Context: an optimization exercise on an open-source flow, tuned for small area. The choices shown serve that exercise and are no tape-out recipe.
At most, simulation tests tie the RTL to the original design; equivalence was not proved.
Not every run is shown, and edits may drop behaviour that the tests do not exercise.
Function not checked in runs 3 to 7: the RTL went through the layout flow alone.

===== flow/design.v =====
module debouncer 
(
	input 		noisy,
	input 		clock,
	output reg 	debounced
);
reg [7:0] shiftreg;
always @ (posedge clock) 
begin
	shiftreg[7:0] <= {shiftreg[6:0], noisy};
	if (shiftreg[7:0] == 8'b00000000) 
	begin
		debounced <= 1'b1;
	end 
	else if (shiftreg[7:0] == 8'b11111111) 
	begin
		debounced <= 1'b0;
	end 
	else 
	begin
		debounced <= debounced;
	end
end
endmodule
module RXMajority3Filter
(
	input clockIN,
	input rxIN,
	output wire rxOUT
);
reg [2:0] rxLock;
assign rxOUT = (rxLock[0] & rxLock[1]) | (rxLock[0] & rxLock[2]) | (rxLock[1] & rxLock[2]);
always @(posedge clockIN)
begin
	rxLock <= {rxIN, rxLock[2:1]};
end
endmodule
module UART_RX
#(
	parameter CLOCK_FREQUENCY = 50_000_000,
	parameter BAUD_RATE       = 9600
)
(
	input  clockIN,
	input  RxResetIN,
	input  rxIN, 
	output wire rxIdleOUT,
	output wire rxReadyOUT,
	output wire [7:0] rxDataOUT
);
localparam HALF_BAUD_CLK_REG_VALUE = (CLOCK_FREQUENCY / BAUD_RATE / 2 - 1);
localparam HALF_BAUD_CLK_REG_SIZE  = $clog2(HALF_BAUD_CLK_REG_VALUE);
reg [HALF_BAUD_CLK_REG_SIZE-1:0] rxClkCounter;
reg rxBaudClk;
reg [9:0] rxReg;
wire rx;
wire rxBaudTick = ~(rx & rxIdleOUT) & (rxClkCounter == 0) & ~rxBaudClk;
assign rxIdleOUT      = ~rxReg[0];
assign rxReadyOUT     = rxReg[9] & rxIdleOUT;
assign rxDataOUT[7:0] = rxReg[8:1];
RXMajority3Filter rxFilter
(
	.clockIN(clockIN),
	.rxIN(rxIN),
	.rxOUT(rx)
);
always @(posedge clockIN) 
begin : rx_clock_generate
	if(rx & rxIdleOUT) 
	begin
		rxClkCounter <= HALF_BAUD_CLK_REG_VALUE;
		rxBaudClk    <= 0;
	end
	else if(rxClkCounter == 0) 
	begin
		rxClkCounter <= HALF_BAUD_CLK_REG_VALUE;
		rxBaudClk    <= ~rxBaudClk;
	end
	else 
	begin
		rxClkCounter <= rxClkCounter - 1'b1;
	end
end
always @(posedge clockIN) 
begin : rx_receive
	if(RxResetIN) begin
		rxReg <= 10'h000;
	end
	else if(rxBaudTick) begin
		if(~rxIdleOUT) begin
			rxReg <= {rx, rxReg[9:1]};
		end
		else if(~rx) begin
			rxReg <= 10'h1FF;
		end
	end
end
endmodule
module LedDataSelector
(
	input wire clock,
	input wire reset,
	input wire [7:0] UART_Rx,
	input wire UART_RxReady,
	output reg [31:0] LED0_Data,
	output reg [31:0] LED0_Addr,
	output reg LED0_Write,
	output reg [31:0] LED1_Data,
	output reg [31:0] LED1_Addr,
	output reg LED1_Write
);
localparam STATE_RX_0_BYTE   = 3'd0;
localparam STATE_RX_OTHER	= 3'd1;
reg [2:0] current_state;
reg [4:0] current_byte;
reg UART_RxReady_q;
wire UART_RxFire = UART_RxReady & ~UART_RxReady_q;
always @(posedge clock)
	UART_RxReady_q <= UART_RxReady;
reg [31:0] LED_Data;
reg [31:0] LED_Addr;
always @(posedge clock)
begin
	if(reset) 
	begin
		LED0_Data <= 32'd0;
		LED0_Addr <= 32'd0;
		LED1_Data <= 32'd0;
		LED1_Addr <= 32'd0;
		LED0_Write <= 1'b0;
		LED1_Write <= 1'b0;
		current_state <= STATE_RX_0_BYTE;
	end
	else if(UART_RxFire)
	begin
		case (current_state)	
		STATE_RX_0_BYTE:
		begin
			current_byte <= 1;
			LED0_Write <= 1'b0;
			LED1_Write <= 1'b0;
			LED_Addr <= {24'd0, UART_Rx[7:0]};
			current_state <= STATE_RX_OTHER;	
		end
		STATE_RX_OTHER:
		begin
			if(UART_RxReady)
			begin
				case (current_byte)
				1:
					LED_Addr <= {16'd0, UART_Rx[7:0], LED_Addr[7:0]};
				2:
					LED_Addr <= {8'd0, UART_Rx[7:0], LED_Addr[15:0]};
				3:
					LED_Addr <= {UART_Rx[7:0], LED_Addr[23:0]};
				4:
					LED_Data <= {24'd0, UART_Rx[7:0]};
				5:
					LED_Data <= {16'd0, UART_Rx[7:0], LED_Data[7:0]};
				6:
					LED_Data <= {8'd0, UART_Rx[7:0], LED_Data[15:0]};
				7:
				begin
					LED_Data = {UART_Rx[7:0], LED_Data[23:0]};
					if(LED_Addr[31] == 1'b1)
					begin
						LED_Addr[31] = 1'b0;
						LED1_Data <= LED_Data;
						LED1_Addr <= LED_Addr;
						LED1_Write <= 1'b1;
					end
					else
					begin
						LED0_Data <= LED_Data;
						LED0_Addr <= LED_Addr;
						LED0_Write <= 1'b1;
					end
					current_state <= STATE_RX_0_BYTE;					
				end
				endcase  
				current_byte <= current_byte + 1;
			end
		end
		endcase  
	end
end
endmodule
module RAM_2P
#(
	parameter ADDR_WIDTH = 32,  
	parameter DATA_WIDTH = 32 	 
)
(
	input [DATA_WIDTH-1:0] data_a, data_b,
	input [$clog2(ADDR_WIDTH):0] addr_a, addr_b,  
	input we_a, we_b, 
	input clock,
	output reg [DATA_WIDTH-1:0] rd_a, rd_b
);
localparam integer ADDR_POINTER_WIDTH = $clog2(ADDR_WIDTH);
reg [DATA_WIDTH-1:0] ram[ADDR_WIDTH-1:0];
always @ (posedge clock)
begin
	if (we_a) 
	begin
		ram[addr_a] <= data_a;
		rd_a <= data_a;
	end
	else 
	begin
		rd_a <= ram[addr_a];
	end
end
always @ (posedge clock)
begin
	if (we_b)
	begin
		ram[addr_b] <= data_b;
		rd_b <= data_b;
	end
	else
	begin
		rd_b <= ram[addr_b];
	end
end
endmodule
module WS2812
#(
	parameter LEDS_NUM = 3,  
	parameter PREPARE_LATCH_DELAY = 10,  
	parameter CLOCK_FRQ = 50_000_000   
)
(
	input wire clock,
	input wire reset,
	input wire [31:0] color_rgb,  
	output reg new_data_req,
	output reg [LED_ADDR_WIDTH-1:0] current_ledN,
	output reg ws_data
);
localparam integer CLOCK_CYCLE_COUNT 	= CLOCK_FRQ / 800_000;
localparam integer T0H_CYCLE_COUNT     = (CLOCK_CYCLE_COUNT * 35 + 50) / 100;  
localparam integer T1H_CYCLE_COUNT     = (CLOCK_CYCLE_COUNT * 90 + 50) / 100;  
localparam integer RESET_CYCLE_COUNT   = 600 * CLOCK_CYCLE_COUNT;  
localparam integer LED_ADDR_WIDTH 		= $clog2(LEDS_NUM);
localparam integer CLK_COUNTER_WIDTH 	= $clog2(RESET_CYCLE_COUNT);
localparam STATE_RESET    = 3'd0;
localparam STATE_PREPARE_LATCH = 3'd1;
localparam STATE_LATCH    = 3'd2;
localparam STATE_PREPARE_TRANSMIT = 3'd3;
localparam STATE_TRANSMIT = 3'd4;
localparam STATE_SEND_RESET   = 3'd5;
reg [CLK_COUNTER_WIDTH-1:0] clk_counter;
reg [2:0] current_state;
reg [1:0] current_color;
reg [2:0] current_bit;
reg [7:0] led_red;
reg [7:0] led_green;
reg [7:0] led_blue;
reg [7:0] led_current_color;
always @ (posedge clock)
begin
	if (reset) 
	begin
		ws_data <= 0;
		current_state <= STATE_RESET;
	end
	else 
	begin
		case (current_state)	
		STATE_RESET:
		begin
			ws_data <= 0;
			clk_counter <= 0;
			current_ledN <= 0;
			current_state <= STATE_PREPARE_LATCH;
		end
		STATE_PREPARE_LATCH:
		begin
			new_data_req <= 1;
			if(clk_counter >= PREPARE_LATCH_DELAY)
				current_state <= STATE_LATCH;
			else
				clk_counter <= clk_counter + 1'b1;
		end
		STATE_LATCH:
		begin
			new_data_req <= 0;
			led_red <= color_rgb[7:0];
			led_green <= color_rgb[15:8];
			led_blue <= color_rgb[23:16];
			current_color <= 0;  
			current_state <= STATE_PREPARE_TRANSMIT;
		end
		STATE_PREPARE_TRANSMIT:
		begin
			clk_counter <= 0;
			current_bit <= 3'd7;
			if(current_color == 2'd0)  
				led_current_color <= led_green;
			else if(current_color == 2'd1)  
				led_current_color <= led_red;
			else if(current_color == 2'd2)  
				led_current_color <= led_blue;
			current_state <= STATE_TRANSMIT;
		end
		STATE_TRANSMIT:		
		begin		
			if(led_current_color[current_bit] == 1'b1 && clk_counter >= T1H_CYCLE_COUNT)
				ws_data <= 0;
			else if(led_current_color[current_bit] == 1'b0 && clk_counter >= T0H_CYCLE_COUNT)
				ws_data <= 0;	
			else
				ws_data <= 1;
			if(clk_counter >= CLOCK_CYCLE_COUNT)
			begin
				clk_counter <= 0;
				if(current_bit == 3'd0)
				begin
					if(current_color == 2)
					begin
						if(current_ledN == LEDS_NUM)
							current_state <= STATE_SEND_RESET;
						else
						begin  
							current_ledN <= current_ledN + 1'd1;
							current_color <= 0;  
							clk_counter <= 0;
							current_state <= STATE_PREPARE_LATCH;
						end
					end
					else
					begin
						current_color <= current_color + 1'b1;
						current_state <= STATE_PREPARE_TRANSMIT;
					end
				end
				else
					current_bit <= current_bit - 1'b1;
			end
			else
				clk_counter <= clk_counter + 1'b1;
		end
		STATE_SEND_RESET:
		begin
			if(clk_counter < RESET_CYCLE_COUNT)
			begin
				clk_counter <= clk_counter + 1'b1;
				ws_data <= 0;
			end
			else
				current_state <= STATE_RESET;
		end
		endcase  
	end
end
endmodule
module SK6812RGBW
#(
	parameter LEDS_NUM = 3,  
	parameter PREPARE_LATCH_DELAY = 10,  
	parameter CLOCK_FRQ = 50_000_000   
)
(
	input wire clock,
	input wire reset,
	input wire [31:0] color_rgbw,  
	output reg new_data_req,
	output reg [LED_ADDR_WIDTH-1:0] current_ledN,
	output reg ws_data
);
localparam integer CLOCK_CYCLE_COUNT 	= CLOCK_FRQ / 800_000;
localparam integer T0H_CYCLE_COUNT     = (CLOCK_CYCLE_COUNT * 35 + 50) / 100;  
localparam integer T1H_CYCLE_COUNT     = (CLOCK_CYCLE_COUNT * 90 + 50) / 100;  
localparam integer RESET_CYCLE_COUNT   = 600 * CLOCK_CYCLE_COUNT;  
localparam integer LED_ADDR_WIDTH 		= $clog2(LEDS_NUM);
localparam integer CLK_COUNTER_WIDTH 	= $clog2(RESET_CYCLE_COUNT);
localparam STATE_RESET    = 3'd0;
localparam STATE_PREPARE_LATCH = 3'd1;
localparam STATE_LATCH    = 3'd2;
localparam STATE_PREPARE_TRANSMIT = 3'd3;
localparam STATE_TRANSMIT = 3'd4;
localparam STATE_SEND_RESET   = 3'd5;
reg [CLK_COUNTER_WIDTH-1:0] clk_counter;
reg [2:0] current_state;
reg [2:0] current_color;
reg [2:0] current_bit;
reg [7:0] led_red;
reg [7:0] led_green;
reg [7:0] led_blue;
reg [7:0] led_white;
reg [7:0] led_current_color;
always @ (posedge clock)
begin
	if (reset) 
	begin
		ws_data <= 0;
		current_state <= STATE_RESET;
	end
	else 
	begin
		case (current_state)	
		STATE_RESET:
		begin
			ws_data <= 0;
			clk_counter <= 0;
			current_ledN <= 0;
			current_state <= STATE_PREPARE_LATCH;
		end
		STATE_PREPARE_LATCH:
		begin
			new_data_req <= 1;
			if(clk_counter >= PREPARE_LATCH_DELAY)
				current_state <= STATE_LATCH;
			else
				clk_counter <= clk_counter + 1'b1;
		end
		STATE_LATCH:
		begin
			new_data_req <= 0;
			led_red <= color_rgbw[7:0];
			led_green <= color_rgbw[15:8];
			led_blue <= color_rgbw[23:16];
			led_white <= color_rgbw[31:24];
			current_color <= 0;  
			current_state <= STATE_PREPARE_TRANSMIT;
		end
		STATE_PREPARE_TRANSMIT:
		begin
			clk_counter <= 0;
			current_bit <= 3'd7;
			if(current_color == 2'd0)  
				led_current_color <= led_green;
			else if(current_color == 2'd1)  
				led_current_color <= led_red;
			else if(current_color == 2'd2)  
				led_current_color <= led_blue;
			else if(current_color == 2'd3)  
				led_current_color <= led_white;
			current_state <= STATE_TRANSMIT;
		end
		STATE_TRANSMIT:		
		begin		
			if(led_current_color[current_bit] == 1'b1 && clk_counter >= T1H_CYCLE_COUNT)
				ws_data <= 0;
			else if(led_current_color[current_bit] == 1'b0 && clk_counter >= T0H_CYCLE_COUNT)
				ws_data <= 0;	
			else
				ws_data <= 1;
			if(clk_counter >= CLOCK_CYCLE_COUNT)
			begin
				clk_counter <= 0;
				if(current_bit == 3'd0)
				begin
					if(current_color == 2'd3)
					begin
						if(current_ledN == LEDS_NUM)
							current_state <= STATE_SEND_RESET;
						else
						begin  
							current_ledN <= current_ledN + 1'd1;
							current_color <= 0;  
							clk_counter <= 0;
							current_state <= STATE_PREPARE_LATCH;
						end
					end
					else
					begin
						current_color <= current_color + 1'b1;
						current_state <= STATE_PREPARE_TRANSMIT;
					end
				end
				else
					current_bit <= current_bit - 1'b1;
			end
			else
				clk_counter <= clk_counter + 1'b1;
		end
		STATE_SEND_RESET:
		begin
			if(clk_counter < RESET_CYCLE_COUNT)
			begin
				clk_counter <= clk_counter + 1'b1;
				ws_data <= 0;
			end
			else
				current_state <= STATE_RESET;
		end
		endcase  
	end
end
endmodule
module C10LP_TOP
(
	input SYS_CLK50M,
	input USER_PB0,
	input GPIO1,
	output ARDUINO_IO12,
	output ARDUINO_IO13
);
wire reset;
wire [31:0] ws_led_color;
wire [1:0] ws_led_addr;  
wire [31:0] sk_led_color;
wire [1:0] sk_led_addr;
wire [31:0] ws_led_color_new;
wire [31:0] ws_led_addr_new;
wire ws_led_write_new;
wire [31:0] sk_led_color_new;
wire [31:0] sk_led_addr_new;
wire sk_led_write_new;
wire [7:0] uart_rx;
wire uart_rx_ready;
wire uart_rx_idle;
wire ws_new_data_req;
wire sk_new_data_req;
debouncer db
(
	.noisy(USER_PB0),
	.clock(SYS_CLK50M),
	.debounced(reset)
);
WS2812
#(
	.LEDS_NUM(3),
	.CLOCK_FRQ(50_000_000)
) ws
(
	.clock(SYS_CLK50M),
	.reset(reset),
	.color_rgb(ws_led_color),
	.current_ledN(ws_led_addr),
	.new_data_req(ws_new_data_req),
	.ws_data(ARDUINO_IO12)
);
SK6812RGBW
#(
	.LEDS_NUM(3),
	.CLOCK_FRQ(50_000_000)
) sk
(
	.clock(SYS_CLK50M),
	.reset(reset),
	.color_rgbw(sk_led_color),
	.current_ledN(sk_led_addr),
	.new_data_req(sk_new_data_req),
	.ws_data(ARDUINO_IO13)
);
RAM_2P ram_ws
(
	.clock(SYS_CLK50M),
	.rd_a(),
	.rd_b(ws_led_color),
	.addr_b({4'd0, ws_led_addr}),
	.data_a(ws_led_color_new),
	.data_b(32'd0),
	.addr_a({3'd0, ws_led_addr_new[2:0]}),
	.we_a(ws_led_write_new),
	.we_b(1'b0)
);
RAM_2P ram_sk
(
	.clock(SYS_CLK50M),
	.rd_a(),
	.rd_b(sk_led_color),
	.addr_b({4'd0, sk_led_addr}),
	.data_a(sk_led_color_new),
	.data_b(32'd0),
	.addr_a({3'd0, sk_led_addr_new[2:0]}),
	.we_a(sk_led_write_new),
	.we_b(1'b0)
);
UART_RX
#(
	.BAUD_RATE(921600),
	.CLOCK_FREQUENCY(50_000_000)
) uart_rx_i
(
	.clockIN(SYS_CLK50M),
	.RxResetIN(reset),
	.rxIN(GPIO1),
	.rxIdleOUT(uart_rx_idle),
	.rxReadyOUT(uart_rx_ready),
	.rxDataOUT(uart_rx)
);
LedDataSelector lds
(
	.clock(SYS_CLK50M),
	.reset(reset),
	.UART_Rx(uart_rx),
	.UART_RxReady(uart_rx_ready),
	.LED0_Data(ws_led_color_new),
	.LED0_Addr(ws_led_addr_new),
	.LED0_Write(ws_led_write_new),
	.LED1_Data(sk_led_color_new),
	.LED1_Addr(sk_led_addr_new),
	.LED1_Write(sk_led_write_new)
);
endmodule

===== flow/run.sh =====
#!/bin/bash
# synth_recipe.tcl (not shown) runs the flow's synth.tcl, then flattens the netlist and writes it again
# the make line also repeats each setting of config.mk as NAME=value (left out here)
make -C /OpenROAD-flow-scripts/flow DESIGN_CONFIG=/design/flow/config.mk WORK_HOME=/design/flow/orfs CLKGATE_MAP_FILE= SYNTH_SCRIPT=/design/flow/synth_recipe.tcl finish

===== flow/config.mk =====
export PLATFORM = sky130hd
export DESIGN_NAME = C10LP_TOP
export DESIGN_NICKNAME = C10LP_TOP
export VERILOG_FILES = /design/flow/design.v
export SDC_FILE = /design/flow/constraint.sdc
export NUM_CORES = 4
export LEC_CHECK = 0
export CAP_MARGIN = 20
export CORE_MARGIN = 2
export CORE_UTILIZATION = 40
export SLEW_MARGIN = 20

===== flow/constraint.sdc =====
create_clock -name core_clock -period 20.0 [get_ports {SYS_CLK50M}]
set_input_delay 4.0000 -clock core_clock [delete_from_list [all_inputs] [get_ports {SYS_CLK50M}]]
set_output_delay 4.0000 -clock core_clock [all_outputs]
set_load 0.01 [all_outputs]

==> run_1/gates.png <==
(1.5 px per µm)
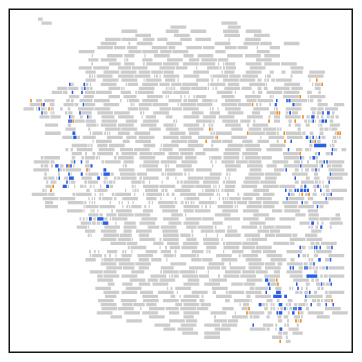
| color | family | cells | most used |
|---|---|---|---|
| orange | inv cells | 38 | inv_1 |
| blue | nor cells | 129 | nor2_1 |
post-route insts no fill: 2,095
commonest non-fill, non-tap cell in the layout: edfxtp_1
multi-input logic portion of the cell area: 22.9%

==> run_1/blocks.png <==
(1.5 px per µm) Other sequential cells in the stronger gray, the rest of the logic in the fainter gray.
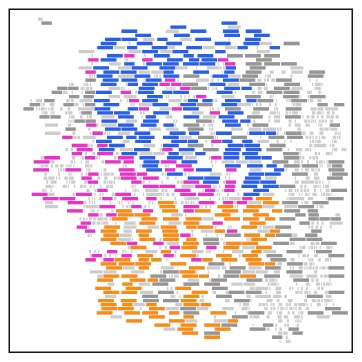
| color | scope | flops |
|---|---|---|
| blue | ram_sk | 160 |
| orange | ram_ws | 120 |
| magenta | lds | 99 |
not colored: 155
Final Core Density: 46.3%
die area: 51,800 µm²

==> impl_metrics.env, run 1 <==
export IMPL_status="no timing/DRC/antenna violations"
export IMPL_synth_common_cells="edfxtp_1 (376), nand2_1 (184), dfxtp_1 (158), a21oi_1 (97), nor2_1 (85)"
export IMPL_clockRootBuffer="clkbuf_16"
export IMPL_rr_worst_depth=6
export IMPL_critical_path_required_ns=16.00
export IMPL_viasPerCell=5.05
export IMPL_ys_warn_count=7
export IMPL_place_area_um2=20800
export IMPL_postSynthCellCount=1370
export IMPL_final_max_slew_viol_count=0
export IMPL_ys_flop_type="edfxtp_1"
export IMPL_cp_end_kind="output port"
export IMPL_setup_tns_final_ns=0
export IMPL_drc=0
export IMPL_cts_sinks=534
export IMPL_fp_dieH_um=228
export IMPL_num_io_pins=5
export IMPL_drtIter0Drc=695
export IMPL_fillers=4301
export IMPL_cts_path_max_buffers=3
export IMPL_crit_chain="clkdlybuf4s50_1"
export IMPL_skew_ns=0.0336
export IMPL_synth_seq_area_share_pct=72.2
export IMPL_antenna_found_initial=1
export IMPL_syn_to_final_growth_pct=13.6
export IMPL_cp_top_family="buffers and inverters"
export IMPL_clkTransAtPathRegs_ns=0.06
export IMPL_final_nets=1416
export IMPL_htreeDepth=2
export IMPL_core_area_um2=49200
export IMPL_clk_latency_ns=0.60
export IMPL_grt_setup_unrepaired="no"
export IMPL_cts_made_buffers=54
export IMPL_synth_area_leaders="edfxtp_1 (56%), dfxtp_1 (16%), mux4_2 (6.8%)"
export IMPL_start_util_pct=40.7
export IMPL_post_synth_top_count_cell="edfxtp_1"
export IMPL_drv_cap=0
export IMPL_hold_class="flip-flop to flip-flop"
export IMPL_crit_type="flip-flop to output port"
export IMPL_syn_nets=1401
export IMPL_hold_viol=0
export IMPL_synth_top_area_cell="edfxtp_1"
export IMPL_synth_area_um2=20000
export IMPL_grt_ovfl_total=0
export IMPL_grt_use_met1_pct=20.3
export IMPL_place_congestion=0.808
export IMPL_drtAntennaViolNets=0
export IMPL_ys_seq_elements=534
export IMPL_post_route_min_period_ns=5.48
export IMPL_synth_edf_count=376
export IMPL_fin_area_um2=22700
export IMPL_dr_pass1_iters=5
export IMPL_max_freq_ghz=0.183
export IMPL_hpwl_mm=21.8
export IMPL_postCtsSetupBuffers=0
export IMPL_cts_tree="done"
export IMPL_cp_max_fo=3
export IMPL_avgSynthCellArea_um2=14.6
export IMPL_io_buffer_count=4
export IMPL_grtUsageMet3_pct=2.34
export IMPL_hold_buffers=0
export IMPL_cp_start_kind="flip-flop"
export IMPL_critPathBufInv=1
export IMPL_worst_path_stages=1
export IMPL_slowest_delay_ns=0.54
==> run_1/m4.png <==
(1.5 px per µm)
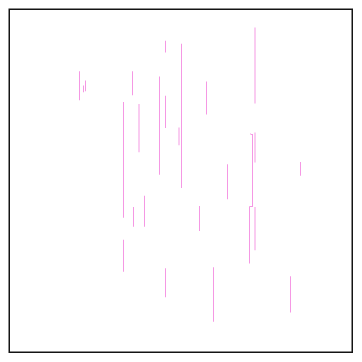
nets with wire on the layer: 9
wire length on this layer: 747 µm
longest straight run: 95.9 µm
share of all routed wire: 2.0%
Routed WL: 36.9 mm
vias: 10,600

==> run_1/congestion_map.png <==
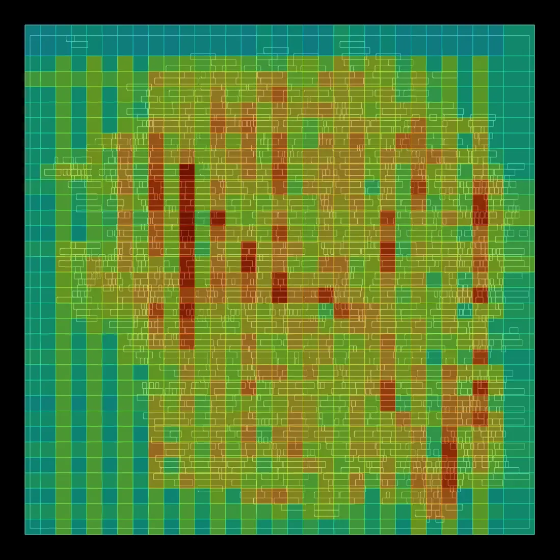
GR peak layer: met2
drt wl/cell: 17.6 µm
GR Layer Usage met2: 24.3%

[run 1: cell usage in the layout (no fill, tap or decap), types with 9 or more instances in the layout]
cell type,instances
inv_1,37
nor2b_1,10
o21ai_0,29
dfxtp_1,157
mux4_2,60
nand3_1,20
clkbuf_16,55
o22ai_1,9
xnor2_1,21
buf_4,22
edfxtp_1,376
a21oi_1,97
mux2i_1,10
nand2_1,184
ha_1,28
xor2_1,15
nor3_1,14
and2_1,17
and3_1,27
nor2_1,82
clkinv_2,15
[run 1: logic make-up after synthesis]
kind of cell,synth area share [%]
AOI/OAI and AO/OA,5.49
xor gates and xnor gates,1.58
DFF,72.2
adders and majority gates,1.80
buffers and inverters,2.01
and+or+nand+nor,9.66
muxes,7.25
[run 1: final cells by class]
class | count | area (µm²) | area share (%)
timing repair buffer | 26 | 205 | 0.902
clock inverter | 36 | 424 | 1.86
tap | 664 | 831 | 3.65
multi-input combinational | 731 | 5220 | 22.9
sequential | 534 | 14500 | 63.6
clock buffer | 66 | 1470 | 6.45
inverter | 38 | 143 | 0.627
[run 1: routing by layer]
metal  routed length [µm]  part of all wire (%)  up-vias
li1                     -                     -     5089
met1                17300                    47     5294
met2                17800                    48      135
met3                 1130                   3.1       57
met4                  746                   2.0        0
met5                    0                     0        -
[run 1: worst paths after layout]
path	start	end	slack, ns
hold / removal	db.shiftreg[5]	db.shiftreg[6]	0.35
hold reg to reg	db.shiftreg[5]	db.shiftreg[6]	0.35
setup / recovery	ws.ws_data	ARDUINO_IO12	14.52
setup reg to reg	sk.current_color[1]	sk.led_current_color[1]	17.16
[run 1: flip-flops by register name (all words and copies together), names as in the netlist, 10 cells and up]
register         count
ram_ws.rd_b         24
ram_sk.rd_b         32
ram_ws.ram          96
uart_rx_i.rxReg     10
lds.LED0_Data       24
lds.LED1_Data       32
sk.clk_counter      16
ram_sk.ram         128
ws.clk_counter      16
lds.LED_Data        24
[run 1: per-stage QoR]
stage	util [%]	hold slack [ns]	std cells	setup slack [ns]
finish	46.3	0.349	2095	14.52
global route	46.3	0.366	2095	14.46
CTS	46.2	0.356	2095	14.47
detailed placement	42.4	0.343	1993	15.13
global placement	42.4	0.331	1993	15.13
floorplan	-	0.326	1370	15.64
==> run_1/clock_nets.png <==
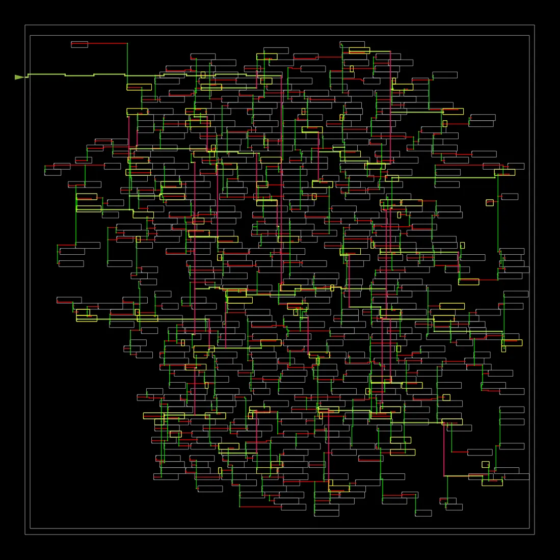

## Run 2: files that changed since run 1, shown whole
==> flow/design.v <==
module debouncer
(
	input 		noisy,
	input 		clock,
	output reg 	debounced
);
reg       last;
reg [2:0] run;    
always @ (posedge clock)
begin
	last <= noisy;
	if (noisy != last)
		run <= 3'd0;
	else if (run != 3'd7)
		run <= run + 3'd1;
	if (run == 3'd7)
		debounced <= ~last;
end
endmodule
module RXMajority3Filter
(
	input clockIN,
	input rxIN,
	output wire rxOUT
);
reg [2:0] rxLock;
assign rxOUT = (rxLock[0] & rxLock[1]) | (rxLock[0] & rxLock[2]) | (rxLock[1] & rxLock[2]);
always @(posedge clockIN)
begin
	rxLock <= {rxIN, rxLock[2:1]};
end
endmodule
module UART_RX
#(
	parameter CLOCK_FREQUENCY = 50_000_000,
	parameter BAUD_RATE       = 921600
)
(
	input  clockIN,
	input  RxResetIN,
	input  rxIN,
	output wire rxFireOUT,
	output wire [7:0] rxDataOUT
);
localparam HALF_BAUD_CLK_REG_VALUE = (CLOCK_FREQUENCY / BAUD_RATE / 2 - 1);
localparam HALF_BAUD_CLK_REG_SIZE  = $clog2(HALF_BAUD_CLK_REG_VALUE);
reg [HALF_BAUD_CLK_REG_SIZE-1:0] rxClkCounter;
reg rxBaudClk;
reg [9:0] rxReg;
wire rx;
wire rxIdle = ~rxReg[0];
wire rxBaudTick = ~(rx & rxIdle) & (rxClkCounter == 0) & ~rxBaudClk;
assign rxFireOUT = rxReg[9] & rxIdle & rxBaudClk & (rxClkCounter == HALF_BAUD_CLK_REG_VALUE);
assign rxDataOUT = rxReg[8:1];
RXMajority3Filter rxFilter
(
	.clockIN(clockIN),
	.rxIN(rxIN),
	.rxOUT(rx)
);
always @(posedge clockIN)
begin
	if(rx & rxIdle)
	begin
		rxClkCounter <= HALF_BAUD_CLK_REG_VALUE;
		rxBaudClk    <= 0;
	end
	else if(rxClkCounter == 0)
	begin
		rxClkCounter <= HALF_BAUD_CLK_REG_VALUE;
		rxBaudClk    <= ~rxBaudClk;
	end
	else
		rxClkCounter <= rxClkCounter - 1'b1;
end
always @(posedge clockIN)
begin
	if(RxResetIN)
		rxReg <= 10'h000;
	else if(rxBaudTick)
	begin
		if(~rxIdle)
			rxReg <= {rx, rxReg[9:1]};
		else if(~rx)
			rxReg <= 10'h1FF;
	end
end
endmodule
module LedDataSelector
(
	input wire clock,
	input wire reset,
	input wire [7:0] UART_Rx,
	input wire UART_RxFire,
	output reg        wr,
	output reg        addr31,
	output reg [2:0]  addr,
	output reg [7:0]  red,
	output reg [7:0]  green,
	output reg [7:0]  blue,
	output reg [7:0]  white
);
reg [2:0] byte_idx;
always @(posedge clock)
begin
	wr <= UART_RxFire & (byte_idx == 3'd7) & ~reset;
	if (reset)
		byte_idx <= 3'd0;
	else if (UART_RxFire)
	begin
		byte_idx <= byte_idx + 3'd1;
		case (byte_idx)
		3'd0: addr   <= UART_Rx[2:0];
		3'd3: addr31 <= UART_Rx[7];
		3'd4: red    <= UART_Rx;
		3'd5: green  <= UART_Rx;
		3'd6: blue   <= UART_Rx;
		3'd7: white  <= UART_Rx;
		default: ;
		endcase
	end
end
endmodule
module RAM_2P
#(
	parameter WIDTH = 32
)
(
	input clock,
	input reset,
	input we,                     
	input [1:0] waddr,
	input [WIDTH-1:0] wdata,      
	input [1:0] rd_led,           
	input [4:0] rd_idx,           
	input win,                    
	input led_end,                
	output rd_bit
);
reg [WIDTH-1:0] ram [0:3];
reg pend;
wire blk    = we & win & ~led_end & ~reset & (waddr == rd_led);
wire commit = pend & (~win | led_end | reset);
always @(posedge clock)
	pend <= blk | (pend & ~commit);
genvar k;
generate
for (k = 0; k < 4; k = k + 1) begin : g_ent
	always @(posedge clock)
		if ((we & ~blk & (waddr == k)) | (commit & (rd_led == k)))
			ram[k] <= wdata;
end
endgenerate
wire [WIDTH-1:0] cur = ram[rd_led];
assign rd_bit = cur[rd_idx];
endmodule
module WS2812
#(
	parameter NBITS = 24,
	parameter [5:0] T_CNT = 6'd35,   
	parameter [4:0] T_IDX = 5'd8,
	parameter [1:0] T_LED = 2'd0,
	parameter [2:0] T_EXT = 3'd6
)
(
	input wire clock,
	input wire reset,
	input wire bit_val,
	output reg [1:0] led,
	output reg [4:0] idx,
	output wire win,
	output wire led_end,
	output reg ws_data
);
reg gap, pre;
reg [5:0] cnt;
reg [2:0] ext;
wire bit_end = ~pre & (cnt == 6'd62);
wire col_end = bit_end & (idx[2:0] == 3'd7);
wire led_last = col_end & (idx == NBITS - 1);
wire term = gap & ~pre & (cnt == T_CNT) & (idx == T_IDX) & (led == T_LED) & (ext == T_EXT);
assign win = ~gap & (~pre | (cnt >= 6'd61));
assign led_end = led_last & ~gap;
always @(posedge clock)
begin
	if (reset)
	begin
		ws_data <= 1'b0;
		gap <= 1'b0;
		pre <= 1'b1;
		cnt <= 6'd50;
		idx <= 5'd0;
		led <= 2'd0;
	end
	else
	begin
		ws_data <= ~gap & ~pre & (bit_val ? (cnt < 6'd56) : (cnt < 6'd22));
		if (term)
		begin
			gap <= 1'b0;
			pre <= 1'b1;
			cnt <= 6'd51;
			idx <= 5'd0;
			led <= 2'd0;
		end
		else if (pre)
		begin
			cnt <= cnt + 6'd1;
			if (cnt == 6'd62)
				pre <= 1'b0;
		end
		else if (led_last)
		begin
			idx <= 5'd0;
			led <= led + 2'd1;
			pre <= 1'b1;
			cnt <= 6'd51;
			if (led == 2'd3)
			begin
				gap <= 1'b1;
				ext <= gap ? ext + 3'd1 : 3'd0;
			end
		end
		else if (col_end)
		begin
			idx <= idx + 5'd1;
			cnt <= 6'd63;
		end
		else if (bit_end)
		begin
			idx <= idx + 5'd1;
			cnt <= 6'd0;
		end
		else
			cnt <= cnt + 6'd1;
	end
end
endmodule
module SK6812RGBW
(
	input wire clock,
	input wire reset,
	input wire bit_val,
	output wire [1:0] led,
	output wire [4:0] idx,
	output wire win,
	output wire led_end,
	output wire ws_data
);
WS2812 #(.NBITS(32), .T_CNT(6'd44), .T_IDX(5'd9), .T_LED(2'd2), .T_EXT(3'd4)) ser
(
	.clock(clock),
	.reset(reset),
	.bit_val(bit_val),
	.led(led),
	.idx(idx),
	.win(win),
	.led_end(led_end),
	.ws_data(ws_data)
);
endmodule
module C10LP_TOP
(
	input SYS_CLK50M,
	input USER_PB0,
	input GPIO1,
	output ARDUINO_IO12,
	output ARDUINO_IO13
);
wire reset;
wire [7:0] uart_rx;
wire uart_rx_fire;
wire wr, addr31;
wire [2:0] addr;
wire [7:0] red, green, blue, white;
wire [31:0] grbw = {green, red, blue, white};
wire [31:0] tx_data;
genvar i;
generate
for (i = 0; i < 32; i = i + 1) begin : g_rev
	assign tx_data[i] = grbw[31 - i];
end
endgenerate
wire [1:0] ws_led, sk_led;
wire [4:0] ws_idx, sk_idx;
wire ws_win, sk_win, ws_led_end, sk_led_end, ws_bit, sk_bit;
debouncer db
(
	.noisy(USER_PB0),
	.clock(SYS_CLK50M),
	.debounced(reset)
);
UART_RX uart_rx_i
(
	.clockIN(SYS_CLK50M),
	.RxResetIN(reset),
	.rxIN(GPIO1),
	.rxFireOUT(uart_rx_fire),
	.rxDataOUT(uart_rx)
);
LedDataSelector lds
(
	.clock(SYS_CLK50M),
	.reset(reset),
	.UART_Rx(uart_rx),
	.UART_RxFire(uart_rx_fire),
	.wr(wr),
	.addr31(addr31),
	.addr(addr),
	.red(red),
	.green(green),
	.blue(blue),
	.white(white)
);
RAM_2P #(.WIDTH(24)) ram_ws
(
	.clock(SYS_CLK50M),
	.reset(reset),
	.we(wr & ~addr31 & ~addr[2]),
	.waddr(addr[1:0]),
	.wdata(tx_data[23:0]),
	.rd_led(ws_led),
	.rd_idx(ws_idx),
	.win(ws_win),
	.led_end(ws_led_end),
	.rd_bit(ws_bit)
);
RAM_2P #(.WIDTH(32)) ram_sk
(
	.clock(SYS_CLK50M),
	.reset(reset),
	.we(wr & addr31 & ~addr[2]),
	.waddr(addr[1:0]),
	.wdata(tx_data),
	.rd_led(sk_led),
	.rd_idx(sk_idx),
	.win(sk_win),
	.led_end(sk_led_end),
	.rd_bit(sk_bit)
);
WS2812 ws
(
	.clock(SYS_CLK50M),
	.reset(reset),
	.bit_val(ws_bit),
	.led(ws_led),
	.idx(ws_idx),
	.win(ws_win),
	.led_end(ws_led_end),
	.ws_data(ARDUINO_IO12)
);
SK6812RGBW sk
(
	.clock(SYS_CLK50M),
	.reset(reset),
	.bit_val(sk_bit),
	.led(sk_led),
	.idx(sk_idx),
	.win(sk_win),
	.led_end(sk_led_end),
	.ws_data(ARDUINO_IO13)
);
endmodule
==> run_2/clock_nets.png <==
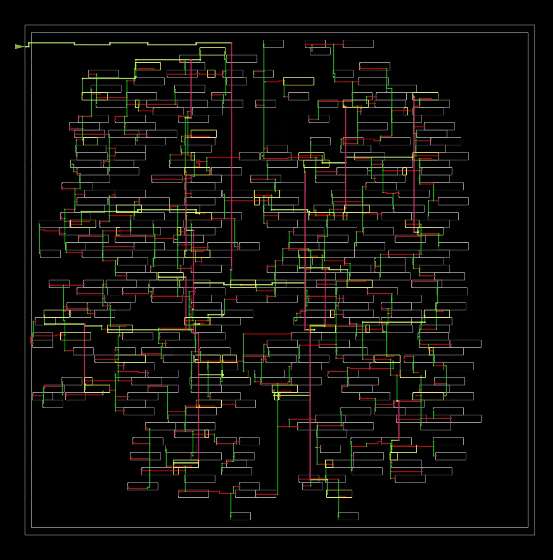
FF+latch count: 328
CTS buffer count: 34
clock latency (worst-skew pair): 0.51 ns

==> run_2/sizing.png <==
(2 px per µm)
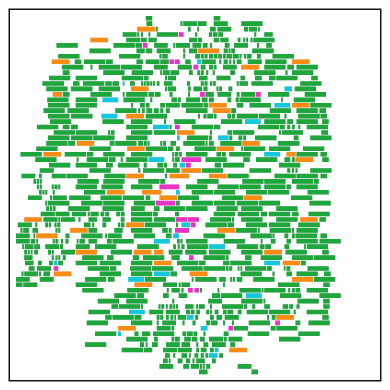
| color | size | cells | most used |
|---|---|---|---|
| cyan | x2 | 29 | mux4_2 |
| magenta | x3 and x4 | 22 | buf_4 |
| green | x1 and smaller | 816 | edfxtp_1 |
| orange | x6 and larger | 47 | clkbuf_16 |
final worst slack: 14.64 ns
Non-clk bufs: 19
Area growth syn-to-layout: 13.7%
Design Area, Final: 14,900 µm²

==> run 2 against run 1 <==
Highest routed layer unchanged. Flip-flop and latch count decreased by 206. Critical path depth unchanged. Cell count decreased by 35%. Global-route usage increased by 1.9 points. Via count decreased by 30%. Critical endpoint is now ARDUINO_IO13. Core utilization decreased by 0.26 points.
==> impl_metrics.env, run 2 <==
export IMPL_rr_worst_depth=9
export IMPL_largest_reg_flops=128
export IMPL_slowest_delay_ns=0.53
export IMPL_io_buffer_count=4
export IMPL_crit_type="flip-flop to output port"
export IMPL_status="no timing/DRC/antenna violations"
export IMPL_die_area_um2=34200
export IMPL_ys_flop_type="edfxtp_1"
export IMPL_layout_common_cells="edfxtp_1 (267), dfxtp_1 (61), nor2_1 (59), nand2_1 (56)"
export IMPL_postSynthCellCount=880
export IMPL_setup_tns_final_ns=0
export IMPL_antenna_found_initial=0
export IMPL_fp_dieH_um=185
export IMPL_synth_seq_area_share_pct=70.5
export IMPL_timing_hold_ws_ns=0.358
export IMPL_critPathBufInv=1
export IMPL_cts_path_max_buffers=3
export IMPL_start_util_pct=40.5
export IMPL_cp_max_fo=1
export IMPL_cp_top_family="buffers and inverters"
export IMPL_grt_setup_unrepaired="no"
export IMPL_crit_chain="clkdlybuf4s50_1"
export IMPL_dp_slack_ns=15.05
export IMPL_reg_largest_list="ram_sk.ram: 128 flops, ram_ws.ram: 96 flops, uart_rx_i.rxReg: 10 flops"
export IMPL_viasPerCell=5.47
export IMPL_grt_ovfl_total=0
export IMPL_final_nets=931
export IMPL_clockRootBuffer="clkbuf_16"
export IMPL_max_freq_ghz=0.187
export IMPL_worstReg2RegEnd="ram_sk.ram[3][0]"
export IMPL_skew_ns=0.0173
export IMPL_avgRoutedWirePerCell_um=20.3
export IMPL_fillers=2845
export IMPL_synth_edf_count=267
export IMPL_final_max_slew_viol_count=0
export IMPL_critical_path_required_ns=16.00
export IMPL_clkTransAtPathRegs_ns=0.06
export IMPL_avgSynthCellArea_um2=14.9
export IMPL_num_io_pins=5
export IMPL_rr_startpoint="sk.ser.idx[1]"
export IMPL_cp_start_kind="flip-flop"
export IMPL_syn_nets=923
export IMPL_num_vias=7420
export IMPL_place_congestion=0.785
export IMPL_cts_sinks=328
export IMPL_synth_common_cells="edfxtp_1 (267), dfxtp_1 (61), nor2_1 (59), nand2_1 (56)"
export IMPL_cts_tree="done"
export IMPL_ys_seq_elements=328
export IMPL_synth_top_area_cell="edfxtp_1"
export IMPL_hold_class="flip-flop to flip-flop"
export IMPL_post_route_min_period_ns=5.36
export IMPL_top_register="ram_sk.ram"
export IMPL_r2r_slack_ns=16.52
export IMPL_core_area_um2=32400
export IMPL_htreeDepth=2
export IMPL_wirelength_mm=27.6
export IMPL_crit_start="sk.ser.ws_data"
export IMPL_drtAntennaViolNets=0
-- run 2: cell type report --
type / count / area, µm² / area share (%)
multi-input cells: 479 / 3620 / 24.3
inverters: 26 / 97.6 / 0.655
clock inverters: 15 / 179 / 1.20
clock buffers: 47 / 993 / 6.67
repair buffers: 19 / 213 / 1.43
flip-flops and latches: 328 / 9240 / 62.0
well taps: 442 / 553 / 3.71
-- run 2: how the worst min path moves through the flow --
stage,from,endpoint,depth (start not counted)
3_3_place_gp,uart_rx_i.rxFilter.rxLock[1],uart_rx_i.rxFilter.rxLock[0],0
4_1_cts,uart_rx_i.rxFilter.rxLock[1],uart_rx_i.rxFilter.rxLock[0],0
6_report,uart_rx_i.rxFilter.rxLock[1],uart_rx_i.rxFilter.rxLock[0],0
2_1_floorplan,uart_rx_i.rxFilter.rxLock[1],uart_rx_i.rxFilter.rxLock[0],0
3_5_place_dp,uart_rx_i.rxFilter.rxLock[1],uart_rx_i.rxFilter.rxLock[0],0
5_1_grt,uart_rx_i.rxFilter.rxLock[1],uart_rx_i.rxFilter.rxLock[0],0
-- run 2: through the flow --
stage	area [µm²]	cells	utilization (%)
after detailed placement	13600	1291	42.1
after floorplan	13100	880	-
final	14900	1356	46.0
after global routing	14900	1356	46.0
after global placement	13600	1291	42.1
after CTS	14800	1353	45.8
-- run 2: logic make-up after synthesis --
kind of cell	share of synthesized area [%]
flops	70.5
fa+ha+maj	3.90
xor+xnor	1.67
mux	3.71
simple gates	9.11
compound gates	8.45
buf+inv	2.64
-- run 2: layer usage --
layer / GRT usage, % / vias up / share of wire (%) / wire (µm)
li1: - / 3429 / - / -
met1: 23.4 / 3780 / 45 / 12500
met2: 27.0 / 168 / 48 / 13200
met3: 2.26 / 43 / 4.5 / 1230
met4: 5.05 / 0 / 2.1 / 583
met5: 0 / - / 0 / 0
==> run_2/blocks.png <==
(2 px per µm) Other sequential cells in the stronger gray, the rest of the logic in the fainter gray.
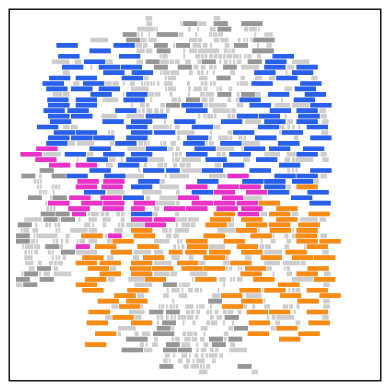

==> run 3: a larger rewrite; changed files in full <==
==> flow/design.v <==
module debouncer
(
	input 		noisy,
	input 		clock,
	output reg 	debounced
);
reg       last;
reg [2:0] run;    
always @ (posedge clock)
begin
	last <= noisy;
	if (noisy != last)
		run <= 3'd0;
	else if (run != 3'd7)
		run <= run + 3'd1;
	if (run == 3'd7)
		debounced <= ~last;
end
endmodule
module RXMajority3Filter
(
	input clockIN,
	input rxIN,
	output wire rxOUT
);
reg [2:0] rxLock;
assign rxOUT = (rxLock[0] & rxLock[1]) | (rxLock[0] & rxLock[2]) | (rxLock[1] & rxLock[2]);
always @(posedge clockIN)
begin
	rxLock <= {rxIN, rxLock[2:1]};
end
endmodule
module UART_RX
#(
	parameter CLOCK_FREQUENCY = 50_000_000,
	parameter BAUD_RATE       = 921600
)
(
	input  clockIN,
	input  RxResetIN,
	input  rxIN,
	output reg  rxFireOUT,
	output reg  rxBitOUT,
	output reg  [3:0] rxBitsOUT
);
localparam HALF_BAUD_CLK_REG_VALUE = (CLOCK_FREQUENCY / BAUD_RATE / 2 - 1);
localparam HALF_BAUD_CLK_REG_SIZE  = $clog2(HALF_BAUD_CLK_REG_VALUE);
reg [HALF_BAUD_CLK_REG_SIZE-1:0] rxClkCounter;
reg rxBaudClk;
wire rx;
wire rxIdle = (rxBitsOUT == 4'd15);
wire rxBaudTick = ~(rx & rxIdle) & (rxClkCounter == 0) & ~rxBaudClk;
RXMajority3Filter rxFilter
(
	.clockIN(clockIN),
	.rxIN(rxIN),
	.rxOUT(rx)
);
always @(posedge clockIN)
begin
	if(rx & rxIdle)
	begin
		rxClkCounter <= HALF_BAUD_CLK_REG_VALUE;
		rxBaudClk    <= 0;
	end
	else if(rxClkCounter == 0)
	begin
		rxClkCounter <= HALF_BAUD_CLK_REG_VALUE;
		rxBaudClk    <= ~rxBaudClk;
	end
	else
		rxClkCounter <= rxClkCounter - 1'b1;
end
always @(posedge clockIN)
begin
	rxFireOUT <= rxBaudTick & (rxBitsOUT == 4'd0) & rx & ~RxResetIN;
	if(RxResetIN)
		rxBitsOUT <= 4'd15;
	else if(rxBaudTick)
	begin
		rxBitOUT <= rx;
		if(rxIdle)
			rxBitsOUT <= 4'd8;
		else
			rxBitsOUT <= rxBitsOUT - 4'd1;
	end
end
endmodule
module LedDataSelector
(
	input wire clock,
	input wire reset,
	input wire [4:0] phase,
	input wire UART_RxFire,
	input wire UART_RxBit,
	input wire [3:0] UART_RxBits,
	input wire [1:0] ws_led,
	input wire ws_win,
	input wire ws_led_end,
	input wire [1:0] sk_led,
	input wire sk_win,
	input wire sk_led_end,
	output wire [3:0] wd,        
	output wire ws_we,           
	output wire sk_we,
	output wire ws_by,           
	output wire sk_by,
	output wire [1:0] by_led
);
reg [2:0] byte_idx;
reg [2:0] addr;
reg addr31;
reg wr;
reg [7:0] cb [0:3];
wire rx_data = ~UART_RxBits[3];            
wire slot_now = (phase[2:0] == UART_RxBits[2:0]);
genvar c;
generate
for (c = 0; c < 4; c = c + 1) begin : g_cb
	localparam [2:0] BYTE = (c == 0) ? 3'd5 : (c == 1) ? 3'd4 : (c == 2) ? 3'd6 : 3'd7;
	wire ins = rx_data & slot_now & (byte_idx == BYTE);
	always @(posedge clock)
		cb[c] <= {cb[c][0], cb[c][7:2], ins ? UART_RxBit : cb[c][1]};
	assign wd[c] = cb[c][1];
end
endgenerate
always @(posedge clock)
begin
	wr <= UART_RxFire & (byte_idx == 3'd7) & ~reset;
	if (reset)
		byte_idx <= 3'd0;
	else if (UART_RxFire)
		byte_idx <= byte_idx + 3'd1;
	if (byte_idx == 3'd0 && UART_RxBits == 4'd7) addr[0] <= UART_RxBit;
	if (byte_idx == 3'd0 && UART_RxBits == 4'd6) addr[1] <= UART_RxBit;
	if (byte_idx == 3'd0 && UART_RxBits == 4'd5) addr[2] <= UART_RxBit;
	if (byte_idx == 3'd3 && UART_RxBits == 4'd0) addr31 <= UART_RxBit;
end
reg pend, ch, sw_on, sw_half;
reg [1:0] tgt;
wire wr_ok   = wr & ~addr[2];    
wire a_win   = addr31 ? sk_win : ws_win;
wire a_end   = addr31 ? sk_led_end : ws_led_end;
wire [1:0] a_led = addr31 ? sk_led : ws_led;
wire blk     = wr_ok & a_win & ~a_end & ~reset & (a_led == addr[1:0]);
wire c_win   = ch ? sk_win : ws_win;
wire c_end   = ch ? sk_led_end : ws_led_end;
wire commit  = pend & (~c_win | c_end | reset);
wire start   = (wr_ok & ~blk) | commit;
wire at_last = (phase == {tgt, 3'd7});
always @(posedge clock)
begin
	if (wr_ok)
	begin
		tgt <= addr[1:0];
		ch <= addr31;
	end
	pend <= blk | (pend & ~commit);
	if (start)
	begin
		sw_on <= 1'b1;
		sw_half <= 1'b0;
	end
	else if (sw_on && at_last)
	begin
		if (sw_half)
			sw_on <= 1'b0;
		sw_half <= 1'b1;
	end
end
wire sw_here = sw_on & (phase[4:3] == tgt);
assign ws_we = sw_here & ~ch;
assign sk_we = sw_here & ch;
assign ws_by = sw_on & ~ch;
assign sk_by = sw_on & ch;
assign by_led = tgt;
endmodule
module RAM_2P
(
	input clock,
	input we,
	input wd,
	output tap0,
	output tap2
);
reg [31:0] q;
assign tap0 = we ? wd : q[1];
assign tap2 = q[17];
always @(posedge clock)
	q <= {q[0], q[31:2], tap0};
endmodule
module WS2812
#(
	parameter NCOL = 3,
	parameter NBITS = 8 * NCOL,
	parameter [5:0] T_CNT = 6'd35,   
	parameter [4:0] T_IDX = 5'd8,
	parameter [1:0] T_LED = 2'd0,
	parameter [2:0] T_EXT = 3'd6
)
(
	input wire clock,
	input wire reset,
	input wire [4:0] phase,
	input wire [2*NCOL-1:0] taps,    
	input wire [NCOL-1:0] wd,        
	input wire by,                   
	input wire [1:0] by_led,
	output reg [1:0] led,
	output reg [4:0] idx,
	output wire win,
	output wire led_end,
	output reg ws_data
);
reg gap, pre;
reg bit_val;    
wire [1:0] col_taps = taps[2*idx[4:3] +: 2];
always @(posedge clock)
	if (phase[3:0] == {led[0], idx[2:0]})
		bit_val <= (by && by_led == led) ? wd[idx[4:3]] : col_taps[phase[4] ^ led[1]];
reg [5:0] cnt;
reg [2:0] ext;
wire bit_end = ~pre & (cnt == 6'd62);
wire col_end = bit_end & (idx[2:0] == 3'd7);
wire led_last = col_end & (idx == NBITS - 1);
wire term = gap & ~pre & (cnt == T_CNT) & (idx == T_IDX) & (led == T_LED) & (ext == T_EXT);
assign win = ~gap & (~pre | (cnt >= 6'd61));
assign led_end = led_last & ~gap;
always @(posedge clock)
begin
	if (reset)
	begin
		ws_data <= 1'b0;
		gap <= 1'b0;
		pre <= 1'b1;
		cnt <= 6'd50;
		idx <= 5'd0;
		led <= 2'd0;
	end
	else
	begin
		ws_data <= ~gap & ~pre & (bit_val ? (cnt < 6'd56) : (cnt < 6'd22));
		if (term)
		begin
			gap <= 1'b0;
			pre <= 1'b1;
			cnt <= 6'd51;
			idx <= 5'd0;
			led <= 2'd0;
		end
		else if (pre)
		begin
			cnt <= cnt + 6'd1;
			if (cnt == 6'd62)
				pre <= 1'b0;
		end
		else if (led_last)
		begin
			idx <= 5'd0;
			led <= led + 2'd1;
			pre <= 1'b1;
			cnt <= 6'd51;
			if (led == 2'd3)
			begin
				gap <= 1'b1;
				ext <= gap ? ext + 3'd1 : 3'd0;
			end
		end
		else if (col_end)
		begin
			idx <= idx + 5'd1;
			cnt <= 6'd63;
		end
		else if (bit_end)
		begin
			idx <= idx + 5'd1;
			cnt <= 6'd0;
		end
		else
			cnt <= cnt + 6'd1;
	end
end
endmodule
module SK6812RGBW
(
	input wire clock,
	input wire reset,
	input wire [4:0] phase,
	input wire [7:0] taps,
	input wire [3:0] wd,
	input wire by,
	input wire [1:0] by_led,
	output wire [1:0] led,
	output wire win,
	output wire led_end,
	output wire ws_data
);
WS2812 #(.NCOL(4), .T_CNT(6'd44), .T_IDX(5'd9), .T_LED(2'd2), .T_EXT(3'd4)) ser
(
	.clock(clock),
	.reset(reset),
	.phase(phase),
	.taps(taps),
	.wd(wd),
	.by(by),
	.by_led(by_led),
	.led(led),
	.idx(),
	.win(win),
	.led_end(led_end),
	.ws_data(ws_data)
);
endmodule
module C10LP_TOP
(
	input SYS_CLK50M,
	input USER_PB0,
	input GPIO1,
	output ARDUINO_IO12,
	output ARDUINO_IO13
);
wire reset;
reg [4:0] phase;
always @(posedge SYS_CLK50M)
	phase <= phase + 5'd1;
wire rx_fire, rx_bit;
wire [3:0] rx_bits;
wire [3:0] wd;
wire ws_we, sk_we, ws_by, sk_by;
wire [1:0] by_led;
wire [1:0] ws_led, sk_led;
wire ws_win, sk_win, ws_led_end, sk_led_end;
wire [5:0] ws_taps;
wire [7:0] sk_taps;
debouncer db
(
	.noisy(USER_PB0),
	.clock(SYS_CLK50M),
	.debounced(reset)
);
UART_RX uart_rx_i
(
	.clockIN(SYS_CLK50M),
	.RxResetIN(reset),
	.rxIN(GPIO1),
	.rxFireOUT(rx_fire),
	.rxBitOUT(rx_bit),
	.rxBitsOUT(rx_bits)
);
LedDataSelector lds
(
	.clock(SYS_CLK50M),
	.reset(reset),
	.phase(phase),
	.UART_RxFire(rx_fire),
	.UART_RxBit(rx_bit),
	.UART_RxBits(rx_bits),
	.ws_led(ws_led),
	.ws_win(ws_win),
	.ws_led_end(ws_led_end),
	.sk_led(sk_led),
	.sk_win(sk_win),
	.sk_led_end(sk_led_end),
	.wd(wd),
	.ws_we(ws_we),
	.sk_we(sk_we),
	.ws_by(ws_by),
	.sk_by(sk_by),
	.by_led(by_led)
);
genvar c;
generate
for (c = 0; c < 3; c = c + 1) begin : g_ws
	RAM_2P ram (.clock(SYS_CLK50M), .we(ws_we), .wd(wd[c]), .tap0(ws_taps[2*c]), .tap2(ws_taps[2*c+1]));
end
for (c = 0; c < 4; c = c + 1) begin : g_sk
	RAM_2P ram (.clock(SYS_CLK50M), .we(sk_we), .wd(wd[c]), .tap0(sk_taps[2*c]), .tap2(sk_taps[2*c+1]));
end
endgenerate
WS2812 ws
(
	.clock(SYS_CLK50M),
	.reset(reset),
	.phase(phase),
	.taps(ws_taps),
	.wd(wd[2:0]),
	.by(ws_by),
	.by_led(by_led),
	.led(ws_led),
	.idx(),
	.win(ws_win),
	.led_end(ws_led_end),
	.ws_data(ARDUINO_IO12)
);
SK6812RGBW sk
(
	.clock(SYS_CLK50M),
	.reset(reset),
	.phase(phase),
	.taps(sk_taps),
	.wd(wd),
	.by(sk_by),
	.by_led(by_led),
	.led(sk_led),
	.win(sk_win),
	.led_end(sk_led_end),
	.ws_data(ARDUINO_IO13)
);
endmodule
==> flow/config.mk <==
export PLATFORM = sky130hd
export DESIGN_NAME = C10LP_TOP
export DESIGN_NICKNAME = C10LP_TOP
export VERILOG_FILES = /design/flow/design.v
export SDC_FILE = /design/flow/constraint.sdc
export NUM_CORES = 4
export LEC_CHECK = 0
export CAP_MARGIN = 20
export CORE_MARGIN = 2
export CORE_UTILIZATION = 40
export CTS_BUF_LIST = sky130_fd_sc_hd__clkbuf_4
export CTS_CLUSTER_SIZE = 30
export SLEW_MARGIN = 20
==> run_3/blocks.png <==
(2 px per µm) Other sequential cells in the stronger gray, the rest of the logic in the fainter gray.
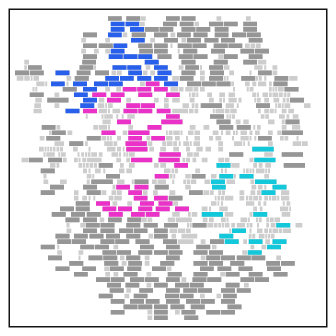
| color | scope | flops |
|---|---|---|
| magenta | lds | 46 |
| blue | g_ws[0] | 32 |
| cyan | sk | 20 |
not colored: 237
Final Core Density: 46.0%
die area: 24,900 µm²

==> run_3/congestion_map.png <==
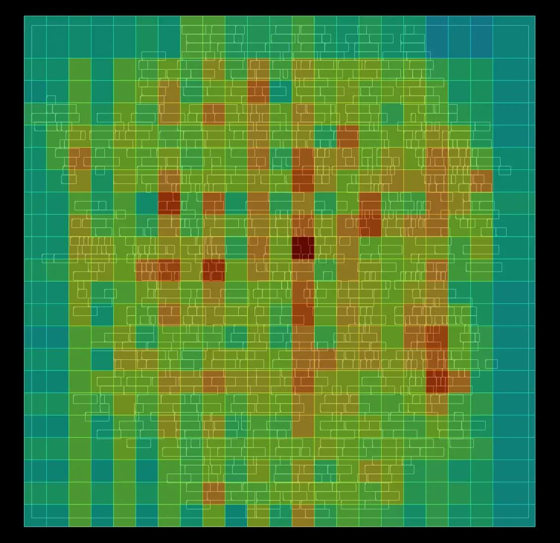
met3 usage: 4.63%
drt wl/cell: 12.2 µm

==> run 3 against run 2 <==
Global-route usage shrank 4.8 points. Critical endpoint is now ARDUINO_IO12. Flip-flop and latch count grew 7. Hold slack lost 0.054 ns.
==> impl_metrics.env, run 3 <==
export IMPL_num_io_pins=5
export IMPL_synth_edf_count=17
export IMPL_hold_class="flip-flop to flip-flop"
export IMPL_num_vias=5055
export IMPL_top_register="g_sk.ram.q"
export IMPL_drc=0
export IMPL_rr_worst_depth=7
export IMPL_drtIter0Drc=208
export IMPL_grt_ovfl_total=0
export IMPL_clkTransAtPathRegs_ns=0.07
export IMPL_fillers=2156
export IMPL_synth_area_leaders="dfxtp_1 (67%), edfxtp_1 (5.4%), ha_1 (4.5%)"
export IMPL_cts_tree="done"
export IMPL_final_nets=816
export IMPL_final_cells=1147
export IMPL_fin_area_um2=10800
export IMPL_hold_buffers=0
export IMPL_syn_to_final_growth_pct=13.5
export IMPL_drv_cap=0
export IMPL_htreeDepth=3
export IMPL_setup_tns_final_ns=0
export IMPL_mostFrequentLayoutCell="dfxtp_1"
export IMPL_clockRootBuffer="clkbuf_4"
export IMPL_start_util_pct=40.5
export IMPL_avgSynthCellArea_um2=13.4
export IMPL_skew_ns=0.0304
export IMPL_wl_met3_um=679
export IMPL_wirelength_mm=14.0
export IMPL_cp_end_kind="output port"
export IMPL_timing_hold_ws_ns=0.304
export IMPL_ys_warn_count=9
export IMPL_place_area_um2=9820
export IMPL_grt_setup_unrepaired="no"
export IMPL_post_route_min_period_ns=5.48
export IMPL_status="no timing/DRC/antenna violations"
export IMPL_cts_sinks=335
export IMPL_top_layer="met4"
export IMPL_hpwl_mm=8.90
export IMPL_postSynthCellCount=709
export IMPL_fp_dieH_um=158
export IMPL_hold_depth=0
export IMPL_dr_pass1_iters=4
export IMPL_place_congestion=0.811
export IMPL_slowest_delay_ns=0.53
export IMPL_met2_length_mm=6.13
export IMPL_hold_viol=0
export IMPL_crit_chain="clkdlybuf4s50_1"
export IMPL_synth_area_um2=9480
export IMPL_wl_met1_mm=6.76
export IMPL_largest_reg_flops=128
export IMPL_synth_seq_area_share_pct=72.5
export IMPL_synth_common_cells="dfxtp_1 (318), nor2_1 (40), ha_1 (34), nand2_1 (32), inv_1 (28)"
export IMPL_clk_latency_ns=0.64
export IMPL_cp_top_family="buffers and inverters"
export IMPL_drtAntennaViolNets=0
export IMPL_reg_largest_list="g_sk.ram.q: 128 flops, g_ws.ram.q: 96 flops, lds.cb: 32 flops"
export IMPL_post_synth_top_count_cell="dfxtp_1"
export IMPL_cp_max_fo=1
export IMPL_layout_common_cells="dfxtp_1 (318), clkbuf_4 (116), nor2_1 (40), ha_1 (34), nand2_1 (32)"
export IMPL_core_area_um2=23400
export IMPL_critical_path_required_ns=16.00
export IMPL_cts_made_buffers=82
export IMPL_worst_path_stages=1
[run 3: changes by cell type after synthesis, sizes merged, moves of 13 or more]
cell,previous run,this run
a222oi,40,0
buf,30,7
dfxtp,61,318
edfxtp,267,17
nand2,56,32
nand3,30,14
nor2,59,40
nor3,21,7
xor2,11,24
[run 3: logic make-up (layout without fill, tap and decap cells)]
group | after synthesis | in the layout | synth area share [%]
AO/OA/AOI/OAI | 63 | 63 | 4.18
XOR/XNOR | 44 | 44 | 4.06
adder cells (fa/ha/maj) | 35 | 35 | 4.59
buffers and inverters | 46 | 164 | 2.19
flip-flops | 335 | 335 | 72.5
multiplexers | 24 | 24 | 3.21
other | 0 | 1 | 0
AND/OR/NAND/NOR | 162 | 162 | 9.23
[run 3: final cells by class]
cell class | count | area [µm²] | area share, %
Antenna cell | 1 | 2.50 | 0.0232
Clock buffer | 116 | 871 | 8.09
Clock inverter | 16 | 73.8 | 0.686
Inverter | 28 | 105 | 0.976
Multi-Input combinational cell | 328 | 2400 | 22.3
Sequential cell | 335 | 6880 | 63.9
Tap cell | 319 | 399 | 3.71
Timing Repair Buffer | 4 | 40.0 | 0.372
[run 3: path summary, 6_finish.rpt]
check	startpoint	to	slack (ns)
setup reg to reg	sk.ser.idx[0]	sk.ser.ext[2]	17.53
hold reg to reg	g_sk[0].ram.q[15]	g_sk[0].ram.q[14]	0.30
hold / removal	g_sk[0].ram.q[15]	g_sk[0].ram.q[14]	0.30
setup / recovery	ws.ws_data	ARDUINO_IO12	14.52
[run 3: layer usage]
| metal | track usage, % | vias to the layer above |
|---|---|---|
| li1 | - | 2554 |
| met1 | 14.9 | 2377 |
| met2 | 17.3 | 91 |
| met3 | 4.63 | 33 |
| met4 | 7.08 | 0 |
| met5 | 0 | - |
[run 3: per-stage QoR]
stage | setup slack, ns
floorplan | 15.63
global placement | 15.10
detailed placement | 15.08
CTS | 14.43
global route | 14.39
finish | 14.52
==> run_3/gates.png <==
(2 px per µm)
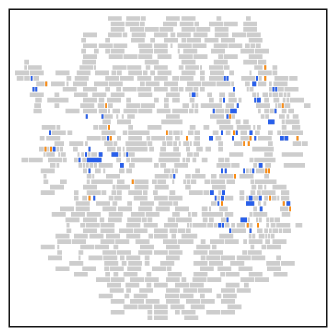

==> run 4, diff against run 3 <==
--- a/flow/config.mk
+++ b/flow/config.mk
@@ -8,6 +8,6 @@
 export CAP_MARGIN = 20
 export CORE_MARGIN = 2
 export CORE_UTILIZATION = 40
-export CTS_BUF_LIST = sky130_fd_sc_hd__clkbuf_4
-export CTS_CLUSTER_SIZE = 30
+export CTS_BUF_LIST = sky130_fd_sc_hd__clkbuf_2
+export CTS_CLUSTER_SIZE = 20
 export SLEW_MARGIN = 20
==> run_4/gates.png <==
(2 px per µm)
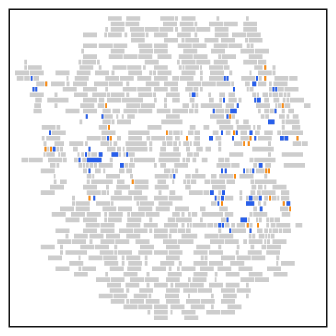
multi-input logic portion of the cell area: 22.7%
post-route insts no fill: 1,151
commonest non-fill, non-tap cell in the layout: dfxtp_1

==> run 4 against run 3 <==
Cell count is 0.35% higher. Setup slack worse by 0.15 ns. Area after synthesis stayed put. Wire length is 1.9% higher. Critical path depth stayed put. Design area is 1.8% lower. Synthesized cell count stayed put. Global-route usage is 0.19 points higher. Fmax is 2.6% lower. Via count is 0.51% lower. Hold slack better by 0.0058 ns.
==> impl_metrics.env, run 4 <==
export IMPL_async_flop_share_pct=0
export IMPL_crit_chain="clkdlybuf4s50_1"
export IMPL_postSynthCellCount=709
export IMPL_viasPerCell=4.37
export IMPL_first_global_vias=5146
export IMPL_post_route_min_period_ns=5.62
export IMPL_synth_seq_area_share_pct=72.5
export IMPL_hold_class="flip-flop to flip-flop"
export IMPL_critical_path_slowest_cell="clkdlybuf4s50_1"
export IMPL_grt_max_degree=16
export IMPL_timing_hold_ws_ns=0.310
export IMPL_drv_cap=0
export IMPL_final_max_slew_viol_count=0
export IMPL_drive_gt1_share_pct=17.4
export IMPL_cts_made_buffers=79
export IMPL_postCtsSetupBuffers=0
export IMPL_max_freq_ghz=0.178
export IMPL_dr_pass1_iters=4
export IMPL_cp_top_family="buffers and inverters"
export IMPL_antenna_found_initial=1
export IMPL_ys_seq_elements=335
export IMPL_largest_reg_flops=128
export IMPL_fp_dieH_um=158
export IMPL_crit_type="flip-flop to output port"
export IMPL_drtAntennaViolNets=0
export IMPL_critical_path_required_ns=16.00
export IMPL_core_area_um2=23400
export IMPL_synth_common_cells="dfxtp_1 (318), nor2_1 (40), ha_1 (34), nand2_1 (32), inv_1 (28)"
export IMPL_yosysUniqueCellTypes=57
export IMPL_io_buffer_count=4
export IMPL_setup_viol=0
export IMPL_ys_warn_count=9
export IMPL_num_vias=5029
export IMPL_drtIter0Drc=174
export IMPL_synth_edf_count=17
export IMPL_top_register="g_sk.ram.q"
export IMPL_htreeDepth=3
export IMPL_cp_end_kind="output port"
export IMPL_hold_buffers=0
export IMPL_worst_slew_pin_slew_ns=0.859
export IMPL_synth_area_um2=9480
export IMPL_layout_common_cells="dfxtp_1 (318), clkbuf_2 (115), nor2_1 (40), ha_1 (34), nand2_1 (32)"
export IMPL_cp_start_kind="flip-flop"
export IMPL_critPathBufInv=1
export IMPL_cp_max_fo=1
export IMPL_post_synth_top_count_cell="dfxtp_1"
export IMPL_drc=0
export IMPL_cts_tree="done"
export IMPL_hold_viol=0
export IMPL_status="no timing/DRC/antenna violations"
export IMPL_num_io_pins=5
export IMPL_hpwl_mm=8.90
export IMPL_skew_ns=0.0334
export IMPL_syn_nets=746
export IMPL_fin_area_um2=10600
export IMPL_place_congestion=0.811
export IMPL_start_util_pct=40.5
export IMPL_avgRoutedWirePerCell_um=12.4
export IMPL_clkTransAtPathRegs_ns=0.11
export IMPL_avgSynthCellArea_um2=13.4
export IMPL_syn_to_final_growth_pct=11.4
export IMPL_clk_latency_ns=0.79
export IMPL_grt_setup_unrepaired="no"
export IMPL_final_nets=813
export IMPL_place_area_um2=9820
export IMPL_die_area_um2=24900
export IMPL_setup_tns_final_ns=0
export IMPL_dp_cells=1014
export IMPL_cts_path_max_buffers=3
export IMPL_clockRootBuffer="clkbuf_2"
export IMPL_slowest_delay_ns=0.53
export IMPL_reg_largest_list="g_sk.ram.q: 128 flops, g_ws.ram.q: 96 flops, lds.cb: 32 flops"
export IMPL_ys_flop_type="dfxtp_1"
export IMPL_wirelength_mm=14.2
export IMPL_synth_top_area_cell="dfxtp_1"
export IMPL_synth_area_leaders="dfxtp_1 (67%), edfxtp_1 (5.4%), ha_1 (4.5%)"
export IMPL_grt_ovfl_total=0
export IMPL_cts_sinks=335
==> run_4/congestion_map.png <==
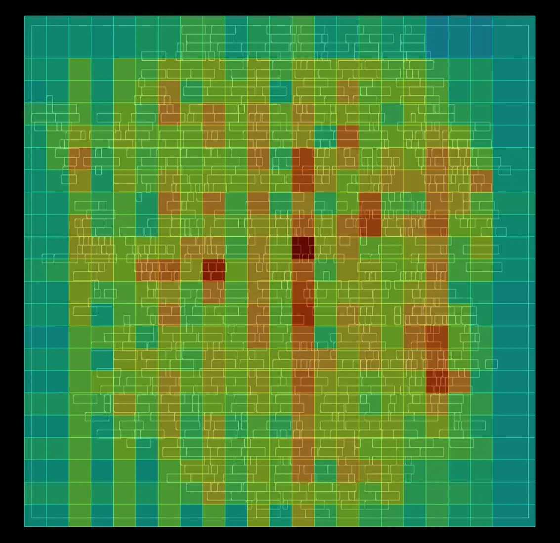
Final Core Density: 45.1%
met3 usage: 4.35%
GR Layer Usage met2: 17.7%

-- run 4: cell counts after synthesis --
Identical to the previous run, type by type.
-- run 4: worst paths after layout --
kind | start | endpoint | slack, ns | cells past startpoint
setup reg to reg | sk.ser.idx[0] | sk.ser.ext[2] | 17.53 | 7
hold / removal | g_sk[2].ram.q[15] | g_sk[2].ram.q[14] | 0.31 | 0
hold reg to reg | g_sk[2].ram.q[15] | g_sk[2].ram.q[14] | 0.31 | 0
setup / recovery | sk.ser.ws_data | ARDUINO_IO13 | 14.38 | 1
-- run 4: cells by family (layout without fill, tap and decap cells) --
group           Yosys count  in the layout  share of synthesized area [%]
simple gates            162            162                           9.23
mux                      24             24                           3.21
buf+inv                  46            168                           2.19
other cells               0              1                              0
xor+xnor                 44             44                           4.06
compound gates           63             63                           4.18
fa+ha+maj                35             35                           4.59
flops                   335            335                           72.5
-- run 4: metal layers --
metal | wire length, µm | track usage [%] | part of all wire (%) | vias to the layer above
met5 | 0 | 0 | 0 | -
met4 | 430 | 7.46 | 3.0 | 0
met3 | 696 | 4.35 | 4.9 | 38
met2 | 6260 | 17.7 | 44 | 87
met1 | 6860 | 15.1 | 48 | 2355
li1 | - | - | - | 2549
-- run 4: final cells by class --
type	count	area, µm²
sequential	335	6880
inverter	28	105
antenna	1	2.50
timing repair buffer	4	40.0
fill	2179	12800
clock inverter	21	170
multi-input combinational	328	2400
clock buffer	115	576
tap	319	399
-- run 4: through the flow --
| step | worst slack (ns) | util [%] |
|---|---|---|
| 6_report | 14.38 | 45.1 |
| 5_1_grt | 14.19 | 45.1 |
| 3_3_place_gp | 15.10 | 41.9 |
| 2_1_floorplan | 15.63 | - |
| 4_1_cts | 14.24 | 45.1 |
| 3_5_place_dp | 15.08 | 41.9 |
==> run_4/clock_nets.png <==
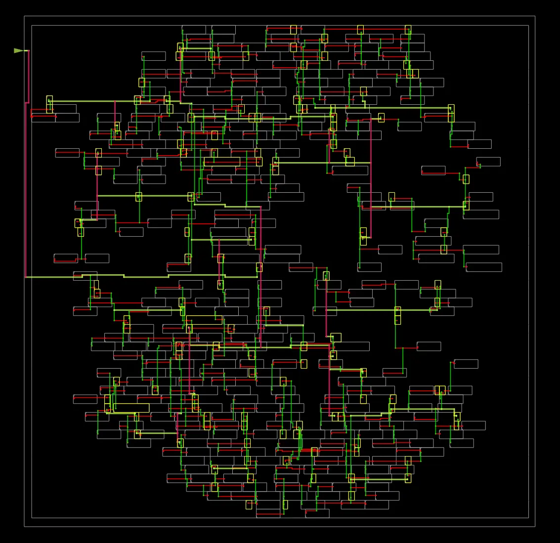

==> run 5, diff against run 4 <==
--- a/flow/design.v
+++ b/flow/design.v
@@ -192,9 +192,8 @@
 module WS2812
 #(
 	parameter NCOL = 3,
-	parameter NBITS = 8 * NCOL,
-	parameter [5:0] T_CNT = 6'd35,   
-	parameter [4:0] T_IDX = 5'd8,
+	parameter [5:0] T_CNT = 6'd35,
+	parameter [4:0] T_IDX = 5'd8,    
 	parameter [1:0] T_LED = 2'd0,
 	parameter [2:0] T_EXT = 3'd6
 )
@@ -202,82 +201,63 @@
 	input wire clock,
 	input wire reset,
 	input wire [4:0] phase,
-	input wire [2*NCOL-1:0] taps,    
-	input wire [NCOL-1:0] wd,        
-	input wire by,                   
+	input wire [2*NCOL-1:0] taps,
+	input wire [NCOL-1:0] wd,
+	input wire by,
 	input wire [1:0] by_led,
 	output reg [1:0] led,
-	output reg [4:0] idx,
 	output wire win,
 	output wire led_end,
-	output reg ws_data
+	output wire ws_data
 );
-reg gap, pre;
-reg bit_val;    
+reg gap, pre, bit_val;
+reg [5:0] cnt;
+reg [4:0] idx;
+reg [2:0] ext;
 wire [1:0] col_taps = taps[2*idx[4:3] +: 2];
 always @(posedge clock)
 	if (phase[3:0] == {led[0], idx[2:0]})
 		bit_val <= (by && by_led == led) ? wd[idx[4:3]] : col_taps[phase[4] ^ led[1]];
-reg [5:0] cnt;
-reg [2:0] ext;
-wire bit_end = ~pre & (cnt == 6'd62);
+wire e62 = (cnt == 6'd62);
+wire bit_end = ~pre & e62;
 wire col_end = bit_end & (idx[2:0] == 3'd7);
-wire led_last = col_end & (idx == NBITS - 1);
-wire term = gap & ~pre & (cnt == T_CNT) & (idx == T_IDX) & (led == T_LED) & (ext == T_EXT);
-assign win = ~gap & (~pre | (cnt >= 6'd61));
+wire led_last = col_end & (idx[4:3] == NCOL - 1);
+wire term = gap & ~pre & (cnt == T_CNT) & ((idx & T_IDX) == T_IDX) & ((led & T_LED) == T_LED) & ((ext & T_EXT) == T_EXT);
+assign win = ~gap & (~pre | (cnt == 6'd61) | e62);
 assign led_end = led_last & ~gap;
+assign ws_data = ~gap & ~pre & (((cnt != 6'd0) & (cnt <= 6'd22)) | (bit_val & (cnt >= 6'd23) & (cnt <= 6'd56)));
 always @(posedge clock)
 begin
-	if (reset)
+	if (reset | term)
 	begin
-		ws_data <= 1'b0;
 		gap <= 1'b0;
 		pre <= 1'b1;
-		cnt <= 6'd50;
+		cnt <= {5'b11001, ~reset};
 		idx <= 5'd0;
 		led <= 2'd0;
 	end
 	else
 	begin
-		ws_data <= ~gap & ~pre & (bit_val ? (cnt < 6'd56) : (cnt < 6'd22));
-		if (term)
+		if (led_last)
 		begin
-			gap <= 1'b0;
 			pre <= 1'b1;
 			cnt <= 6'd51;
 			idx <= 5'd0;
-			led <= 2'd0;
-		end
-		else if (pre)
-		begin
-			cnt <= cnt + 6'd1;
-			if (cnt == 6'd62)
-				pre <= 1'b0;
-		end
-		else if (led_last)
-		begin
-			idx <= 5'd0;
 			led <= led + 2'd1;
-			pre <= 1'b1;
-			cnt <= 6'd51;
 			if (led == 2'd3)
 			begin
 				gap <= 1'b1;
 				ext <= gap ? ext + 3'd1 : 3'd0;
 			end
 		end
-		else if (col_end)
-		begin
-			idx <= idx + 5'd1;
-			cnt <= 6'd63;
-		end
-		else if (bit_end)
+		else
 		begin
-			idx <= idx + 5'd1;
-			cnt <= 6'd0;
+			if (pre & e62)
+				pre <= 1'b0;
+			cnt <= (bit_end & ~col_end) ? 6'd0 : cnt + 6'd1;
+			if (bit_end)
+				idx <= idx + 5'd1;
 		end
-		else
-			cnt <= cnt + 6'd1;
 	end
 end
 endmodule
@@ -305,7 +285,6 @@
 	.by(by),
 	.by_led(by_led),
 	.led(led),
-	.idx(),
 	.win(win),
 	.led_end(led_end),
 	.ws_data(ws_data)
@@ -387,7 +366,6 @@
 	.by(ws_by),
 	.by_led(by_led),
 	.led(ws_led),
-	.idx(),
 	.win(ws_win),
 	.led_end(ws_led_end),
 	.ws_data(ARDUINO_IO12)
--- a/flow/config.mk
+++ b/flow/config.mk
@@ -8,6 +8,7 @@
 export CAP_MARGIN = 20
 export CORE_MARGIN = 2
 export CORE_UTILIZATION = 40
-export CTS_BUF_LIST = sky130_fd_sc_hd__clkbuf_2
+export CTS_BUF_LIST = sky130_fd_sc_hd__clkbuf_8
+export CTS_CLUSTER_DIAMETER = 80
 export CTS_CLUSTER_SIZE = 20
 export SLEW_MARGIN = 20
==> run_5/clock_nets.png <==
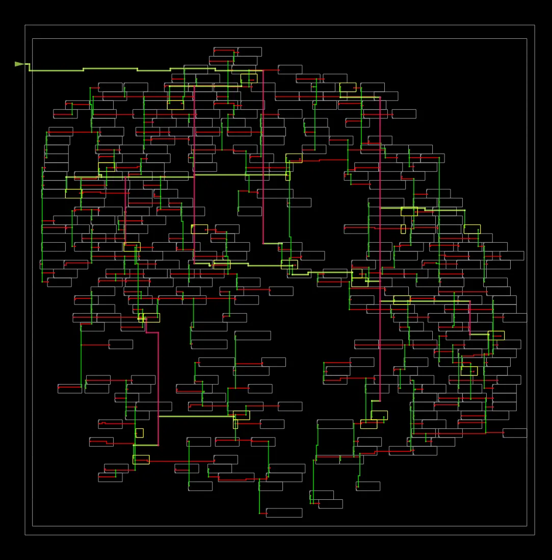
CTS Sinks: 333
FF+latch count: 333
clk_skew: 0.0342 ns
CTS buffer count: 20

==> run 5 against run 4 <==
Critical endpoint unchanged. Core utilization fell by 1.3 points. Global-route usage shrank 1.0 points. Hold slack got worse by 0.0092 ns. Critical path type unchanged. Clock-buffer cell count down 94. Highest routed layer unchanged.
==> impl_metrics.env, run 5 <==
export IMPL_dieWidth_um=156
export IMPL_status="no timing/DRC/antenna violations"
export IMPL_crit_path_end="ARDUINO_IO13"
export IMPL_rr_startpoint="sk.ser.cnt[0]"
export IMPL_dr_pass1_iters=5
export IMPL_max_freq_ghz=0.145
export IMPL_crit_start="sk.ser.cnt[0]"
export IMPL_start_util_pct=41.0
export IMPL_final_nets=718
export IMPL_setup_tns_final_ns=0
export IMPL_drive_gt1_share_pct=7.06
export IMPL_critPathArrivalTime_ns=2.88
export IMPL_syn_nets=707
export IMPL_dp_cells=952
export IMPL_layout_common_cells="dfxtp_1 (316), nor2_1 (42), xor2_1 (28), nand2_1 (26), ha_1 (26)"
export IMPL_htreeDepth=1
export IMPL_reg_largest_list="g_sk.ram.q: 128 flops, g_ws.ram.q: 96 flops, lds.cb: 32 flops"
export IMPL_wirelength_mm=13.0
export IMPL_synth_top_area_cell="dfxtp_1"
export IMPL_final_max_slew_viol_count=0
export IMPL_fin_crit_sh_pct=34.4
export IMPL_hold_class="flip-flop to flip-flop"
export IMPL_post_route_min_period_ns=6.89
export IMPL_cts_tree="done"
export IMPL_ys_warn_count=9
export IMPL_grt_max_degree=22
export IMPL_avgSynthCellArea_um2=13.7
export IMPL_r2r_slack_ns=17.85
export IMPL_grt_ovfl_total=0
export IMPL_synth_edf_count=17
export IMPL_ys_seq_elements=333
export IMPL_cts_resized=0
export IMPL_viasPerCell=4.66
export IMPL_yosysUniqueCellTypes=66
export IMPL_drv_cap=0
export IMPL_postCtsSetupBuffers=0
export IMPL_grt_usage_pct=11.1
export IMPL_place_area_um2=9630
export IMPL_fin_area_um2=9950
export IMPL_cp_end_kind="output port"
export IMPL_first_global_vias=4566
export IMPL_hpwl_mm=8.53
export IMPL_largest_reg_flops=128
export IMPL_antenna_found_initial=0
export IMPL_crit_type="flip-flop to output port"
export IMPL_place_congestion=0.821
export IMPL_cp_start_kind="flip-flop"
export IMPL_hold_buffers=0
export IMPL_grt_pass1_wl_mm=22.1
export IMPL_avgRoutedWirePerCell_um=13.3
export IMPL_ys_flop_type="dfxtp_1"
export IMPL_cp_max_fo=6
export IMPL_drc=0
export IMPL_n_antenna_cell=0
export IMPL_synth_top_area_share_pct=68.0
export IMPL_worst_slew_pin_slew_ns=0.858
export IMPL_synth_seq_area_share_pct=73.5
export IMPL_syn_to_final_growth_pct=6.96
export IMPL_rr_worst_depth=7
export IMPL_clockRootBuffer="clkbuf_8"
export IMPL_num_io_pins=5
export IMPL_cts_path_max_buffers=3
export IMPL_synth_area_leaders="dfxtp_1 (68%), edfxtp_1 (5.5%), ha_1 (3.5%)"
export IMPL_clk_latency_ns=0.55
export IMPL_clkTransAtPathRegs_ns=0.13
export IMPL_mostFrequentLayoutCell="dfxtp_1"
export IMPL_grt_setup_unrepaired="no"
export IMPL_die_area_um2=24500
export IMPL_rows=55
export IMPL_io_buffer_count=4
export IMPL_drtAntennaViolNets=0
export IMPL_synth_common_cells="dfxtp_1 (316), nor2_1 (42), xor2_1 (28), ha_1 (26), nand2_1 (26)"
export IMPL_relSlewSlack_pct=42.3
export IMPL_postSynthCellCount=678
export IMPL_top_register="g_sk.ram.q"
export IMPL_num_vias=4563
export IMPL_synth_area_um2=9300
export IMPL_async_flop_share_pct=0
export IMPL_fp_dieH_um=156
export IMPL_hold_viol=0
export IMPL_core_area_um2=22700
export IMPL_worstReg2RegEnd="sk.ser.ext[1]"
export IMPL_setup_viol=0
export IMPL_critical_path_required_ns=16.00
export IMPL_post_synth_top_count_cell="dfxtp_1"
export IMPL_drtIter0Drc=324
export IMPL_hold_depth=0
==> run_5/blocks.png <==
(2 px per µm) Other sequential cells in the stronger gray, the rest of the logic in the fainter gray.
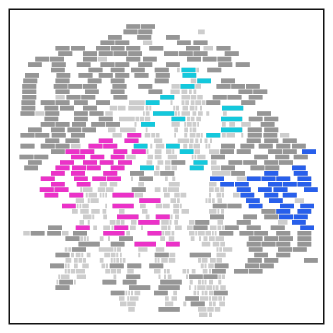
| color | scope | flops |
|---|---|---|
| cyan | sk | 19 |
| magenta | lds | 46 |
| blue | g_ws[0] | 32 |
not colored: 236
post-route insts no fill: 979
Final Core Density: 43.8%

-- run 5: cell count changes in the layout (fill, tap and decap cells not counted), moves of 6 or more --
| cell | change |
|---|---|
| clkbuf_2 | -115 |
| clkbuf_8 | +21 |
| clkinv_1 | -12 |
| ha_1 | -8 |
| a21oi_1 | -7 |
| o21ai_0 | -7 |
| nand2_1 | -6 |
-- run 5: layout make-up --
type                    instances  area [µm²]
inverters                      21        78.8
multi-input cells             309        2320
clock inverters                 6        30.0
clock buffers                  21         289
repair buffers                  4        40.0
flip-flops and latches        333        6840
fillers                      2051       12800
well taps                     285         357
-- run 5: cells by family after synthesis --
family          share of synthesized area (%)
fa+ha+maj                                3.61
compound gates                           3.57
simple gates                             9.31
buf+inv                                  1.59
mux                                      3.92
flops                                    73.5
xor+xnor                                 4.51
-- run 5: worst min path at each step --
stage / startpoint / to / slack (ns)
floorplan: g_sk[0].ram.q[11] / g_sk[0].ram.q[10] / 0.31
global placement: g_sk[1].ram.q[12] / g_sk[1].ram.q[11] / 0.31
detailed placement: g_sk[0].ram.q[22] / g_sk[0].ram.q[21] / 0.31
CTS: g_sk[1].ram.q[7] / g_sk[1].ram.q[6] / 0.29
global route: g_sk[1].ram.q[7] / g_sk[1].ram.q[6] / 0.29
finish: g_sk[1].ram.q[7] / g_sk[1].ram.q[6] / 0.30
-- run 5: worst max-delay path, stage by stage, from the launching register on --
cell	delay [ns]
dfxtp_1	0.44
inv_1	0.10
ha_1	0.23
nor2b_1	0.15
nand2b_1	0.08
a21oi_1	0.06
or3_1	0.34
a211oi_1	0.32
clkdlybuf4s50_1	0.61
-- run 5: per-stage QoR --
stage          hold slack [ns]  setup slack [ns]
3_3_place_gp             0.310             13.79
3_5_place_dp             0.312             13.70
2_1_floorplan            0.310             14.32
4_1_cts                  0.291             13.04
6_report                 0.301             13.12
5_1_grt                  0.292             12.91
-- run 5: per-layer routing --
layer,routed length (µm),vias to the layer above,part of all wire [%],GRT usage (%)
met2,5990,68,46,18.3
met3,487,32,3.7,2.33
met4,359,0,2.8,3.80
met5,0,-,0,0
li1,-,2275,-,-
met1,6220,2188,48,14.4
==> run_5/sizing.png <==
(3 px per µm)
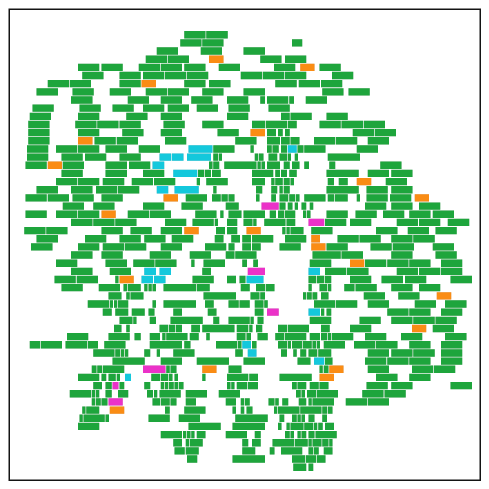

==> run 6, diff against run 5 <==
--- a/flow/config.mk
+++ b/flow/config.mk
@@ -9,6 +9,6 @@
 export CORE_MARGIN = 2
 export CORE_UTILIZATION = 40
 export CTS_BUF_LIST = sky130_fd_sc_hd__clkbuf_8
-export CTS_CLUSTER_DIAMETER = 80
-export CTS_CLUSTER_SIZE = 20
+export CTS_CLUSTER_DIAMETER = 60
+export CTS_CLUSTER_SIZE = 16
 export SLEW_MARGIN = 20
==> run_6/sizing.png <==
(3 px per µm)
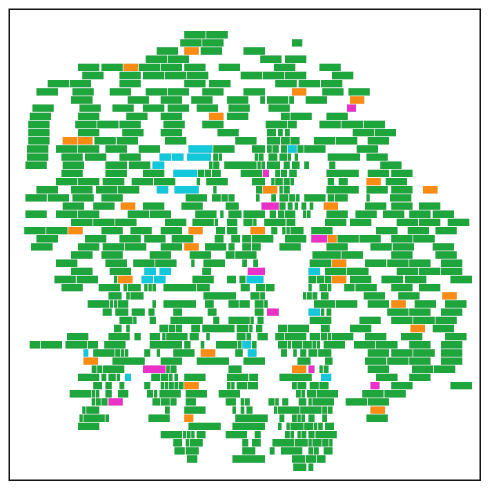
Non-clk bufs: 4
final worst slack: 13.11 ns
Design Area, Final: 10,100 µm²

==> run 6 against run 5 <==
Cell count up 1.0%. Die area unchanged. First-iteration DRC count shrank 7.1%. Critical endpoint unchanged.
==> impl_metrics.env, run 6 <==
export IMPL_viasPerCell=4.66
export IMPL_clk_latency_ns=0.56
export IMPL_antenna_found_initial=0
export IMPL_cts_path_max_buffers=3
export IMPL_drtIter0Drc=301
export IMPL_post_synth_top_count_cell="dfxtp_1"
export IMPL_syn_to_final_growth_pct=8.21
export IMPL_status="no timing/DRC/antenna violations"
export IMPL_drc=0
export IMPL_clockRootBuffer="clkbuf_8"
export IMPL_cp_top_family="buffers and inverters"
export IMPL_cp_end_kind="output port"
export IMPL_place_area_um2=9630
export IMPL_syn_nets=707
export IMPL_synth_seq_area_share_pct=73.5
export IMPL_critPathArrivalTime_ns=2.89
export IMPL_cts_resized=0
export IMPL_final_max_slew_viol_count=0
export IMPL_cts_tree="done"
export IMPL_critical_path_required_ns=16.00
export IMPL_ys_seq_elements=333
export IMPL_start_util_pct=41.0
export IMPL_num_vias=4607
export IMPL_dp_slack_ns=13.70
export IMPL_grt_max_degree=18
export IMPL_yosysUniqueCellTypes=66
export IMPL_avgRoutedWirePerCell_um=13.4
export IMPL_post_route_min_period_ns=6.89
export IMPL_clkTransAtPathRegs_ns=0.10
export IMPL_drtAntennaViolNets=0
export IMPL_grt_busiest_layer="met2"
export IMPL_hold_class="flip-flop to flip-flop"
export IMPL_synth_common_cells="dfxtp_1 (316), nor2_1 (42), xor2_1 (28), ha_1 (26), nand2_1 (26)"
export IMPL_grt_usage_pct=11.2
export IMPL_fp_dieH_um=156
export IMPL_hpwl_mm=8.53
export IMPL_dr_pass1_iters=7
export IMPL_relSlewSlack_pct=33.4
export IMPL_critPathBufInv=2
export IMPL_skew_ns=0.0310
export IMPL_grt_use_met1_pct=14.4
export IMPL_synth_area_leaders="dfxtp_1 (68%), edfxtp_1 (5.5%), ha_1 (3.5%)"
export IMPL_cp_start_kind="flip-flop"
export IMPL_crit_chain="inv_1, ha_1, nor2b_1, nand2b_1, a21oi_1, or3_1, a211oi_1, clkdlybuf4s50_1"
export IMPL_dieWidth_um=156
export IMPL_postCtsSetupBuffers=0
export IMPL_drive_gt1_share_pct=8.52
export IMPL_num_io_pins=5
export IMPL_grtUsageMet3_pct=2.49
export IMPL_synth_top_area_cell="dfxtp_1"
export IMPL_worst_slew_pin_slew_ns=0.989
export IMPL_synth_edf_count=17
export IMPL_core_area_um2=22700
export IMPL_async_flop_share_pct=0
export IMPL_final_nets=724
export IMPL_rows=55
export IMPL_synth_area_um2=9300
export IMPL_grt_pass1_wl_mm=22.3
export IMPL_grt_setup_unrepaired="no"
export IMPL_drv_cap=0
export IMPL_fin_crit_sh_pct=34.4
export IMPL_cts_sinks=333
export IMPL_critical_path_slowest_cell="clkdlybuf4s50_1"
export IMPL_timing_hold_ws_ns=0.320
export IMPL_hold_buffers=0
export IMPL_mostFrequentLayoutCell="dfxtp_1"
export IMPL_setup_tns_final_ns=0
export IMPL_largest_reg_flops=128
export IMPL_n_antenna_cell=0
export IMPL_max_freq_ghz=0.145
export IMPL_crit_type="flip-flop to output port"
export IMPL_cp_max_fo=6
export IMPL_avgSynthCellArea_um2=13.7
export IMPL_ys_warn_count=9
export IMPL_fillers=2034
export IMPL_cts_made_buffers=26
export IMPL_die_area_um2=24500
export IMPL_io_buffer_count=4
export IMPL_hold_depth=0
export IMPL_wirelength_mm=13.2
export IMPL_reg_largest_list="g_sk.ram.q: 128 flops, g_ws.ram.q: 96 flops, lds.cb: 32 flops"
export IMPL_top_register="g_sk.ram.q"
export IMPL_synth_top_area_share_pct=68.0
export IMPL_htreeDepth=1
export IMPL_worst_path_stages=8
export IMPL_layout_common_cells="dfxtp_1 (316), nor2_1 (42), xor2_1 (28), clkbuf_8 (27)"
export IMPL_setup_viol=0
export IMPL_place_congestion=0.821
export IMPL_slowest_delay_ns=0.61
export IMPL_met2_usage_pct=18.6
==> run_6/gates.png <==
(2 px per µm)
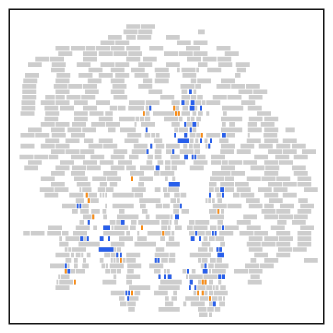
| color | family | cells | most used |
|---|---|---|---|
| blue | nor cells | 70 | nor2_1 |
| orange | inv cells | 21 | inv_1 |
post-route insts no fill: 989
multi-input logic portion of the cell area: 23.0%

[run 6: cell counts after synthesis]
Identical to the previous run, type by type.
[run 6: layer usage]
layer / vias to the layer above / part of all wire, %
met5: - / 0
met1: 2192 / 47
met3: 34 / 4.1
met4: 0 / 2.7
met2: 87 / 46
li1: 2294 / -
[run 6: final timing paths]
check | start | to | slack [ns]
max | sk.ser.cnt[0] | ARDUINO_IO13 | 13.11
min | g_sk[0].ram.q[3] | g_sk[0].ram.q[2] | 0.32
max reg2reg | sk.ser.idx[0] | sk.ser.cnt[0] | 17.81
min reg2reg | g_sk[0].ram.q[3] | g_sk[0].ram.q[2] | 0.32
[run 6: cell type report]
cell class / count / area, µm² / share of cell area [%]
multi-input cells: 309 / 2320 / 23.0
inverters: 21 / 78.8 / 0.783
well taps: 285 / 357 / 3.54
clock buffers: 27 / 372 / 3.69
flip-flops and latches: 333 / 6840 / 67.9
clock inverters: 10 / 63.8 / 0.634
repair buffers: 4 / 40.0 / 0.398
[run 6: worst reg2reg max path: stages, from the launching register on]
cell and delay [ns]:
dfxtp_1 0.40, ha_1 0.26, ha_1 0.23, nor4_1 0.86, nor2_1 0.09, nor3_1 0.17, nor2_1 0.06
[run 6: logic make-up (layout without fill, tap and decap cells)]
logic type	after synthesis	count (layout)	share of synthesized area [%]
mux	28	28	3.92
flops	333	333	73.5
buf+inv	36	62	1.59
fa+ha+maj	27	27	3.61
xor+xnor	47	47	4.51
compound gates	50	50	3.57
simple gates	157	157	9.31
[run 6: per-stage QoR]
stage	instances	utilization, %
after floorplan	678	-
after global placement	952	42.4
after detailed placement	952	42.4
after CTS	989	44.3
after global routing	989	44.3
final	989	44.3
==> run_6/clock_nets.png <==
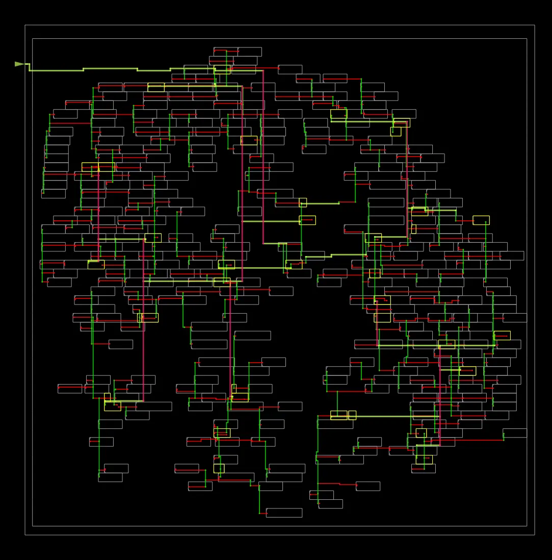

==> run 7, diff against run 6 <==
--- a/flow/config.mk
+++ b/flow/config.mk
@@ -8,7 +8,7 @@
 export CAP_MARGIN = 20
 export CORE_MARGIN = 2
 export CORE_UTILIZATION = 40
-export CTS_BUF_LIST = sky130_fd_sc_hd__clkbuf_8
-export CTS_CLUSTER_DIAMETER = 60
-export CTS_CLUSTER_SIZE = 16
+export CTS_BUF_LIST = sky130_fd_sc_hd__clkbuf_16
+export CTS_CLUSTER_DIAMETER = 80
+export CTS_CLUSTER_SIZE = 30
 export SLEW_MARGIN = 20
==> run_7/clock_nets.png <==
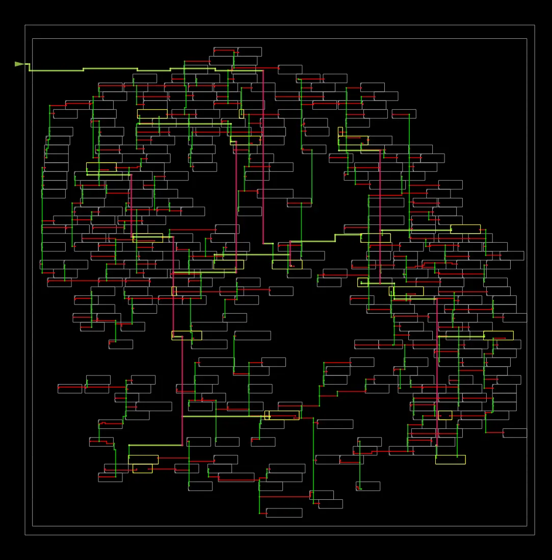
CTS buffer count: 15
clk_skew: 0.0303 ns

==> run 7 against run 6 <==
Still clean on timing, DRC and antenna. Fmax is 0.98% higher. Hold slack improved by 0.0079 ns. Cell count fell by 1.4%. Via count decreased by 1.0%. Highest routed layer unchanged.
==> impl_metrics.env, run 7 <==
export IMPL_syn_nets=707
export IMPL_top_layer="met4"
export IMPL_worstReg2RegEnd="sk.ser.bit_val"
export IMPL_yosys_area_share_simple_pct=9.31
export IMPL_rr_worst_depth=5
export IMPL_hold_buffers=0
export IMPL_rows=55
export IMPL_drc=0
export IMPL_antenna_found_initial=0
export IMPL_top_register="g_sk.ram.q"
export IMPL_critPathArrivalTime_ns=2.82
export IMPL_grt_setup_unrepaired="no"
export IMPL_final_max_slew_viol_count=0
export IMPL_place_congestion=0.821
export IMPL_critical_path_required_ns=16.00
export IMPL_clkTransAtPathRegs_ns=0.10
export IMPL_hp_start="g_sk[3].ram.q[2]"
export IMPL_hold_depth=0
export IMPL_fin_crit_sh_pct=34.1
export IMPL_syn_to_final_growth_pct=8.15
export IMPL_cp_top_family="buffers and inverters"
export IMPL_ys_flop_type="dfxtp_1"
export IMPL_postSynthCellCount=678
export IMPL_cp_start_kind="flip-flop"
export IMPL_num_vias=4559
export IMPL_grt_usage_pct=11.0
export IMPL_setup_tns_final_ns=0
export IMPL_drtAntennaViolNets=0
export IMPL_synth_edf_count=17
export IMPL_avgSynthCellArea_um2=13.7
export IMPL_slowest_delay_ns=0.61
export IMPL_synth_top_area_cell="dfxtp_1"
export IMPL_cp_max_fo=6
export IMPL_viasPerCell=4.68
export IMPL_status="no timing/DRC/antenna violations"
export IMPL_dp_cells=952
export IMPL_cts_tree="done"
export IMPL_grt_max_degree=32
export IMPL_drive_gt1_share_pct=6.38
export IMPL_first_global_vias=4512
export IMPL_grt_ovfl_total=0
export IMPL_fin_ws_ns=13.18
export IMPL_fp_dieH_um=156
export IMPL_dp_slack_ns=13.70
export IMPL_synth_compound_area_share_pct=3.57
export IMPL_async_flop_share_pct=0
export IMPL_hpwl_mm=8.53
export IMPL_clk_latency_ns=0.51
export IMPL_reg_largest_list="g_sk.ram.q: 128 flops, g_ws.ram.q: 96 flops, lds.cb: 32 flops"
export IMPL_mostFrequentLayoutCell="dfxtp_1"
export IMPL_wirelength_mm=12.9
export IMPL_setup_viol=0
export IMPL_wl_met3_um=455
export IMPL_cts_resized=0
export IMPL_hold_viol=0
export IMPL_hold_class="flip-flop to flip-flop"
export IMPL_wl_met1_mm=6.21
export IMPL_post_route_min_period_ns=6.82
export IMPL_worst_slew_pin_slew_ns=0.866
export IMPL_synth_top_area_share_pct=68.0
export IMPL_dr_pass1_iters=4
export IMPL_largest_reg_flops=128
export IMPL_dieWidth_um=156
export IMPL_num_io_pins=5
export IMPL_synth_area_leaders="dfxtp_1 (68%), edfxtp_1 (5.5%), ha_1 (3.5%)"
export IMPL_drv_cap=0
export IMPL_cts_sinks=333
export IMPL_cts_path_max_buffers=3
export IMPL_io_buffer_count=4
export IMPL_htreeDepth=1
export IMPL_rr_startpoint="lds.tgt[1]"
export IMPL_postCtsSetupBuffers=0
export IMPL_start_util_pct=41.0
export IMPL_synth_common_cells="dfxtp_1 (316), nor2_1 (42), xor2_1 (28), ha_1 (26), nand2_1 (26)"
export IMPL_layout_common_cells="dfxtp_1 (316), nor2_1 (42), xor2_1 (28)"
export IMPL_r2r_slack_ns=17.86
export IMPL_clockRootBuffer="clkbuf_16"
export IMPL_met2_length_mm=5.92
export IMPL_grt_pass1_wl_mm=21.8
export IMPL_ys_warn_count=9
export IMPL_synthMuxAreaShare_pct=3.91
export IMPL_synth_seq_area_share_pct=73.5
export IMPL_critical_path_slowest_cell="clkdlybuf4s50_1"
export IMPL_crit_chain="inv_1, ha_1, nor2b_1, nand2b_1, a21oi_1, or3_1, a211oi_1, clkdlybuf4s50_1"
export IMPL_critPathBufInv=2
export IMPL_synth_top_family_by_area="simple AND/OR/NAND/NOR gates"
export IMPL_n_antenna_cell=0
export IMPL_synth_area_um2=9300
export IMPL_core_area_um2=22700
export IMPL_drtIter0Drc=279
export IMPL_crit_type="flip-flop to output port"
export IMPL_synth_xor_area_share_pct=4.51
export IMPL_cp_end_kind="output port"
export IMPL_relSlewSlack_pct=41.7
export IMPL_ys_seq_elements=333
export IMPL_worstHoldEndpoint="g_sk[3].ram.q[1]"
export IMPL_final_nets=713
export IMPL_synthAdderAreaFrac_pct=3.61
export IMPL_max_freq_ghz=0.147
export IMPL_yosysUniqueCellTypes=66
export IMPL_post_synth_top_count_cell="dfxtp_1"
==> run_7/blocks.png <==
(2 px per µm) Other sequential cells in the stronger gray, the rest of the logic in the fainter gray.
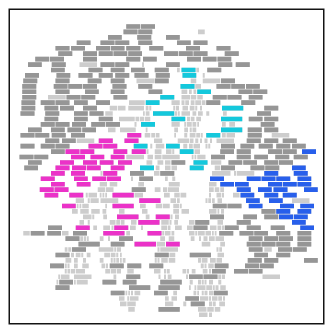
| color | scope | flops |
|---|---|---|
| cyan | sk | 19 |
| blue | g_ws[0] | 32 |
| magenta | lds | 46 |
Final Core Density: 44.3%
post-route insts no fill: 975
die area: 24,500 µm²

## run 7: through the flow
| stage | hold WS (ns) | area (µm²) |
|---|---|---|
| 6_report | 0.328 | 10100 |
| 5_1_grt | 0.339 | 10100 |
| 3_3_place_gp | 0.310 | 9630 |
| 3_5_place_dp | 0.312 | 9630 |
| 2_1_floorplan | 0.310 | 9300 |
| 4_1_cts | 0.331 | 10100 |
## run 7: worst max path at each step
stage | startpoint | to | depth (start not counted)
final | sk.ser.cnt[0] | ARDUINO_IO13 | 8
after global routing | sk.ser.cnt[0] | ARDUINO_IO13 | 8
after CTS | sk.ser.cnt[0] | ARDUINO_IO13 | 8
after detailed placement | sk.ser.cnt[0] | ARDUINO_IO13 | 8
after global placement | sk.ser.cnt[0] | ARDUINO_IO13 | 8
after floorplan | ws.cnt[0] | ARDUINO_IO12 | 7
## run 7: layer usage
metal / track usage [%] / vias up
met5: 0 / -
met4: 3.84 / 0
met3: 2.22 / 30
met2: 18.4 / 63
met1: 14.1 / 2189
li1: - / 2277
## run 7: final cells by class
cell class | count | area [µm²]
Clock buffer | 15 | 375
Clock inverter | 8 | 55.1
Fill cell | 2030 | 12700
Inverter | 21 | 78.8
Multi-Input combinational cell | 309 | 2320
Sequential cell | 333 | 6840
Tap cell | 285 | 357
Timing Repair Buffer | 4 | 40.0
## run 7: cells by family after synthesis
| group | after synthesis |
|---|---|
| flip-flops | 333 |
| AND/OR/NAND/NOR | 157 |
| AO/OA/AOI/OAI | 50 |
| XOR/XNOR | 47 |
| buffers and inverters | 36 |
| multiplexers | 28 |
| adder cells (fa/ha/maj) | 27 |
==> run_7/sizing.png <==
(3 px per µm)
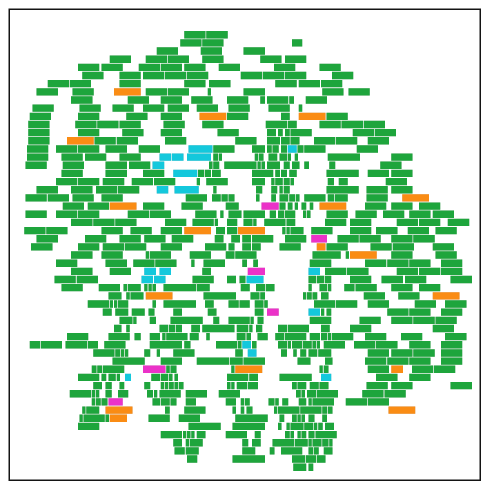

## Run 8: files that changed since run 7, shown whole
==> flow/design.v <==
module debouncer
(
	input 		noisy,
	input 		clock,
	output reg 	debounced
);
reg       last;
reg [2:0] run;    
always @ (posedge clock)
begin
	last <= noisy;
	if (noisy != last)
		run <= 3'd0;
	else if (run != 3'd7)
		run <= run + 3'd1;
	if (run == 3'd7)
		debounced <= ~last;
end
endmodule
module RXMajority3Filter
(
	input clockIN,
	input rxIN,
	output wire rxOUT
);
reg [2:0] rxLock;
assign rxOUT = (rxLock[0] & rxLock[1]) | (rxLock[0] & rxLock[2]) | (rxLock[1] & rxLock[2]);
always @(posedge clockIN)
begin
	rxLock <= {rxIN, rxLock[2:1]};
end
endmodule
module UART_RX
#(
	parameter CLOCK_FREQUENCY = 50_000_000,
	parameter BAUD_RATE       = 921600
)
(
	input  clockIN,
	input  RxResetIN,
	input  rxIN,
	output reg  rxFireOUT,
	output reg  rxBitOUT,
	output reg  [3:0] rxBitsOUT
);
localparam HALF_BAUD_CLK_REG_VALUE = (CLOCK_FREQUENCY / BAUD_RATE / 2 - 1);
localparam HALF_BAUD_CLK_REG_SIZE  = $clog2(HALF_BAUD_CLK_REG_VALUE);
reg [HALF_BAUD_CLK_REG_SIZE-1:0] rxClkCounter;
reg rxBaudClk;
wire rx;
wire rxIdle = (rxBitsOUT == 4'd15);
wire rxBaudTick = ~(rx & rxIdle) & (rxClkCounter == 0) & ~rxBaudClk;
RXMajority3Filter rxFilter
(
	.clockIN(clockIN),
	.rxIN(rxIN),
	.rxOUT(rx)
);
always @(posedge clockIN)
begin
	if(rx & rxIdle)
	begin
		rxClkCounter <= HALF_BAUD_CLK_REG_VALUE;
		rxBaudClk    <= 0;
	end
	else if(rxClkCounter == 0)
	begin
		rxClkCounter <= HALF_BAUD_CLK_REG_VALUE;
		rxBaudClk    <= ~rxBaudClk;
	end
	else
		rxClkCounter <= rxClkCounter - 1'b1;
end
always @(posedge clockIN)
begin
	rxFireOUT <= rxBaudTick & (rxBitsOUT == 4'd0) & rx & ~RxResetIN;
	if(RxResetIN)
		rxBitsOUT <= 4'd15;
	else if(rxBaudTick)
	begin
		rxBitOUT <= rx;
		if(rxIdle)
			rxBitsOUT <= 4'd8;
		else
			rxBitsOUT <= rxBitsOUT - 4'd1;
	end
end
endmodule
module LedDataSelector
(
	input wire clock,
	input wire reset,
	input wire [4:0] phase,
	input wire UART_RxFire,
	input wire UART_RxBit,
	input wire [3:0] UART_RxBits,
	input wire ws_win,
	input wire sk_win,
	output wire [3:0] wd,        
	output wire ws_we,           
	output wire sk_we,
	output wire ws_by,           
	output wire sk_by,
	output wire [1:0] by_led
);
reg [2:0] byte_idx;
reg [2:0] addr;
reg addr31;
reg wr;
reg [7:0] cb [0:3];
wire rx_data = ~UART_RxBits[3];            
wire slot_now = (phase[2:0] == UART_RxBits[2:0]);
genvar c;
generate
for (c = 0; c < 4; c = c + 1) begin : g_cb
	localparam [2:0] BYTE = (c == 0) ? 3'd5 : (c == 1) ? 3'd4 : (c == 2) ? 3'd6 : 3'd7;
	wire ins = rx_data & slot_now & (byte_idx == BYTE);
	always @(posedge clock)
		cb[c] <= {cb[c][0], cb[c][7:2], ins ? UART_RxBit : cb[c][1]};
	assign wd[c] = cb[c][1];
end
endgenerate
always @(posedge clock)
begin
	wr <= UART_RxFire & (byte_idx == 3'd7) & ~reset;
	if (reset)
		byte_idx <= 3'd0;
	else if (UART_RxFire)
		byte_idx <= byte_idx + 3'd1;
	if (byte_idx == 3'd0 && UART_RxBits == 4'd7) addr[0] <= UART_RxBit;
	if (byte_idx == 3'd0 && UART_RxBits == 4'd6) addr[1] <= UART_RxBit;
	if (byte_idx == 3'd0 && UART_RxBits == 4'd5) addr[2] <= UART_RxBit;
	if (byte_idx == 3'd3 && UART_RxBits == 4'd0) addr31 <= UART_RxBit;
end
reg pend, ch, sw_on, sw_half;
reg [1:0] tgt;
wire wr_ok   = wr & ~addr[2];    
wire blk     = wr_ok & (addr31 ? sk_win : ws_win);
wire commit  = pend & ~(ch ? sk_win : ws_win);
wire start   = (wr_ok & ~blk) | commit;
always @(posedge clock)
begin
	if (wr_ok)
	begin
		tgt <= addr[1:0];
		ch <= addr31;
	end
	pend <= blk | (pend & ~commit);
	if (start)
	begin
		sw_on <= 1'b1;
		sw_half <= 1'b0;
	end
	else if (sw_on && phase == 5'd31)
	begin
		if (sw_half)
			sw_on <= 1'b0;
		sw_half <= 1'b1;
	end
end
wire sw_here = sw_on & (phase[4:3] == tgt);
assign ws_we = sw_here & ~ch;
assign sk_we = sw_here & ch;
assign ws_by = sw_on & ~ch;
assign sk_by = sw_on & ch;
assign by_led = tgt;
endmodule
module RAM_2P
(
	input clock,
	input we,
	input wd,
	output tap0,
	output tap2
);
reg [31:0] q;
assign tap0 = we ? wd : q[1];
assign tap2 = q[17];
always @(posedge clock)
	q <= {q[0], q[31:2], tap0};
endmodule
module WS2812
#(
	parameter NCOL = 3,
	parameter [5:0] T_CNT = 6'd35,   
	parameter [4:0] T_IDX = 5'b10000,   
	parameter [1:0] T_LED = 2'b00,      
	parameter [2:0] T_EXT = 3'b111
)
(
	input wire clock,
	input wire reset,
	input wire [4:0] phase,
	input wire [7:0] taps,
	input wire [3:0] wd,
	input wire by,
	input wire [1:0] by_led,
	output reg [1:0] led,
	output wire win,
	output wire ws_data
);
localparam [4:0] IDX0 = (NCOL == 3) ? 5'd8 : 5'd0;
reg pre, bit_val;
reg [5:0] cnt;
reg [4:0] idx;
reg [2:0] ext;
wire gap = |ext;
wire [1:0] col_taps = taps[2*idx[4:3] +: 2];
always @(posedge clock)
	if (phase[3:0] == {led[0], idx[2:0]})
		bit_val <= (by && by_led == led) ? wd[idx[4:3]] : col_taps[phase[4] ^ led[1]];
wire e62 = (cnt == 6'd62);
wire bit_end = ~pre & e62;
wire col_end = bit_end & (idx[2:0] == 3'd7);
wire led_last = bit_end & (idx == 5'd31);
wire term = ~pre & (cnt == T_CNT) & ((idx & T_IDX) == T_IDX) & ((led & T_LED) == T_LED) & ((ext & T_EXT) == T_EXT);
assign win = ~gap & (~pre | (cnt == 6'd61) | e62);
assign ws_data = ~gap & ~pre & (((cnt != 6'd0) & (cnt <= 6'd22)) | (bit_val & (cnt >= 6'd23) & (cnt <= 6'd56)));
always @(posedge clock)
begin
	if (reset | term)
	begin
		pre <= 1'b1;
		cnt <= {5'b11001, ~reset};
		{ext, led, idx} <= {5'd0, IDX0};
	end
	else
	begin
		if (led_last | (pre & e62))
			pre <= ~pre;
		if (led_last)
			cnt <= 6'd51;
		else if (bit_end & ~col_end)
			cnt <= 6'd0;
		else
			cnt <= cnt + 6'd1;
		if (led_last)
		begin
			idx <= IDX0;
			{ext, led} <= {ext, led} + 5'd1;
		end
		else if (bit_end)
			idx <= idx + 5'd1;
	end
end
endmodule
module SK6812RGBW
(
	input wire clock,
	input wire reset,
	input wire [4:0] phase,
	input wire [7:0] taps,     
	input wire [3:0] wd,
	input wire by,
	input wire [1:0] by_led,
	output wire [1:0] led,
	output wire win,
	output wire ws_data
);
WS2812 #(.NCOL(4), .T_CNT(6'd44), .T_IDX(5'b01001), .T_LED(2'b10), .T_EXT(3'b101)) ser
(
	.clock(clock),
	.reset(reset),
	.phase(phase),
	.taps(taps),
	.wd(wd),
	.by(by),
	.by_led(by_led),
	.led(led),
	.win(win),
	.ws_data(ws_data)
);
endmodule
module C10LP_TOP
(
	input SYS_CLK50M,
	input USER_PB0,
	input GPIO1,
	output ARDUINO_IO12,
	output ARDUINO_IO13
);
wire reset;
reg [4:0] phase;
always @(posedge SYS_CLK50M)
	phase <= phase + 5'd1;
wire rx_fire, rx_bit;
wire [3:0] rx_bits;
wire [3:0] wd;
wire ws_we, sk_we, ws_by, sk_by;
wire [1:0] by_led;
wire [1:0] ws_led, sk_led;
wire ws_win, sk_win;
wire [7:0] ws_taps;    
wire [7:0] sk_taps;
debouncer db
(
	.noisy(USER_PB0),
	.clock(SYS_CLK50M),
	.debounced(reset)
);
UART_RX uart_rx_i
(
	.clockIN(SYS_CLK50M),
	.RxResetIN(reset),
	.rxIN(GPIO1),
	.rxFireOUT(rx_fire),
	.rxBitOUT(rx_bit),
	.rxBitsOUT(rx_bits)
);
LedDataSelector lds
(
	.clock(SYS_CLK50M),
	.reset(reset),
	.phase(phase),
	.UART_RxFire(rx_fire),
	.UART_RxBit(rx_bit),
	.UART_RxBits(rx_bits),
	.ws_win(ws_win),
	.sk_win(sk_win),
	.wd(wd),
	.ws_we(ws_we),
	.sk_we(sk_we),
	.ws_by(ws_by),
	.sk_by(sk_by),
	.by_led(by_led)
);
genvar c;
generate
for (c = 0; c < 3; c = c + 1) begin : g_ws
	RAM_2P ram (.clock(SYS_CLK50M), .we(ws_we), .wd(wd[c]), .tap0(ws_taps[2*c+2]), .tap2(ws_taps[2*c+3]));
end
for (c = 0; c < 4; c = c + 1) begin : g_sk
	RAM_2P ram (.clock(SYS_CLK50M), .we(sk_we), .wd(wd[c]), .tap0(sk_taps[2*c]), .tap2(sk_taps[2*c+1]));
end
endgenerate
WS2812 ws
(
	.clock(SYS_CLK50M),
	.reset(reset),
	.phase(phase),
	.taps(ws_taps),
	.wd({wd[2:0], 1'b0}),
	.by(ws_by),
	.by_led(by_led),
	.led(ws_led),
	.win(ws_win),
	.ws_data(ARDUINO_IO12)
);
SK6812RGBW sk
(
	.clock(SYS_CLK50M),
	.reset(reset),
	.phase(phase),
	.taps(sk_taps),
	.wd(wd),
	.by(sk_by),
	.by_led(by_led),
	.led(sk_led),
	.win(sk_win),
	.ws_data(ARDUINO_IO13)
);
endmodule
==> flow/config.mk <==
export PLATFORM = sky130hd
export DESIGN_NAME = C10LP_TOP
export DESIGN_NICKNAME = C10LP_TOP
export VERILOG_FILES = /design/flow/design.v
export SDC_FILE = /design/flow/constraint.sdc
export NUM_CORES = 4
export LEC_CHECK = 0
export CAP_MARGIN = 20
export CORE_MARGIN = 2
export CORE_UTILIZATION = 40
export CTS_BUF_LIST = sky130_fd_sc_hd__clkbuf_8
export CTS_CLUSTER_DIAMETER = 60
export CTS_CLUSTER_SIZE = 16
export SLEW_MARGIN = 20
==> run_8/sizing.png <==
(3 px per µm)
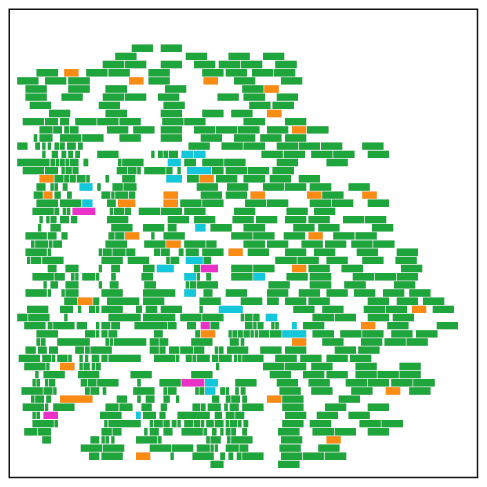
final worst slack: 13.26 ns
Design Area, Final: 9980 µm²
Area growth syn-to-layout: 8.61%

==> run_8/congestion_map.png <==
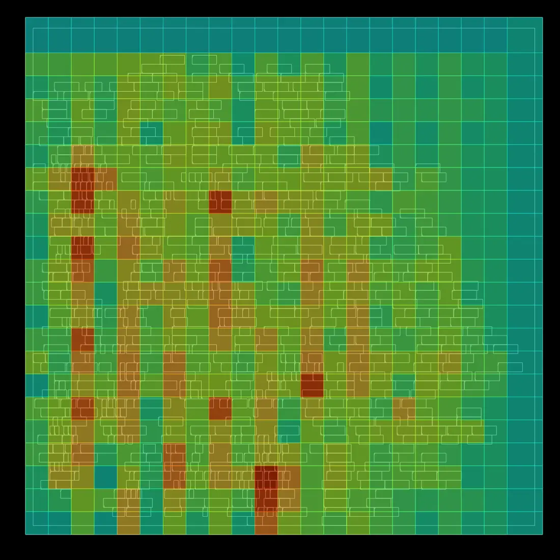
GR Layer Usage met2: 18.4%
met1 usage: 15.3%
Final Core Density: 44.2%
drt wl/cell: 13.3 µm
gr usage total: 11.4%

==> run 8 against run 7 <==
Cell count is 1.1% higher. Clock-buffer cell count increased by 13. Synthesized cell count is 0.15% higher. Register-to-register slack got worse by 0.13 ns. Non-clock buffer count is the same. Die area decreased by 1.2%. Design area down 0.81%. Core utilization is 0.090 points lower.
==> impl_metrics.env, run 8 <==
export IMPL_status="no timing/DRC/antenna violations"
export IMPL_layout_common_cells="dfxtp_1 (320), nor2_1 (43), nand2_1 (40), xor2_1 (34)"
export IMPL_hold_viol=0
export IMPL_reg_largest_list="g_sk.ram.q: 128 flops, g_ws.ram.q: 96 flops, lds.cb: 32 flops"
export IMPL_cp_max_fo=5
export IMPL_cts_tree="done"
export IMPL_ys_flop_type="dfxtp_1"
export IMPL_drv_cap=0
export IMPL_relSlewSlack_pct=60.6
export IMPL_drc=0
export IMPL_max_freq_ghz=0.148
export IMPL_crit_type="flip-flop to output port"
export IMPL_worst_slew_pin_slew_ns=0.586
export IMPL_postCtsSetupBuffers=0
export IMPL_dp_slack_ns=13.80
export IMPL_cts_made_buffers=26
export IMPL_rr_worst_depth=5
export IMPL_grt_max_degree=18
export IMPL_post_route_min_period_ns=6.74
export IMPL_antenna_found_initial=0
export IMPL_htreeDepth=1
export IMPL_die_area_um2=24200
export IMPL_viasPerCell=4.55
export IMPL_setup_tns_final_ns=0
export IMPL_num_vias=4489
export IMPL_hp_start="g_ws[0].ram.q[16]"
export IMPL_grt_pass1_wl_mm=22.4
export IMPL_cts_path_max_buffers=3
export IMPL_num_io_pins=5
export IMPL_largest_reg_flops=128
export IMPL_post_synth_top_count_cell="dfxtp_1"
export IMPL_critical_path_slowest_cell="clkdlybuf4s50_1"
export IMPL_grt_setup_unrepaired="no"
export IMPL_cp_end_kind="output port"
export IMPL_drtIter0Drc=212
export IMPL_mostFrequentLayoutCell="dfxtp_1"
export IMPL_drtAntennaViolNets=0
export IMPL_fin_crit_sh_pct=33.7
export IMPL_clk_latency_ns=0.56
export IMPL_synth_area_leaders="dfxtp_1 (70%), ha_1 (3.8%), edfxtp_1 (3.6%)"
export IMPL_synth_seq_area_share_pct=73.3
export IMPL_hold_class="flip-flop to flip-flop"
export IMPL_rows=55
export IMPL_cts_sinks=331
export IMPL_core_area_um2=22600
export IMPL_start_util_pct=40.7
export IMPL_worstHoldEndpoint="g_ws[0].ram.q[15]"
export IMPL_worstReg2RegEnd="ws.bit_val"
export IMPL_hold_depth=0
export IMPL_cts_resized=0
export IMPL_synth_edf_count=11
export IMPL_timing_hold_ws_ns=0.322
export IMPL_rr_startpoint="lds.tgt[1]"
export IMPL_synth_area_um2=9190
export IMPL_skew_ns=0.0325
export IMPL_drive_gt1_share_pct=7.99
export IMPL_postSynthCellCount=679
export IMPL_fp_dieH_um=156
export IMPL_hpwl_mm=8.42
export IMPL_grt_ovfl_total=0
export IMPL_cp_start_kind="flip-flop"
export IMPL_dr_pass1_iters=4
export IMPL_r2r_slack_ns=17.73
export IMPL_top_register="g_sk.ram.q"
export IMPL_synth_top_area_cell="dfxtp_1"
export IMPL_crit_chain="inv_1, ha_1, inv_1, o21ai_0, nand2_1, a22o_1, a2111oi_0, clkdlybuf4s50_1"
export IMPL_synth_common_cells="dfxtp_1 (320), nor2_1 (43), nand2_1 (40), xor2_1 (34), ha_1 (28)"
export IMPL_n_antenna_cell=0
export IMPL_first_global_vias=4492
export IMPL_critPathArrivalTime_ns=2.74
export IMPL_final_nets=724
export IMPL_io_buffer_count=4
export IMPL_final_max_slew_viol_count=0
export IMPL_async_flop_share_pct=0
export IMPL_clockRootBuffer="clkbuf_8"
export IMPL_hold_buffers=0
export IMPL_ys_warn_count=11
export IMPL_synth_top_area_share_pct=69.7
export IMPL_slowest_delay_ns=0.62
export IMPL_clkTransAtPathRegs_ns=0.09
export IMPL_dieWidth_um=156
export IMPL_wirelength_mm=13.1
export IMPL_ys_seq_elements=331
export IMPL_critical_path_required_ns=16.00
export IMPL_yosysUniqueCellTypes=59
export IMPL_avgSynthCellArea_um2=13.5
export IMPL_setup_viol=0
export IMPL_crit_top_cell="inv_1"
export IMPL_syn_nets=710
export IMPL_place_congestion=0.799
## run 8: critical path, delay by kind of cell (launching register included)
| kind | cells | cell delay (ns) |
|---|---|---|
| AO/OA/AOI/OAI | 3 | 0.82 |
| buffers and inverters | 3 | 0.76 |
| flip-flops | 1 | 0.36 |
| adder cells (fa/ha/maj) | 1 | 0.18 |
| AND/OR/NAND/NOR | 1 | 0.07 |
## run 8: worst max-delay path by stage
stage,from,endpoint,slack (ns)
detailed placement,ws.cnt[0],ARDUINO_IO12,13.80
finish,ws.cnt[0],ARDUINO_IO12,13.26
floorplan,ws.cnt[0],ARDUINO_IO12,14.32
global placement,ws.cnt[0],ARDUINO_IO12,13.86
global route,ws.cnt[0],ARDUINO_IO12,12.91
CTS,ws.cnt[0],ARDUINO_IO12,13.15
## run 8: final cells by class
type                            count  area (µm²)
Tap cell                          285         357
Sequential cell                   331        6740
Fill cell                        2048       12600
Timing Repair Buffer                4        40.0
Clock inverter                      8        81.3
Inverter                           22        82.6
Clock buffer                       28         385
Multi-Input combinational cell    308        2290
## run 8: stage by stage
stage | utilization (%) | cell area (µm²) | std cells
3_3_place_gp | 42.1 | 9510 | 950
2_1_floorplan | - | 9190 | 679
3_5_place_dp | 42.1 | 9510 | 950
4_1_cts | 44.2 | 9980 | 986
5_1_grt | 44.2 | 9980 | 986
6_report | 44.2 | 9980 | 986
## run 8: cell families (layout without fill, tap and decap cells)
| family | Yosys count | in the layout | share of synthesized area (%) |
|---|---|---|---|
| fa+ha+maj | 29 | 29 | 3.92 |
| buf+inv | 40 | 62 | 1.69 |
| compound gates | 47 | 47 | 3.43 |
| mux | 29 | 29 | 3.77 |
| simple gates | 153 | 153 | 8.92 |
| xor+xnor | 50 | 50 | 4.93 |
| flops | 331 | 331 | 73.3 |
## run 8: per-layer routing
layer	up-vias	wire, µm	share of wire [%]	track usage [%]
met4	0	309	2.4	3.89
met5	-	0	0	0
met3	26	468	3.6	2.42
li1	2266	-	-	-
met1	2140	6460	49	15.3
met2	57	5870	45	18.4
==> run_8/clock_nets.png <==
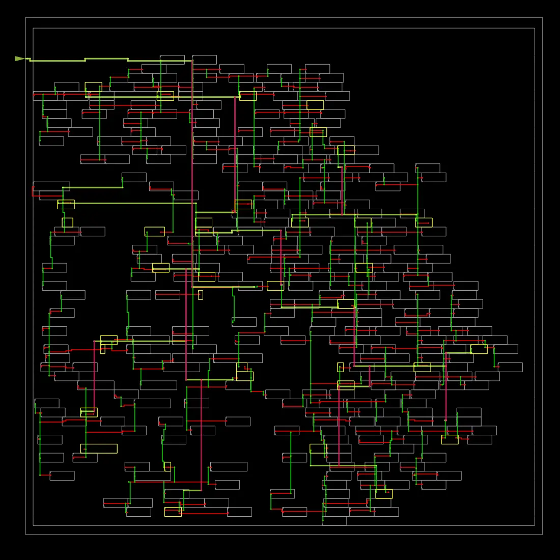

==> run 9, diff against run 8 <==
--- a/flow/config.mk
+++ b/flow/config.mk
@@ -8,7 +8,7 @@
 export CAP_MARGIN = 20
 export CORE_MARGIN = 2
 export CORE_UTILIZATION = 40
-export CTS_BUF_LIST = sky130_fd_sc_hd__clkbuf_8
-export CTS_CLUSTER_DIAMETER = 60
-export CTS_CLUSTER_SIZE = 16
+export CTS_BUF_LIST = sky130_fd_sc_hd__clkbuf_16
+export CTS_CLUSTER_DIAMETER = 80
+export CTS_CLUSTER_SIZE = 30
 export SLEW_MARGIN = 20
==> run_9/clock_nets.png <==
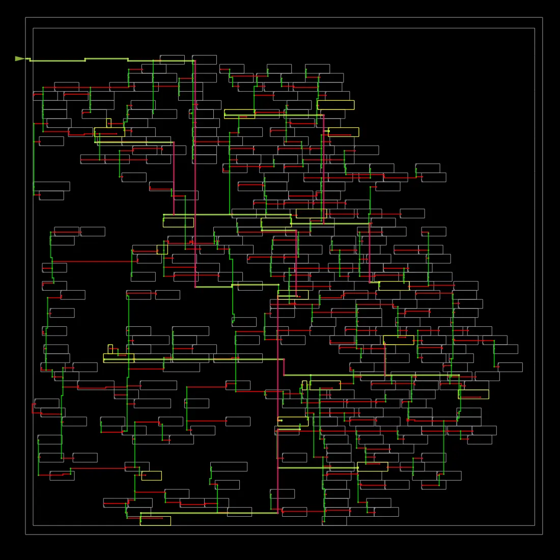
CTS Sinks: 331
clock latency (worst-skew pair): 0.50 ns

==> run_9/gates.png <==
(2 px per µm)
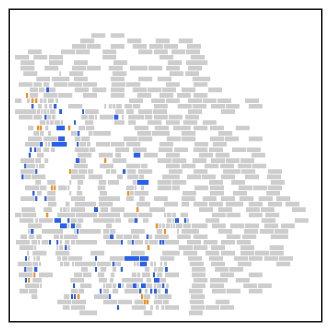
| color | family | cells | most used |
|---|---|---|---|
| orange | inv cells | 22 | inv_1 |
| blue | nor cells | 74 | nor2_1 |
multi-input logic portion of the cell area: 23.1%
post-route insts no fill: 971

==> run 9 against run 8 <==
Hold slack better by 0.0049 ns. Core utilization decreased by 0.11 points. Largest cell class unchanged. Clock-buffer cell count down 13. Still clean on timing, DRC and antenna. Synthesized cell count unchanged. Global-route usage is 0.10 points lower. Fmax rose by 0.48%.
==> impl_metrics.env, run 9 <==
export IMPL_status="no timing/DRC/antenna violations"
export IMPL_synth_top_family_by_area="simple AND/OR/NAND/NOR gates"
export IMPL_cts_resized=0
export IMPL_synthMuxAreaShare_pct=3.77
export IMPL_synth_compound_area_share_pct=3.43
export IMPL_dr_pass1_iters=5
export IMPL_ys_seq_elements=331
export IMPL_yosysUniqueCellTypes=59
export IMPL_synth_common_cells="dfxtp_1 (320), nor2_1 (43), nand2_1 (40), xor2_1 (34), ha_1 (28)"
export IMPL_async_flop_share_pct=0
export IMPL_hold_viol=0
export IMPL_cts_made_buffers=15
export IMPL_fin_crit_sh_pct=33.5
export IMPL_cp_top_family="compound AO/OA/AOI/OAI gates"
export IMPL_n_antenna_cell=0
export IMPL_first_global_vias=4387
export IMPL_worst_slew_pin_slew_ns=0.580
export IMPL_grt_ovfl_total=0
export IMPL_grt_setup_unrepaired="no"
export IMPL_critPathBufInv=3
export IMPL_die_area_um2=24200
export IMPL_synth_seq_area_share_pct=73.3
export IMPL_cts_path_max_buffers=3
export IMPL_max_freq_ghz=0.149
export IMPL_critPathArrivalTime_ns=2.70
export IMPL_top_register="g_sk.ram.q"
export IMPL_synth_edf_count=11
export IMPL_rows=55
export IMPL_slowest_delay_ns=0.62
export IMPL_postCtsSetupBuffers=0
export IMPL_drc=0
export IMPL_post_synth_top_count_cell="dfxtp_1"
export IMPL_num_vias=4428
export IMPL_layout_common_cells="dfxtp_1 (320), nor2_1 (43), nand2_1 (40), xor2_1 (34), ha_1 (28)"
export IMPL_grt_max_degree=32
export IMPL_synth_xor_area_share_pct=4.93
export IMPL_final_nets=713
export IMPL_setup_tns_final_ns=0
export IMPL_crit_chain="inv_1, ha_1, inv_1, o21ai_0, nand2_1, a22o_1, a2111oi_0, clkdlybuf4s50_1"
export IMPL_io_buffer_count=4
export IMPL_viasPerCell=4.56
export IMPL_critical_path_required_ns=16.00
export IMPL_synth_top_area_share_pct=69.7
export IMPL_mostFrequentLayoutCell="dfxtp_1"
export IMPL_synthAdderAreaFrac_pct=3.92
export IMPL_avgRoutedWirePerCell_um=13.4
export IMPL_setup_viol=0
export IMPL_reg_largest_list="g_sk.ram.q: 128 flops, g_ws.ram.q: 96 flops, lds.cb: 32 flops"
export IMPL_place_area_um2=9510
export IMPL_ys_warn_count=11
export IMPL_avgSynthCellArea_um2=13.5
export IMPL_cp_end_kind="output port"
export IMPL_drv_cap=0
export IMPL_drtIter0Drc=159
export IMPL_crit_top_cell="inv_1"
export IMPL_num_io_pins=5
export IMPL_hpwl_mm=8.42
export IMPL_clockRootBuffer="clkbuf_16"
## run 9: cell counts after synthesis
No cell type changed its count.
## run 9: routing by layer
layer  routed length, µm  global-route usage (%)  vias up
li1                    -                       -     2248
met1                6410                    15.4     2116
met2                5820                    18.3       42
met3                 519                    2.14       22
met4                 257                    3.54        0
met5                   0                       0        -
## run 9: through the flow
stage,setup slack (ns),util (%),hold slack (ns)
after global routing,12.98,44.1,0.337
after global placement,13.86,42.1,0.310
after detailed placement,13.80,42.1,0.312
final,13.30,44.1,0.327
after CTS,13.23,44.1,0.330
after floorplan,14.32,-,0.310
## run 9: path summary, 6_finish.rpt
| kind | start | to | cells past startpoint | slack [ns] |
|---|---|---|---|---|
| worst min-delay path | g_sk[0].ram.q[4] | g_sk[0].ram.q[3] | 0 | 0.33 |
| worst max register to register | lds.tgt[1] | ws.bit_val | 5 | 17.74 |
| worst min register to register | g_sk[0].ram.q[4] | g_sk[0].ram.q[3] | 0 | 0.33 |
| worst max-delay path | ws.cnt[0] | ARDUINO_IO12 | 8 | 13.30 |
## run 9: area by class of cell
cell class	instances	area, µm²
sequential	331	6740
tap	285	357
clock inverter	6	66.3
fill	2030	12600
clock buffer	15	375
inverter	22	82.6
timing repair buffer	4	40.0
multi-input combinational	308	2290
## run 9: kinds of logic after synthesis
logic type / count (synthesis)
multiplexers: 29
adder cells (fa/ha/maj): 29
buffers and inverters: 40
flip-flops: 331
XOR/XNOR: 50
AND/OR/NAND/NOR: 153
AO/OA/AOI/OAI: 47

==> port drivers added, routing unchanged <==
Ports are ideal in the flow. The routed layouts listed here were re-timed in OpenROAD. Step 1, drivers: a clkbuf_16 drives SYS_CLK50M and a buf_2 each remaining input, both assumed. Step 2 adds t to the input delays and takes it off the output delays; t is the mean of the earliest and latest rising clock arrival at the registers after step 1. Input paths then give back, and output paths get back, about the clock's delay inside the block. a / b / c = no drivers / after step 1 / after step 2; a / b = the first two.
| run | t, ns | setup slack, ns | worst hold slack (ns) | worst data-port slew with drivers (ns) | cell pins on the clock port's net |
|---|---|---|---|---|---|
| run 1 | 0.637 | 14.524 / 14.468 / 15.106 | 0.349 / 0.349 / 0.349 | 0.03 | 1 |
| run 2 | 0.554 | 14.644 / 14.593 / 15.031 | 0.358 / 0.358 / 0.358 | 0.03 | 1 |
| run 3 | 0.657 | 14.524 / 14.489 / 15.085 | 0.304 / 0.304 / 0.304 | 0.03 | 1 |
| run 4 | 0.806 | 14.377 / 14.342 / 15.093 | 0.310 / 0.310 / 0.310 | 0.03 | 1 |
| run 5 | 0.574 | 13.115 / 13.076 / 13.649 | 0.301 / 0.301 / 0.301 | 0.03 | 1 |
| run 6 | 0.581 | 13.113 / 13.073 / 13.654 | 0.320 / 0.320 / 0.320 | 0.03 | 1 |
| run 7 | 0.534 | 13.180 / 13.137 / 13.671 | 0.328 / 0.328 / 0.328 | 0.03 | 1 |
| run 8 | 0.579 | 13.264 / 13.225 / 13.804 | 0.322 / 0.322 / 0.322 | 0.03 | 1 |
| run 9 | 0.530 | 13.297 / 13.253 / 13.783 | 0.327 / 0.327 / 0.327 | 0.03 | 1 |
After both steps every run listed still meets setup and hold.
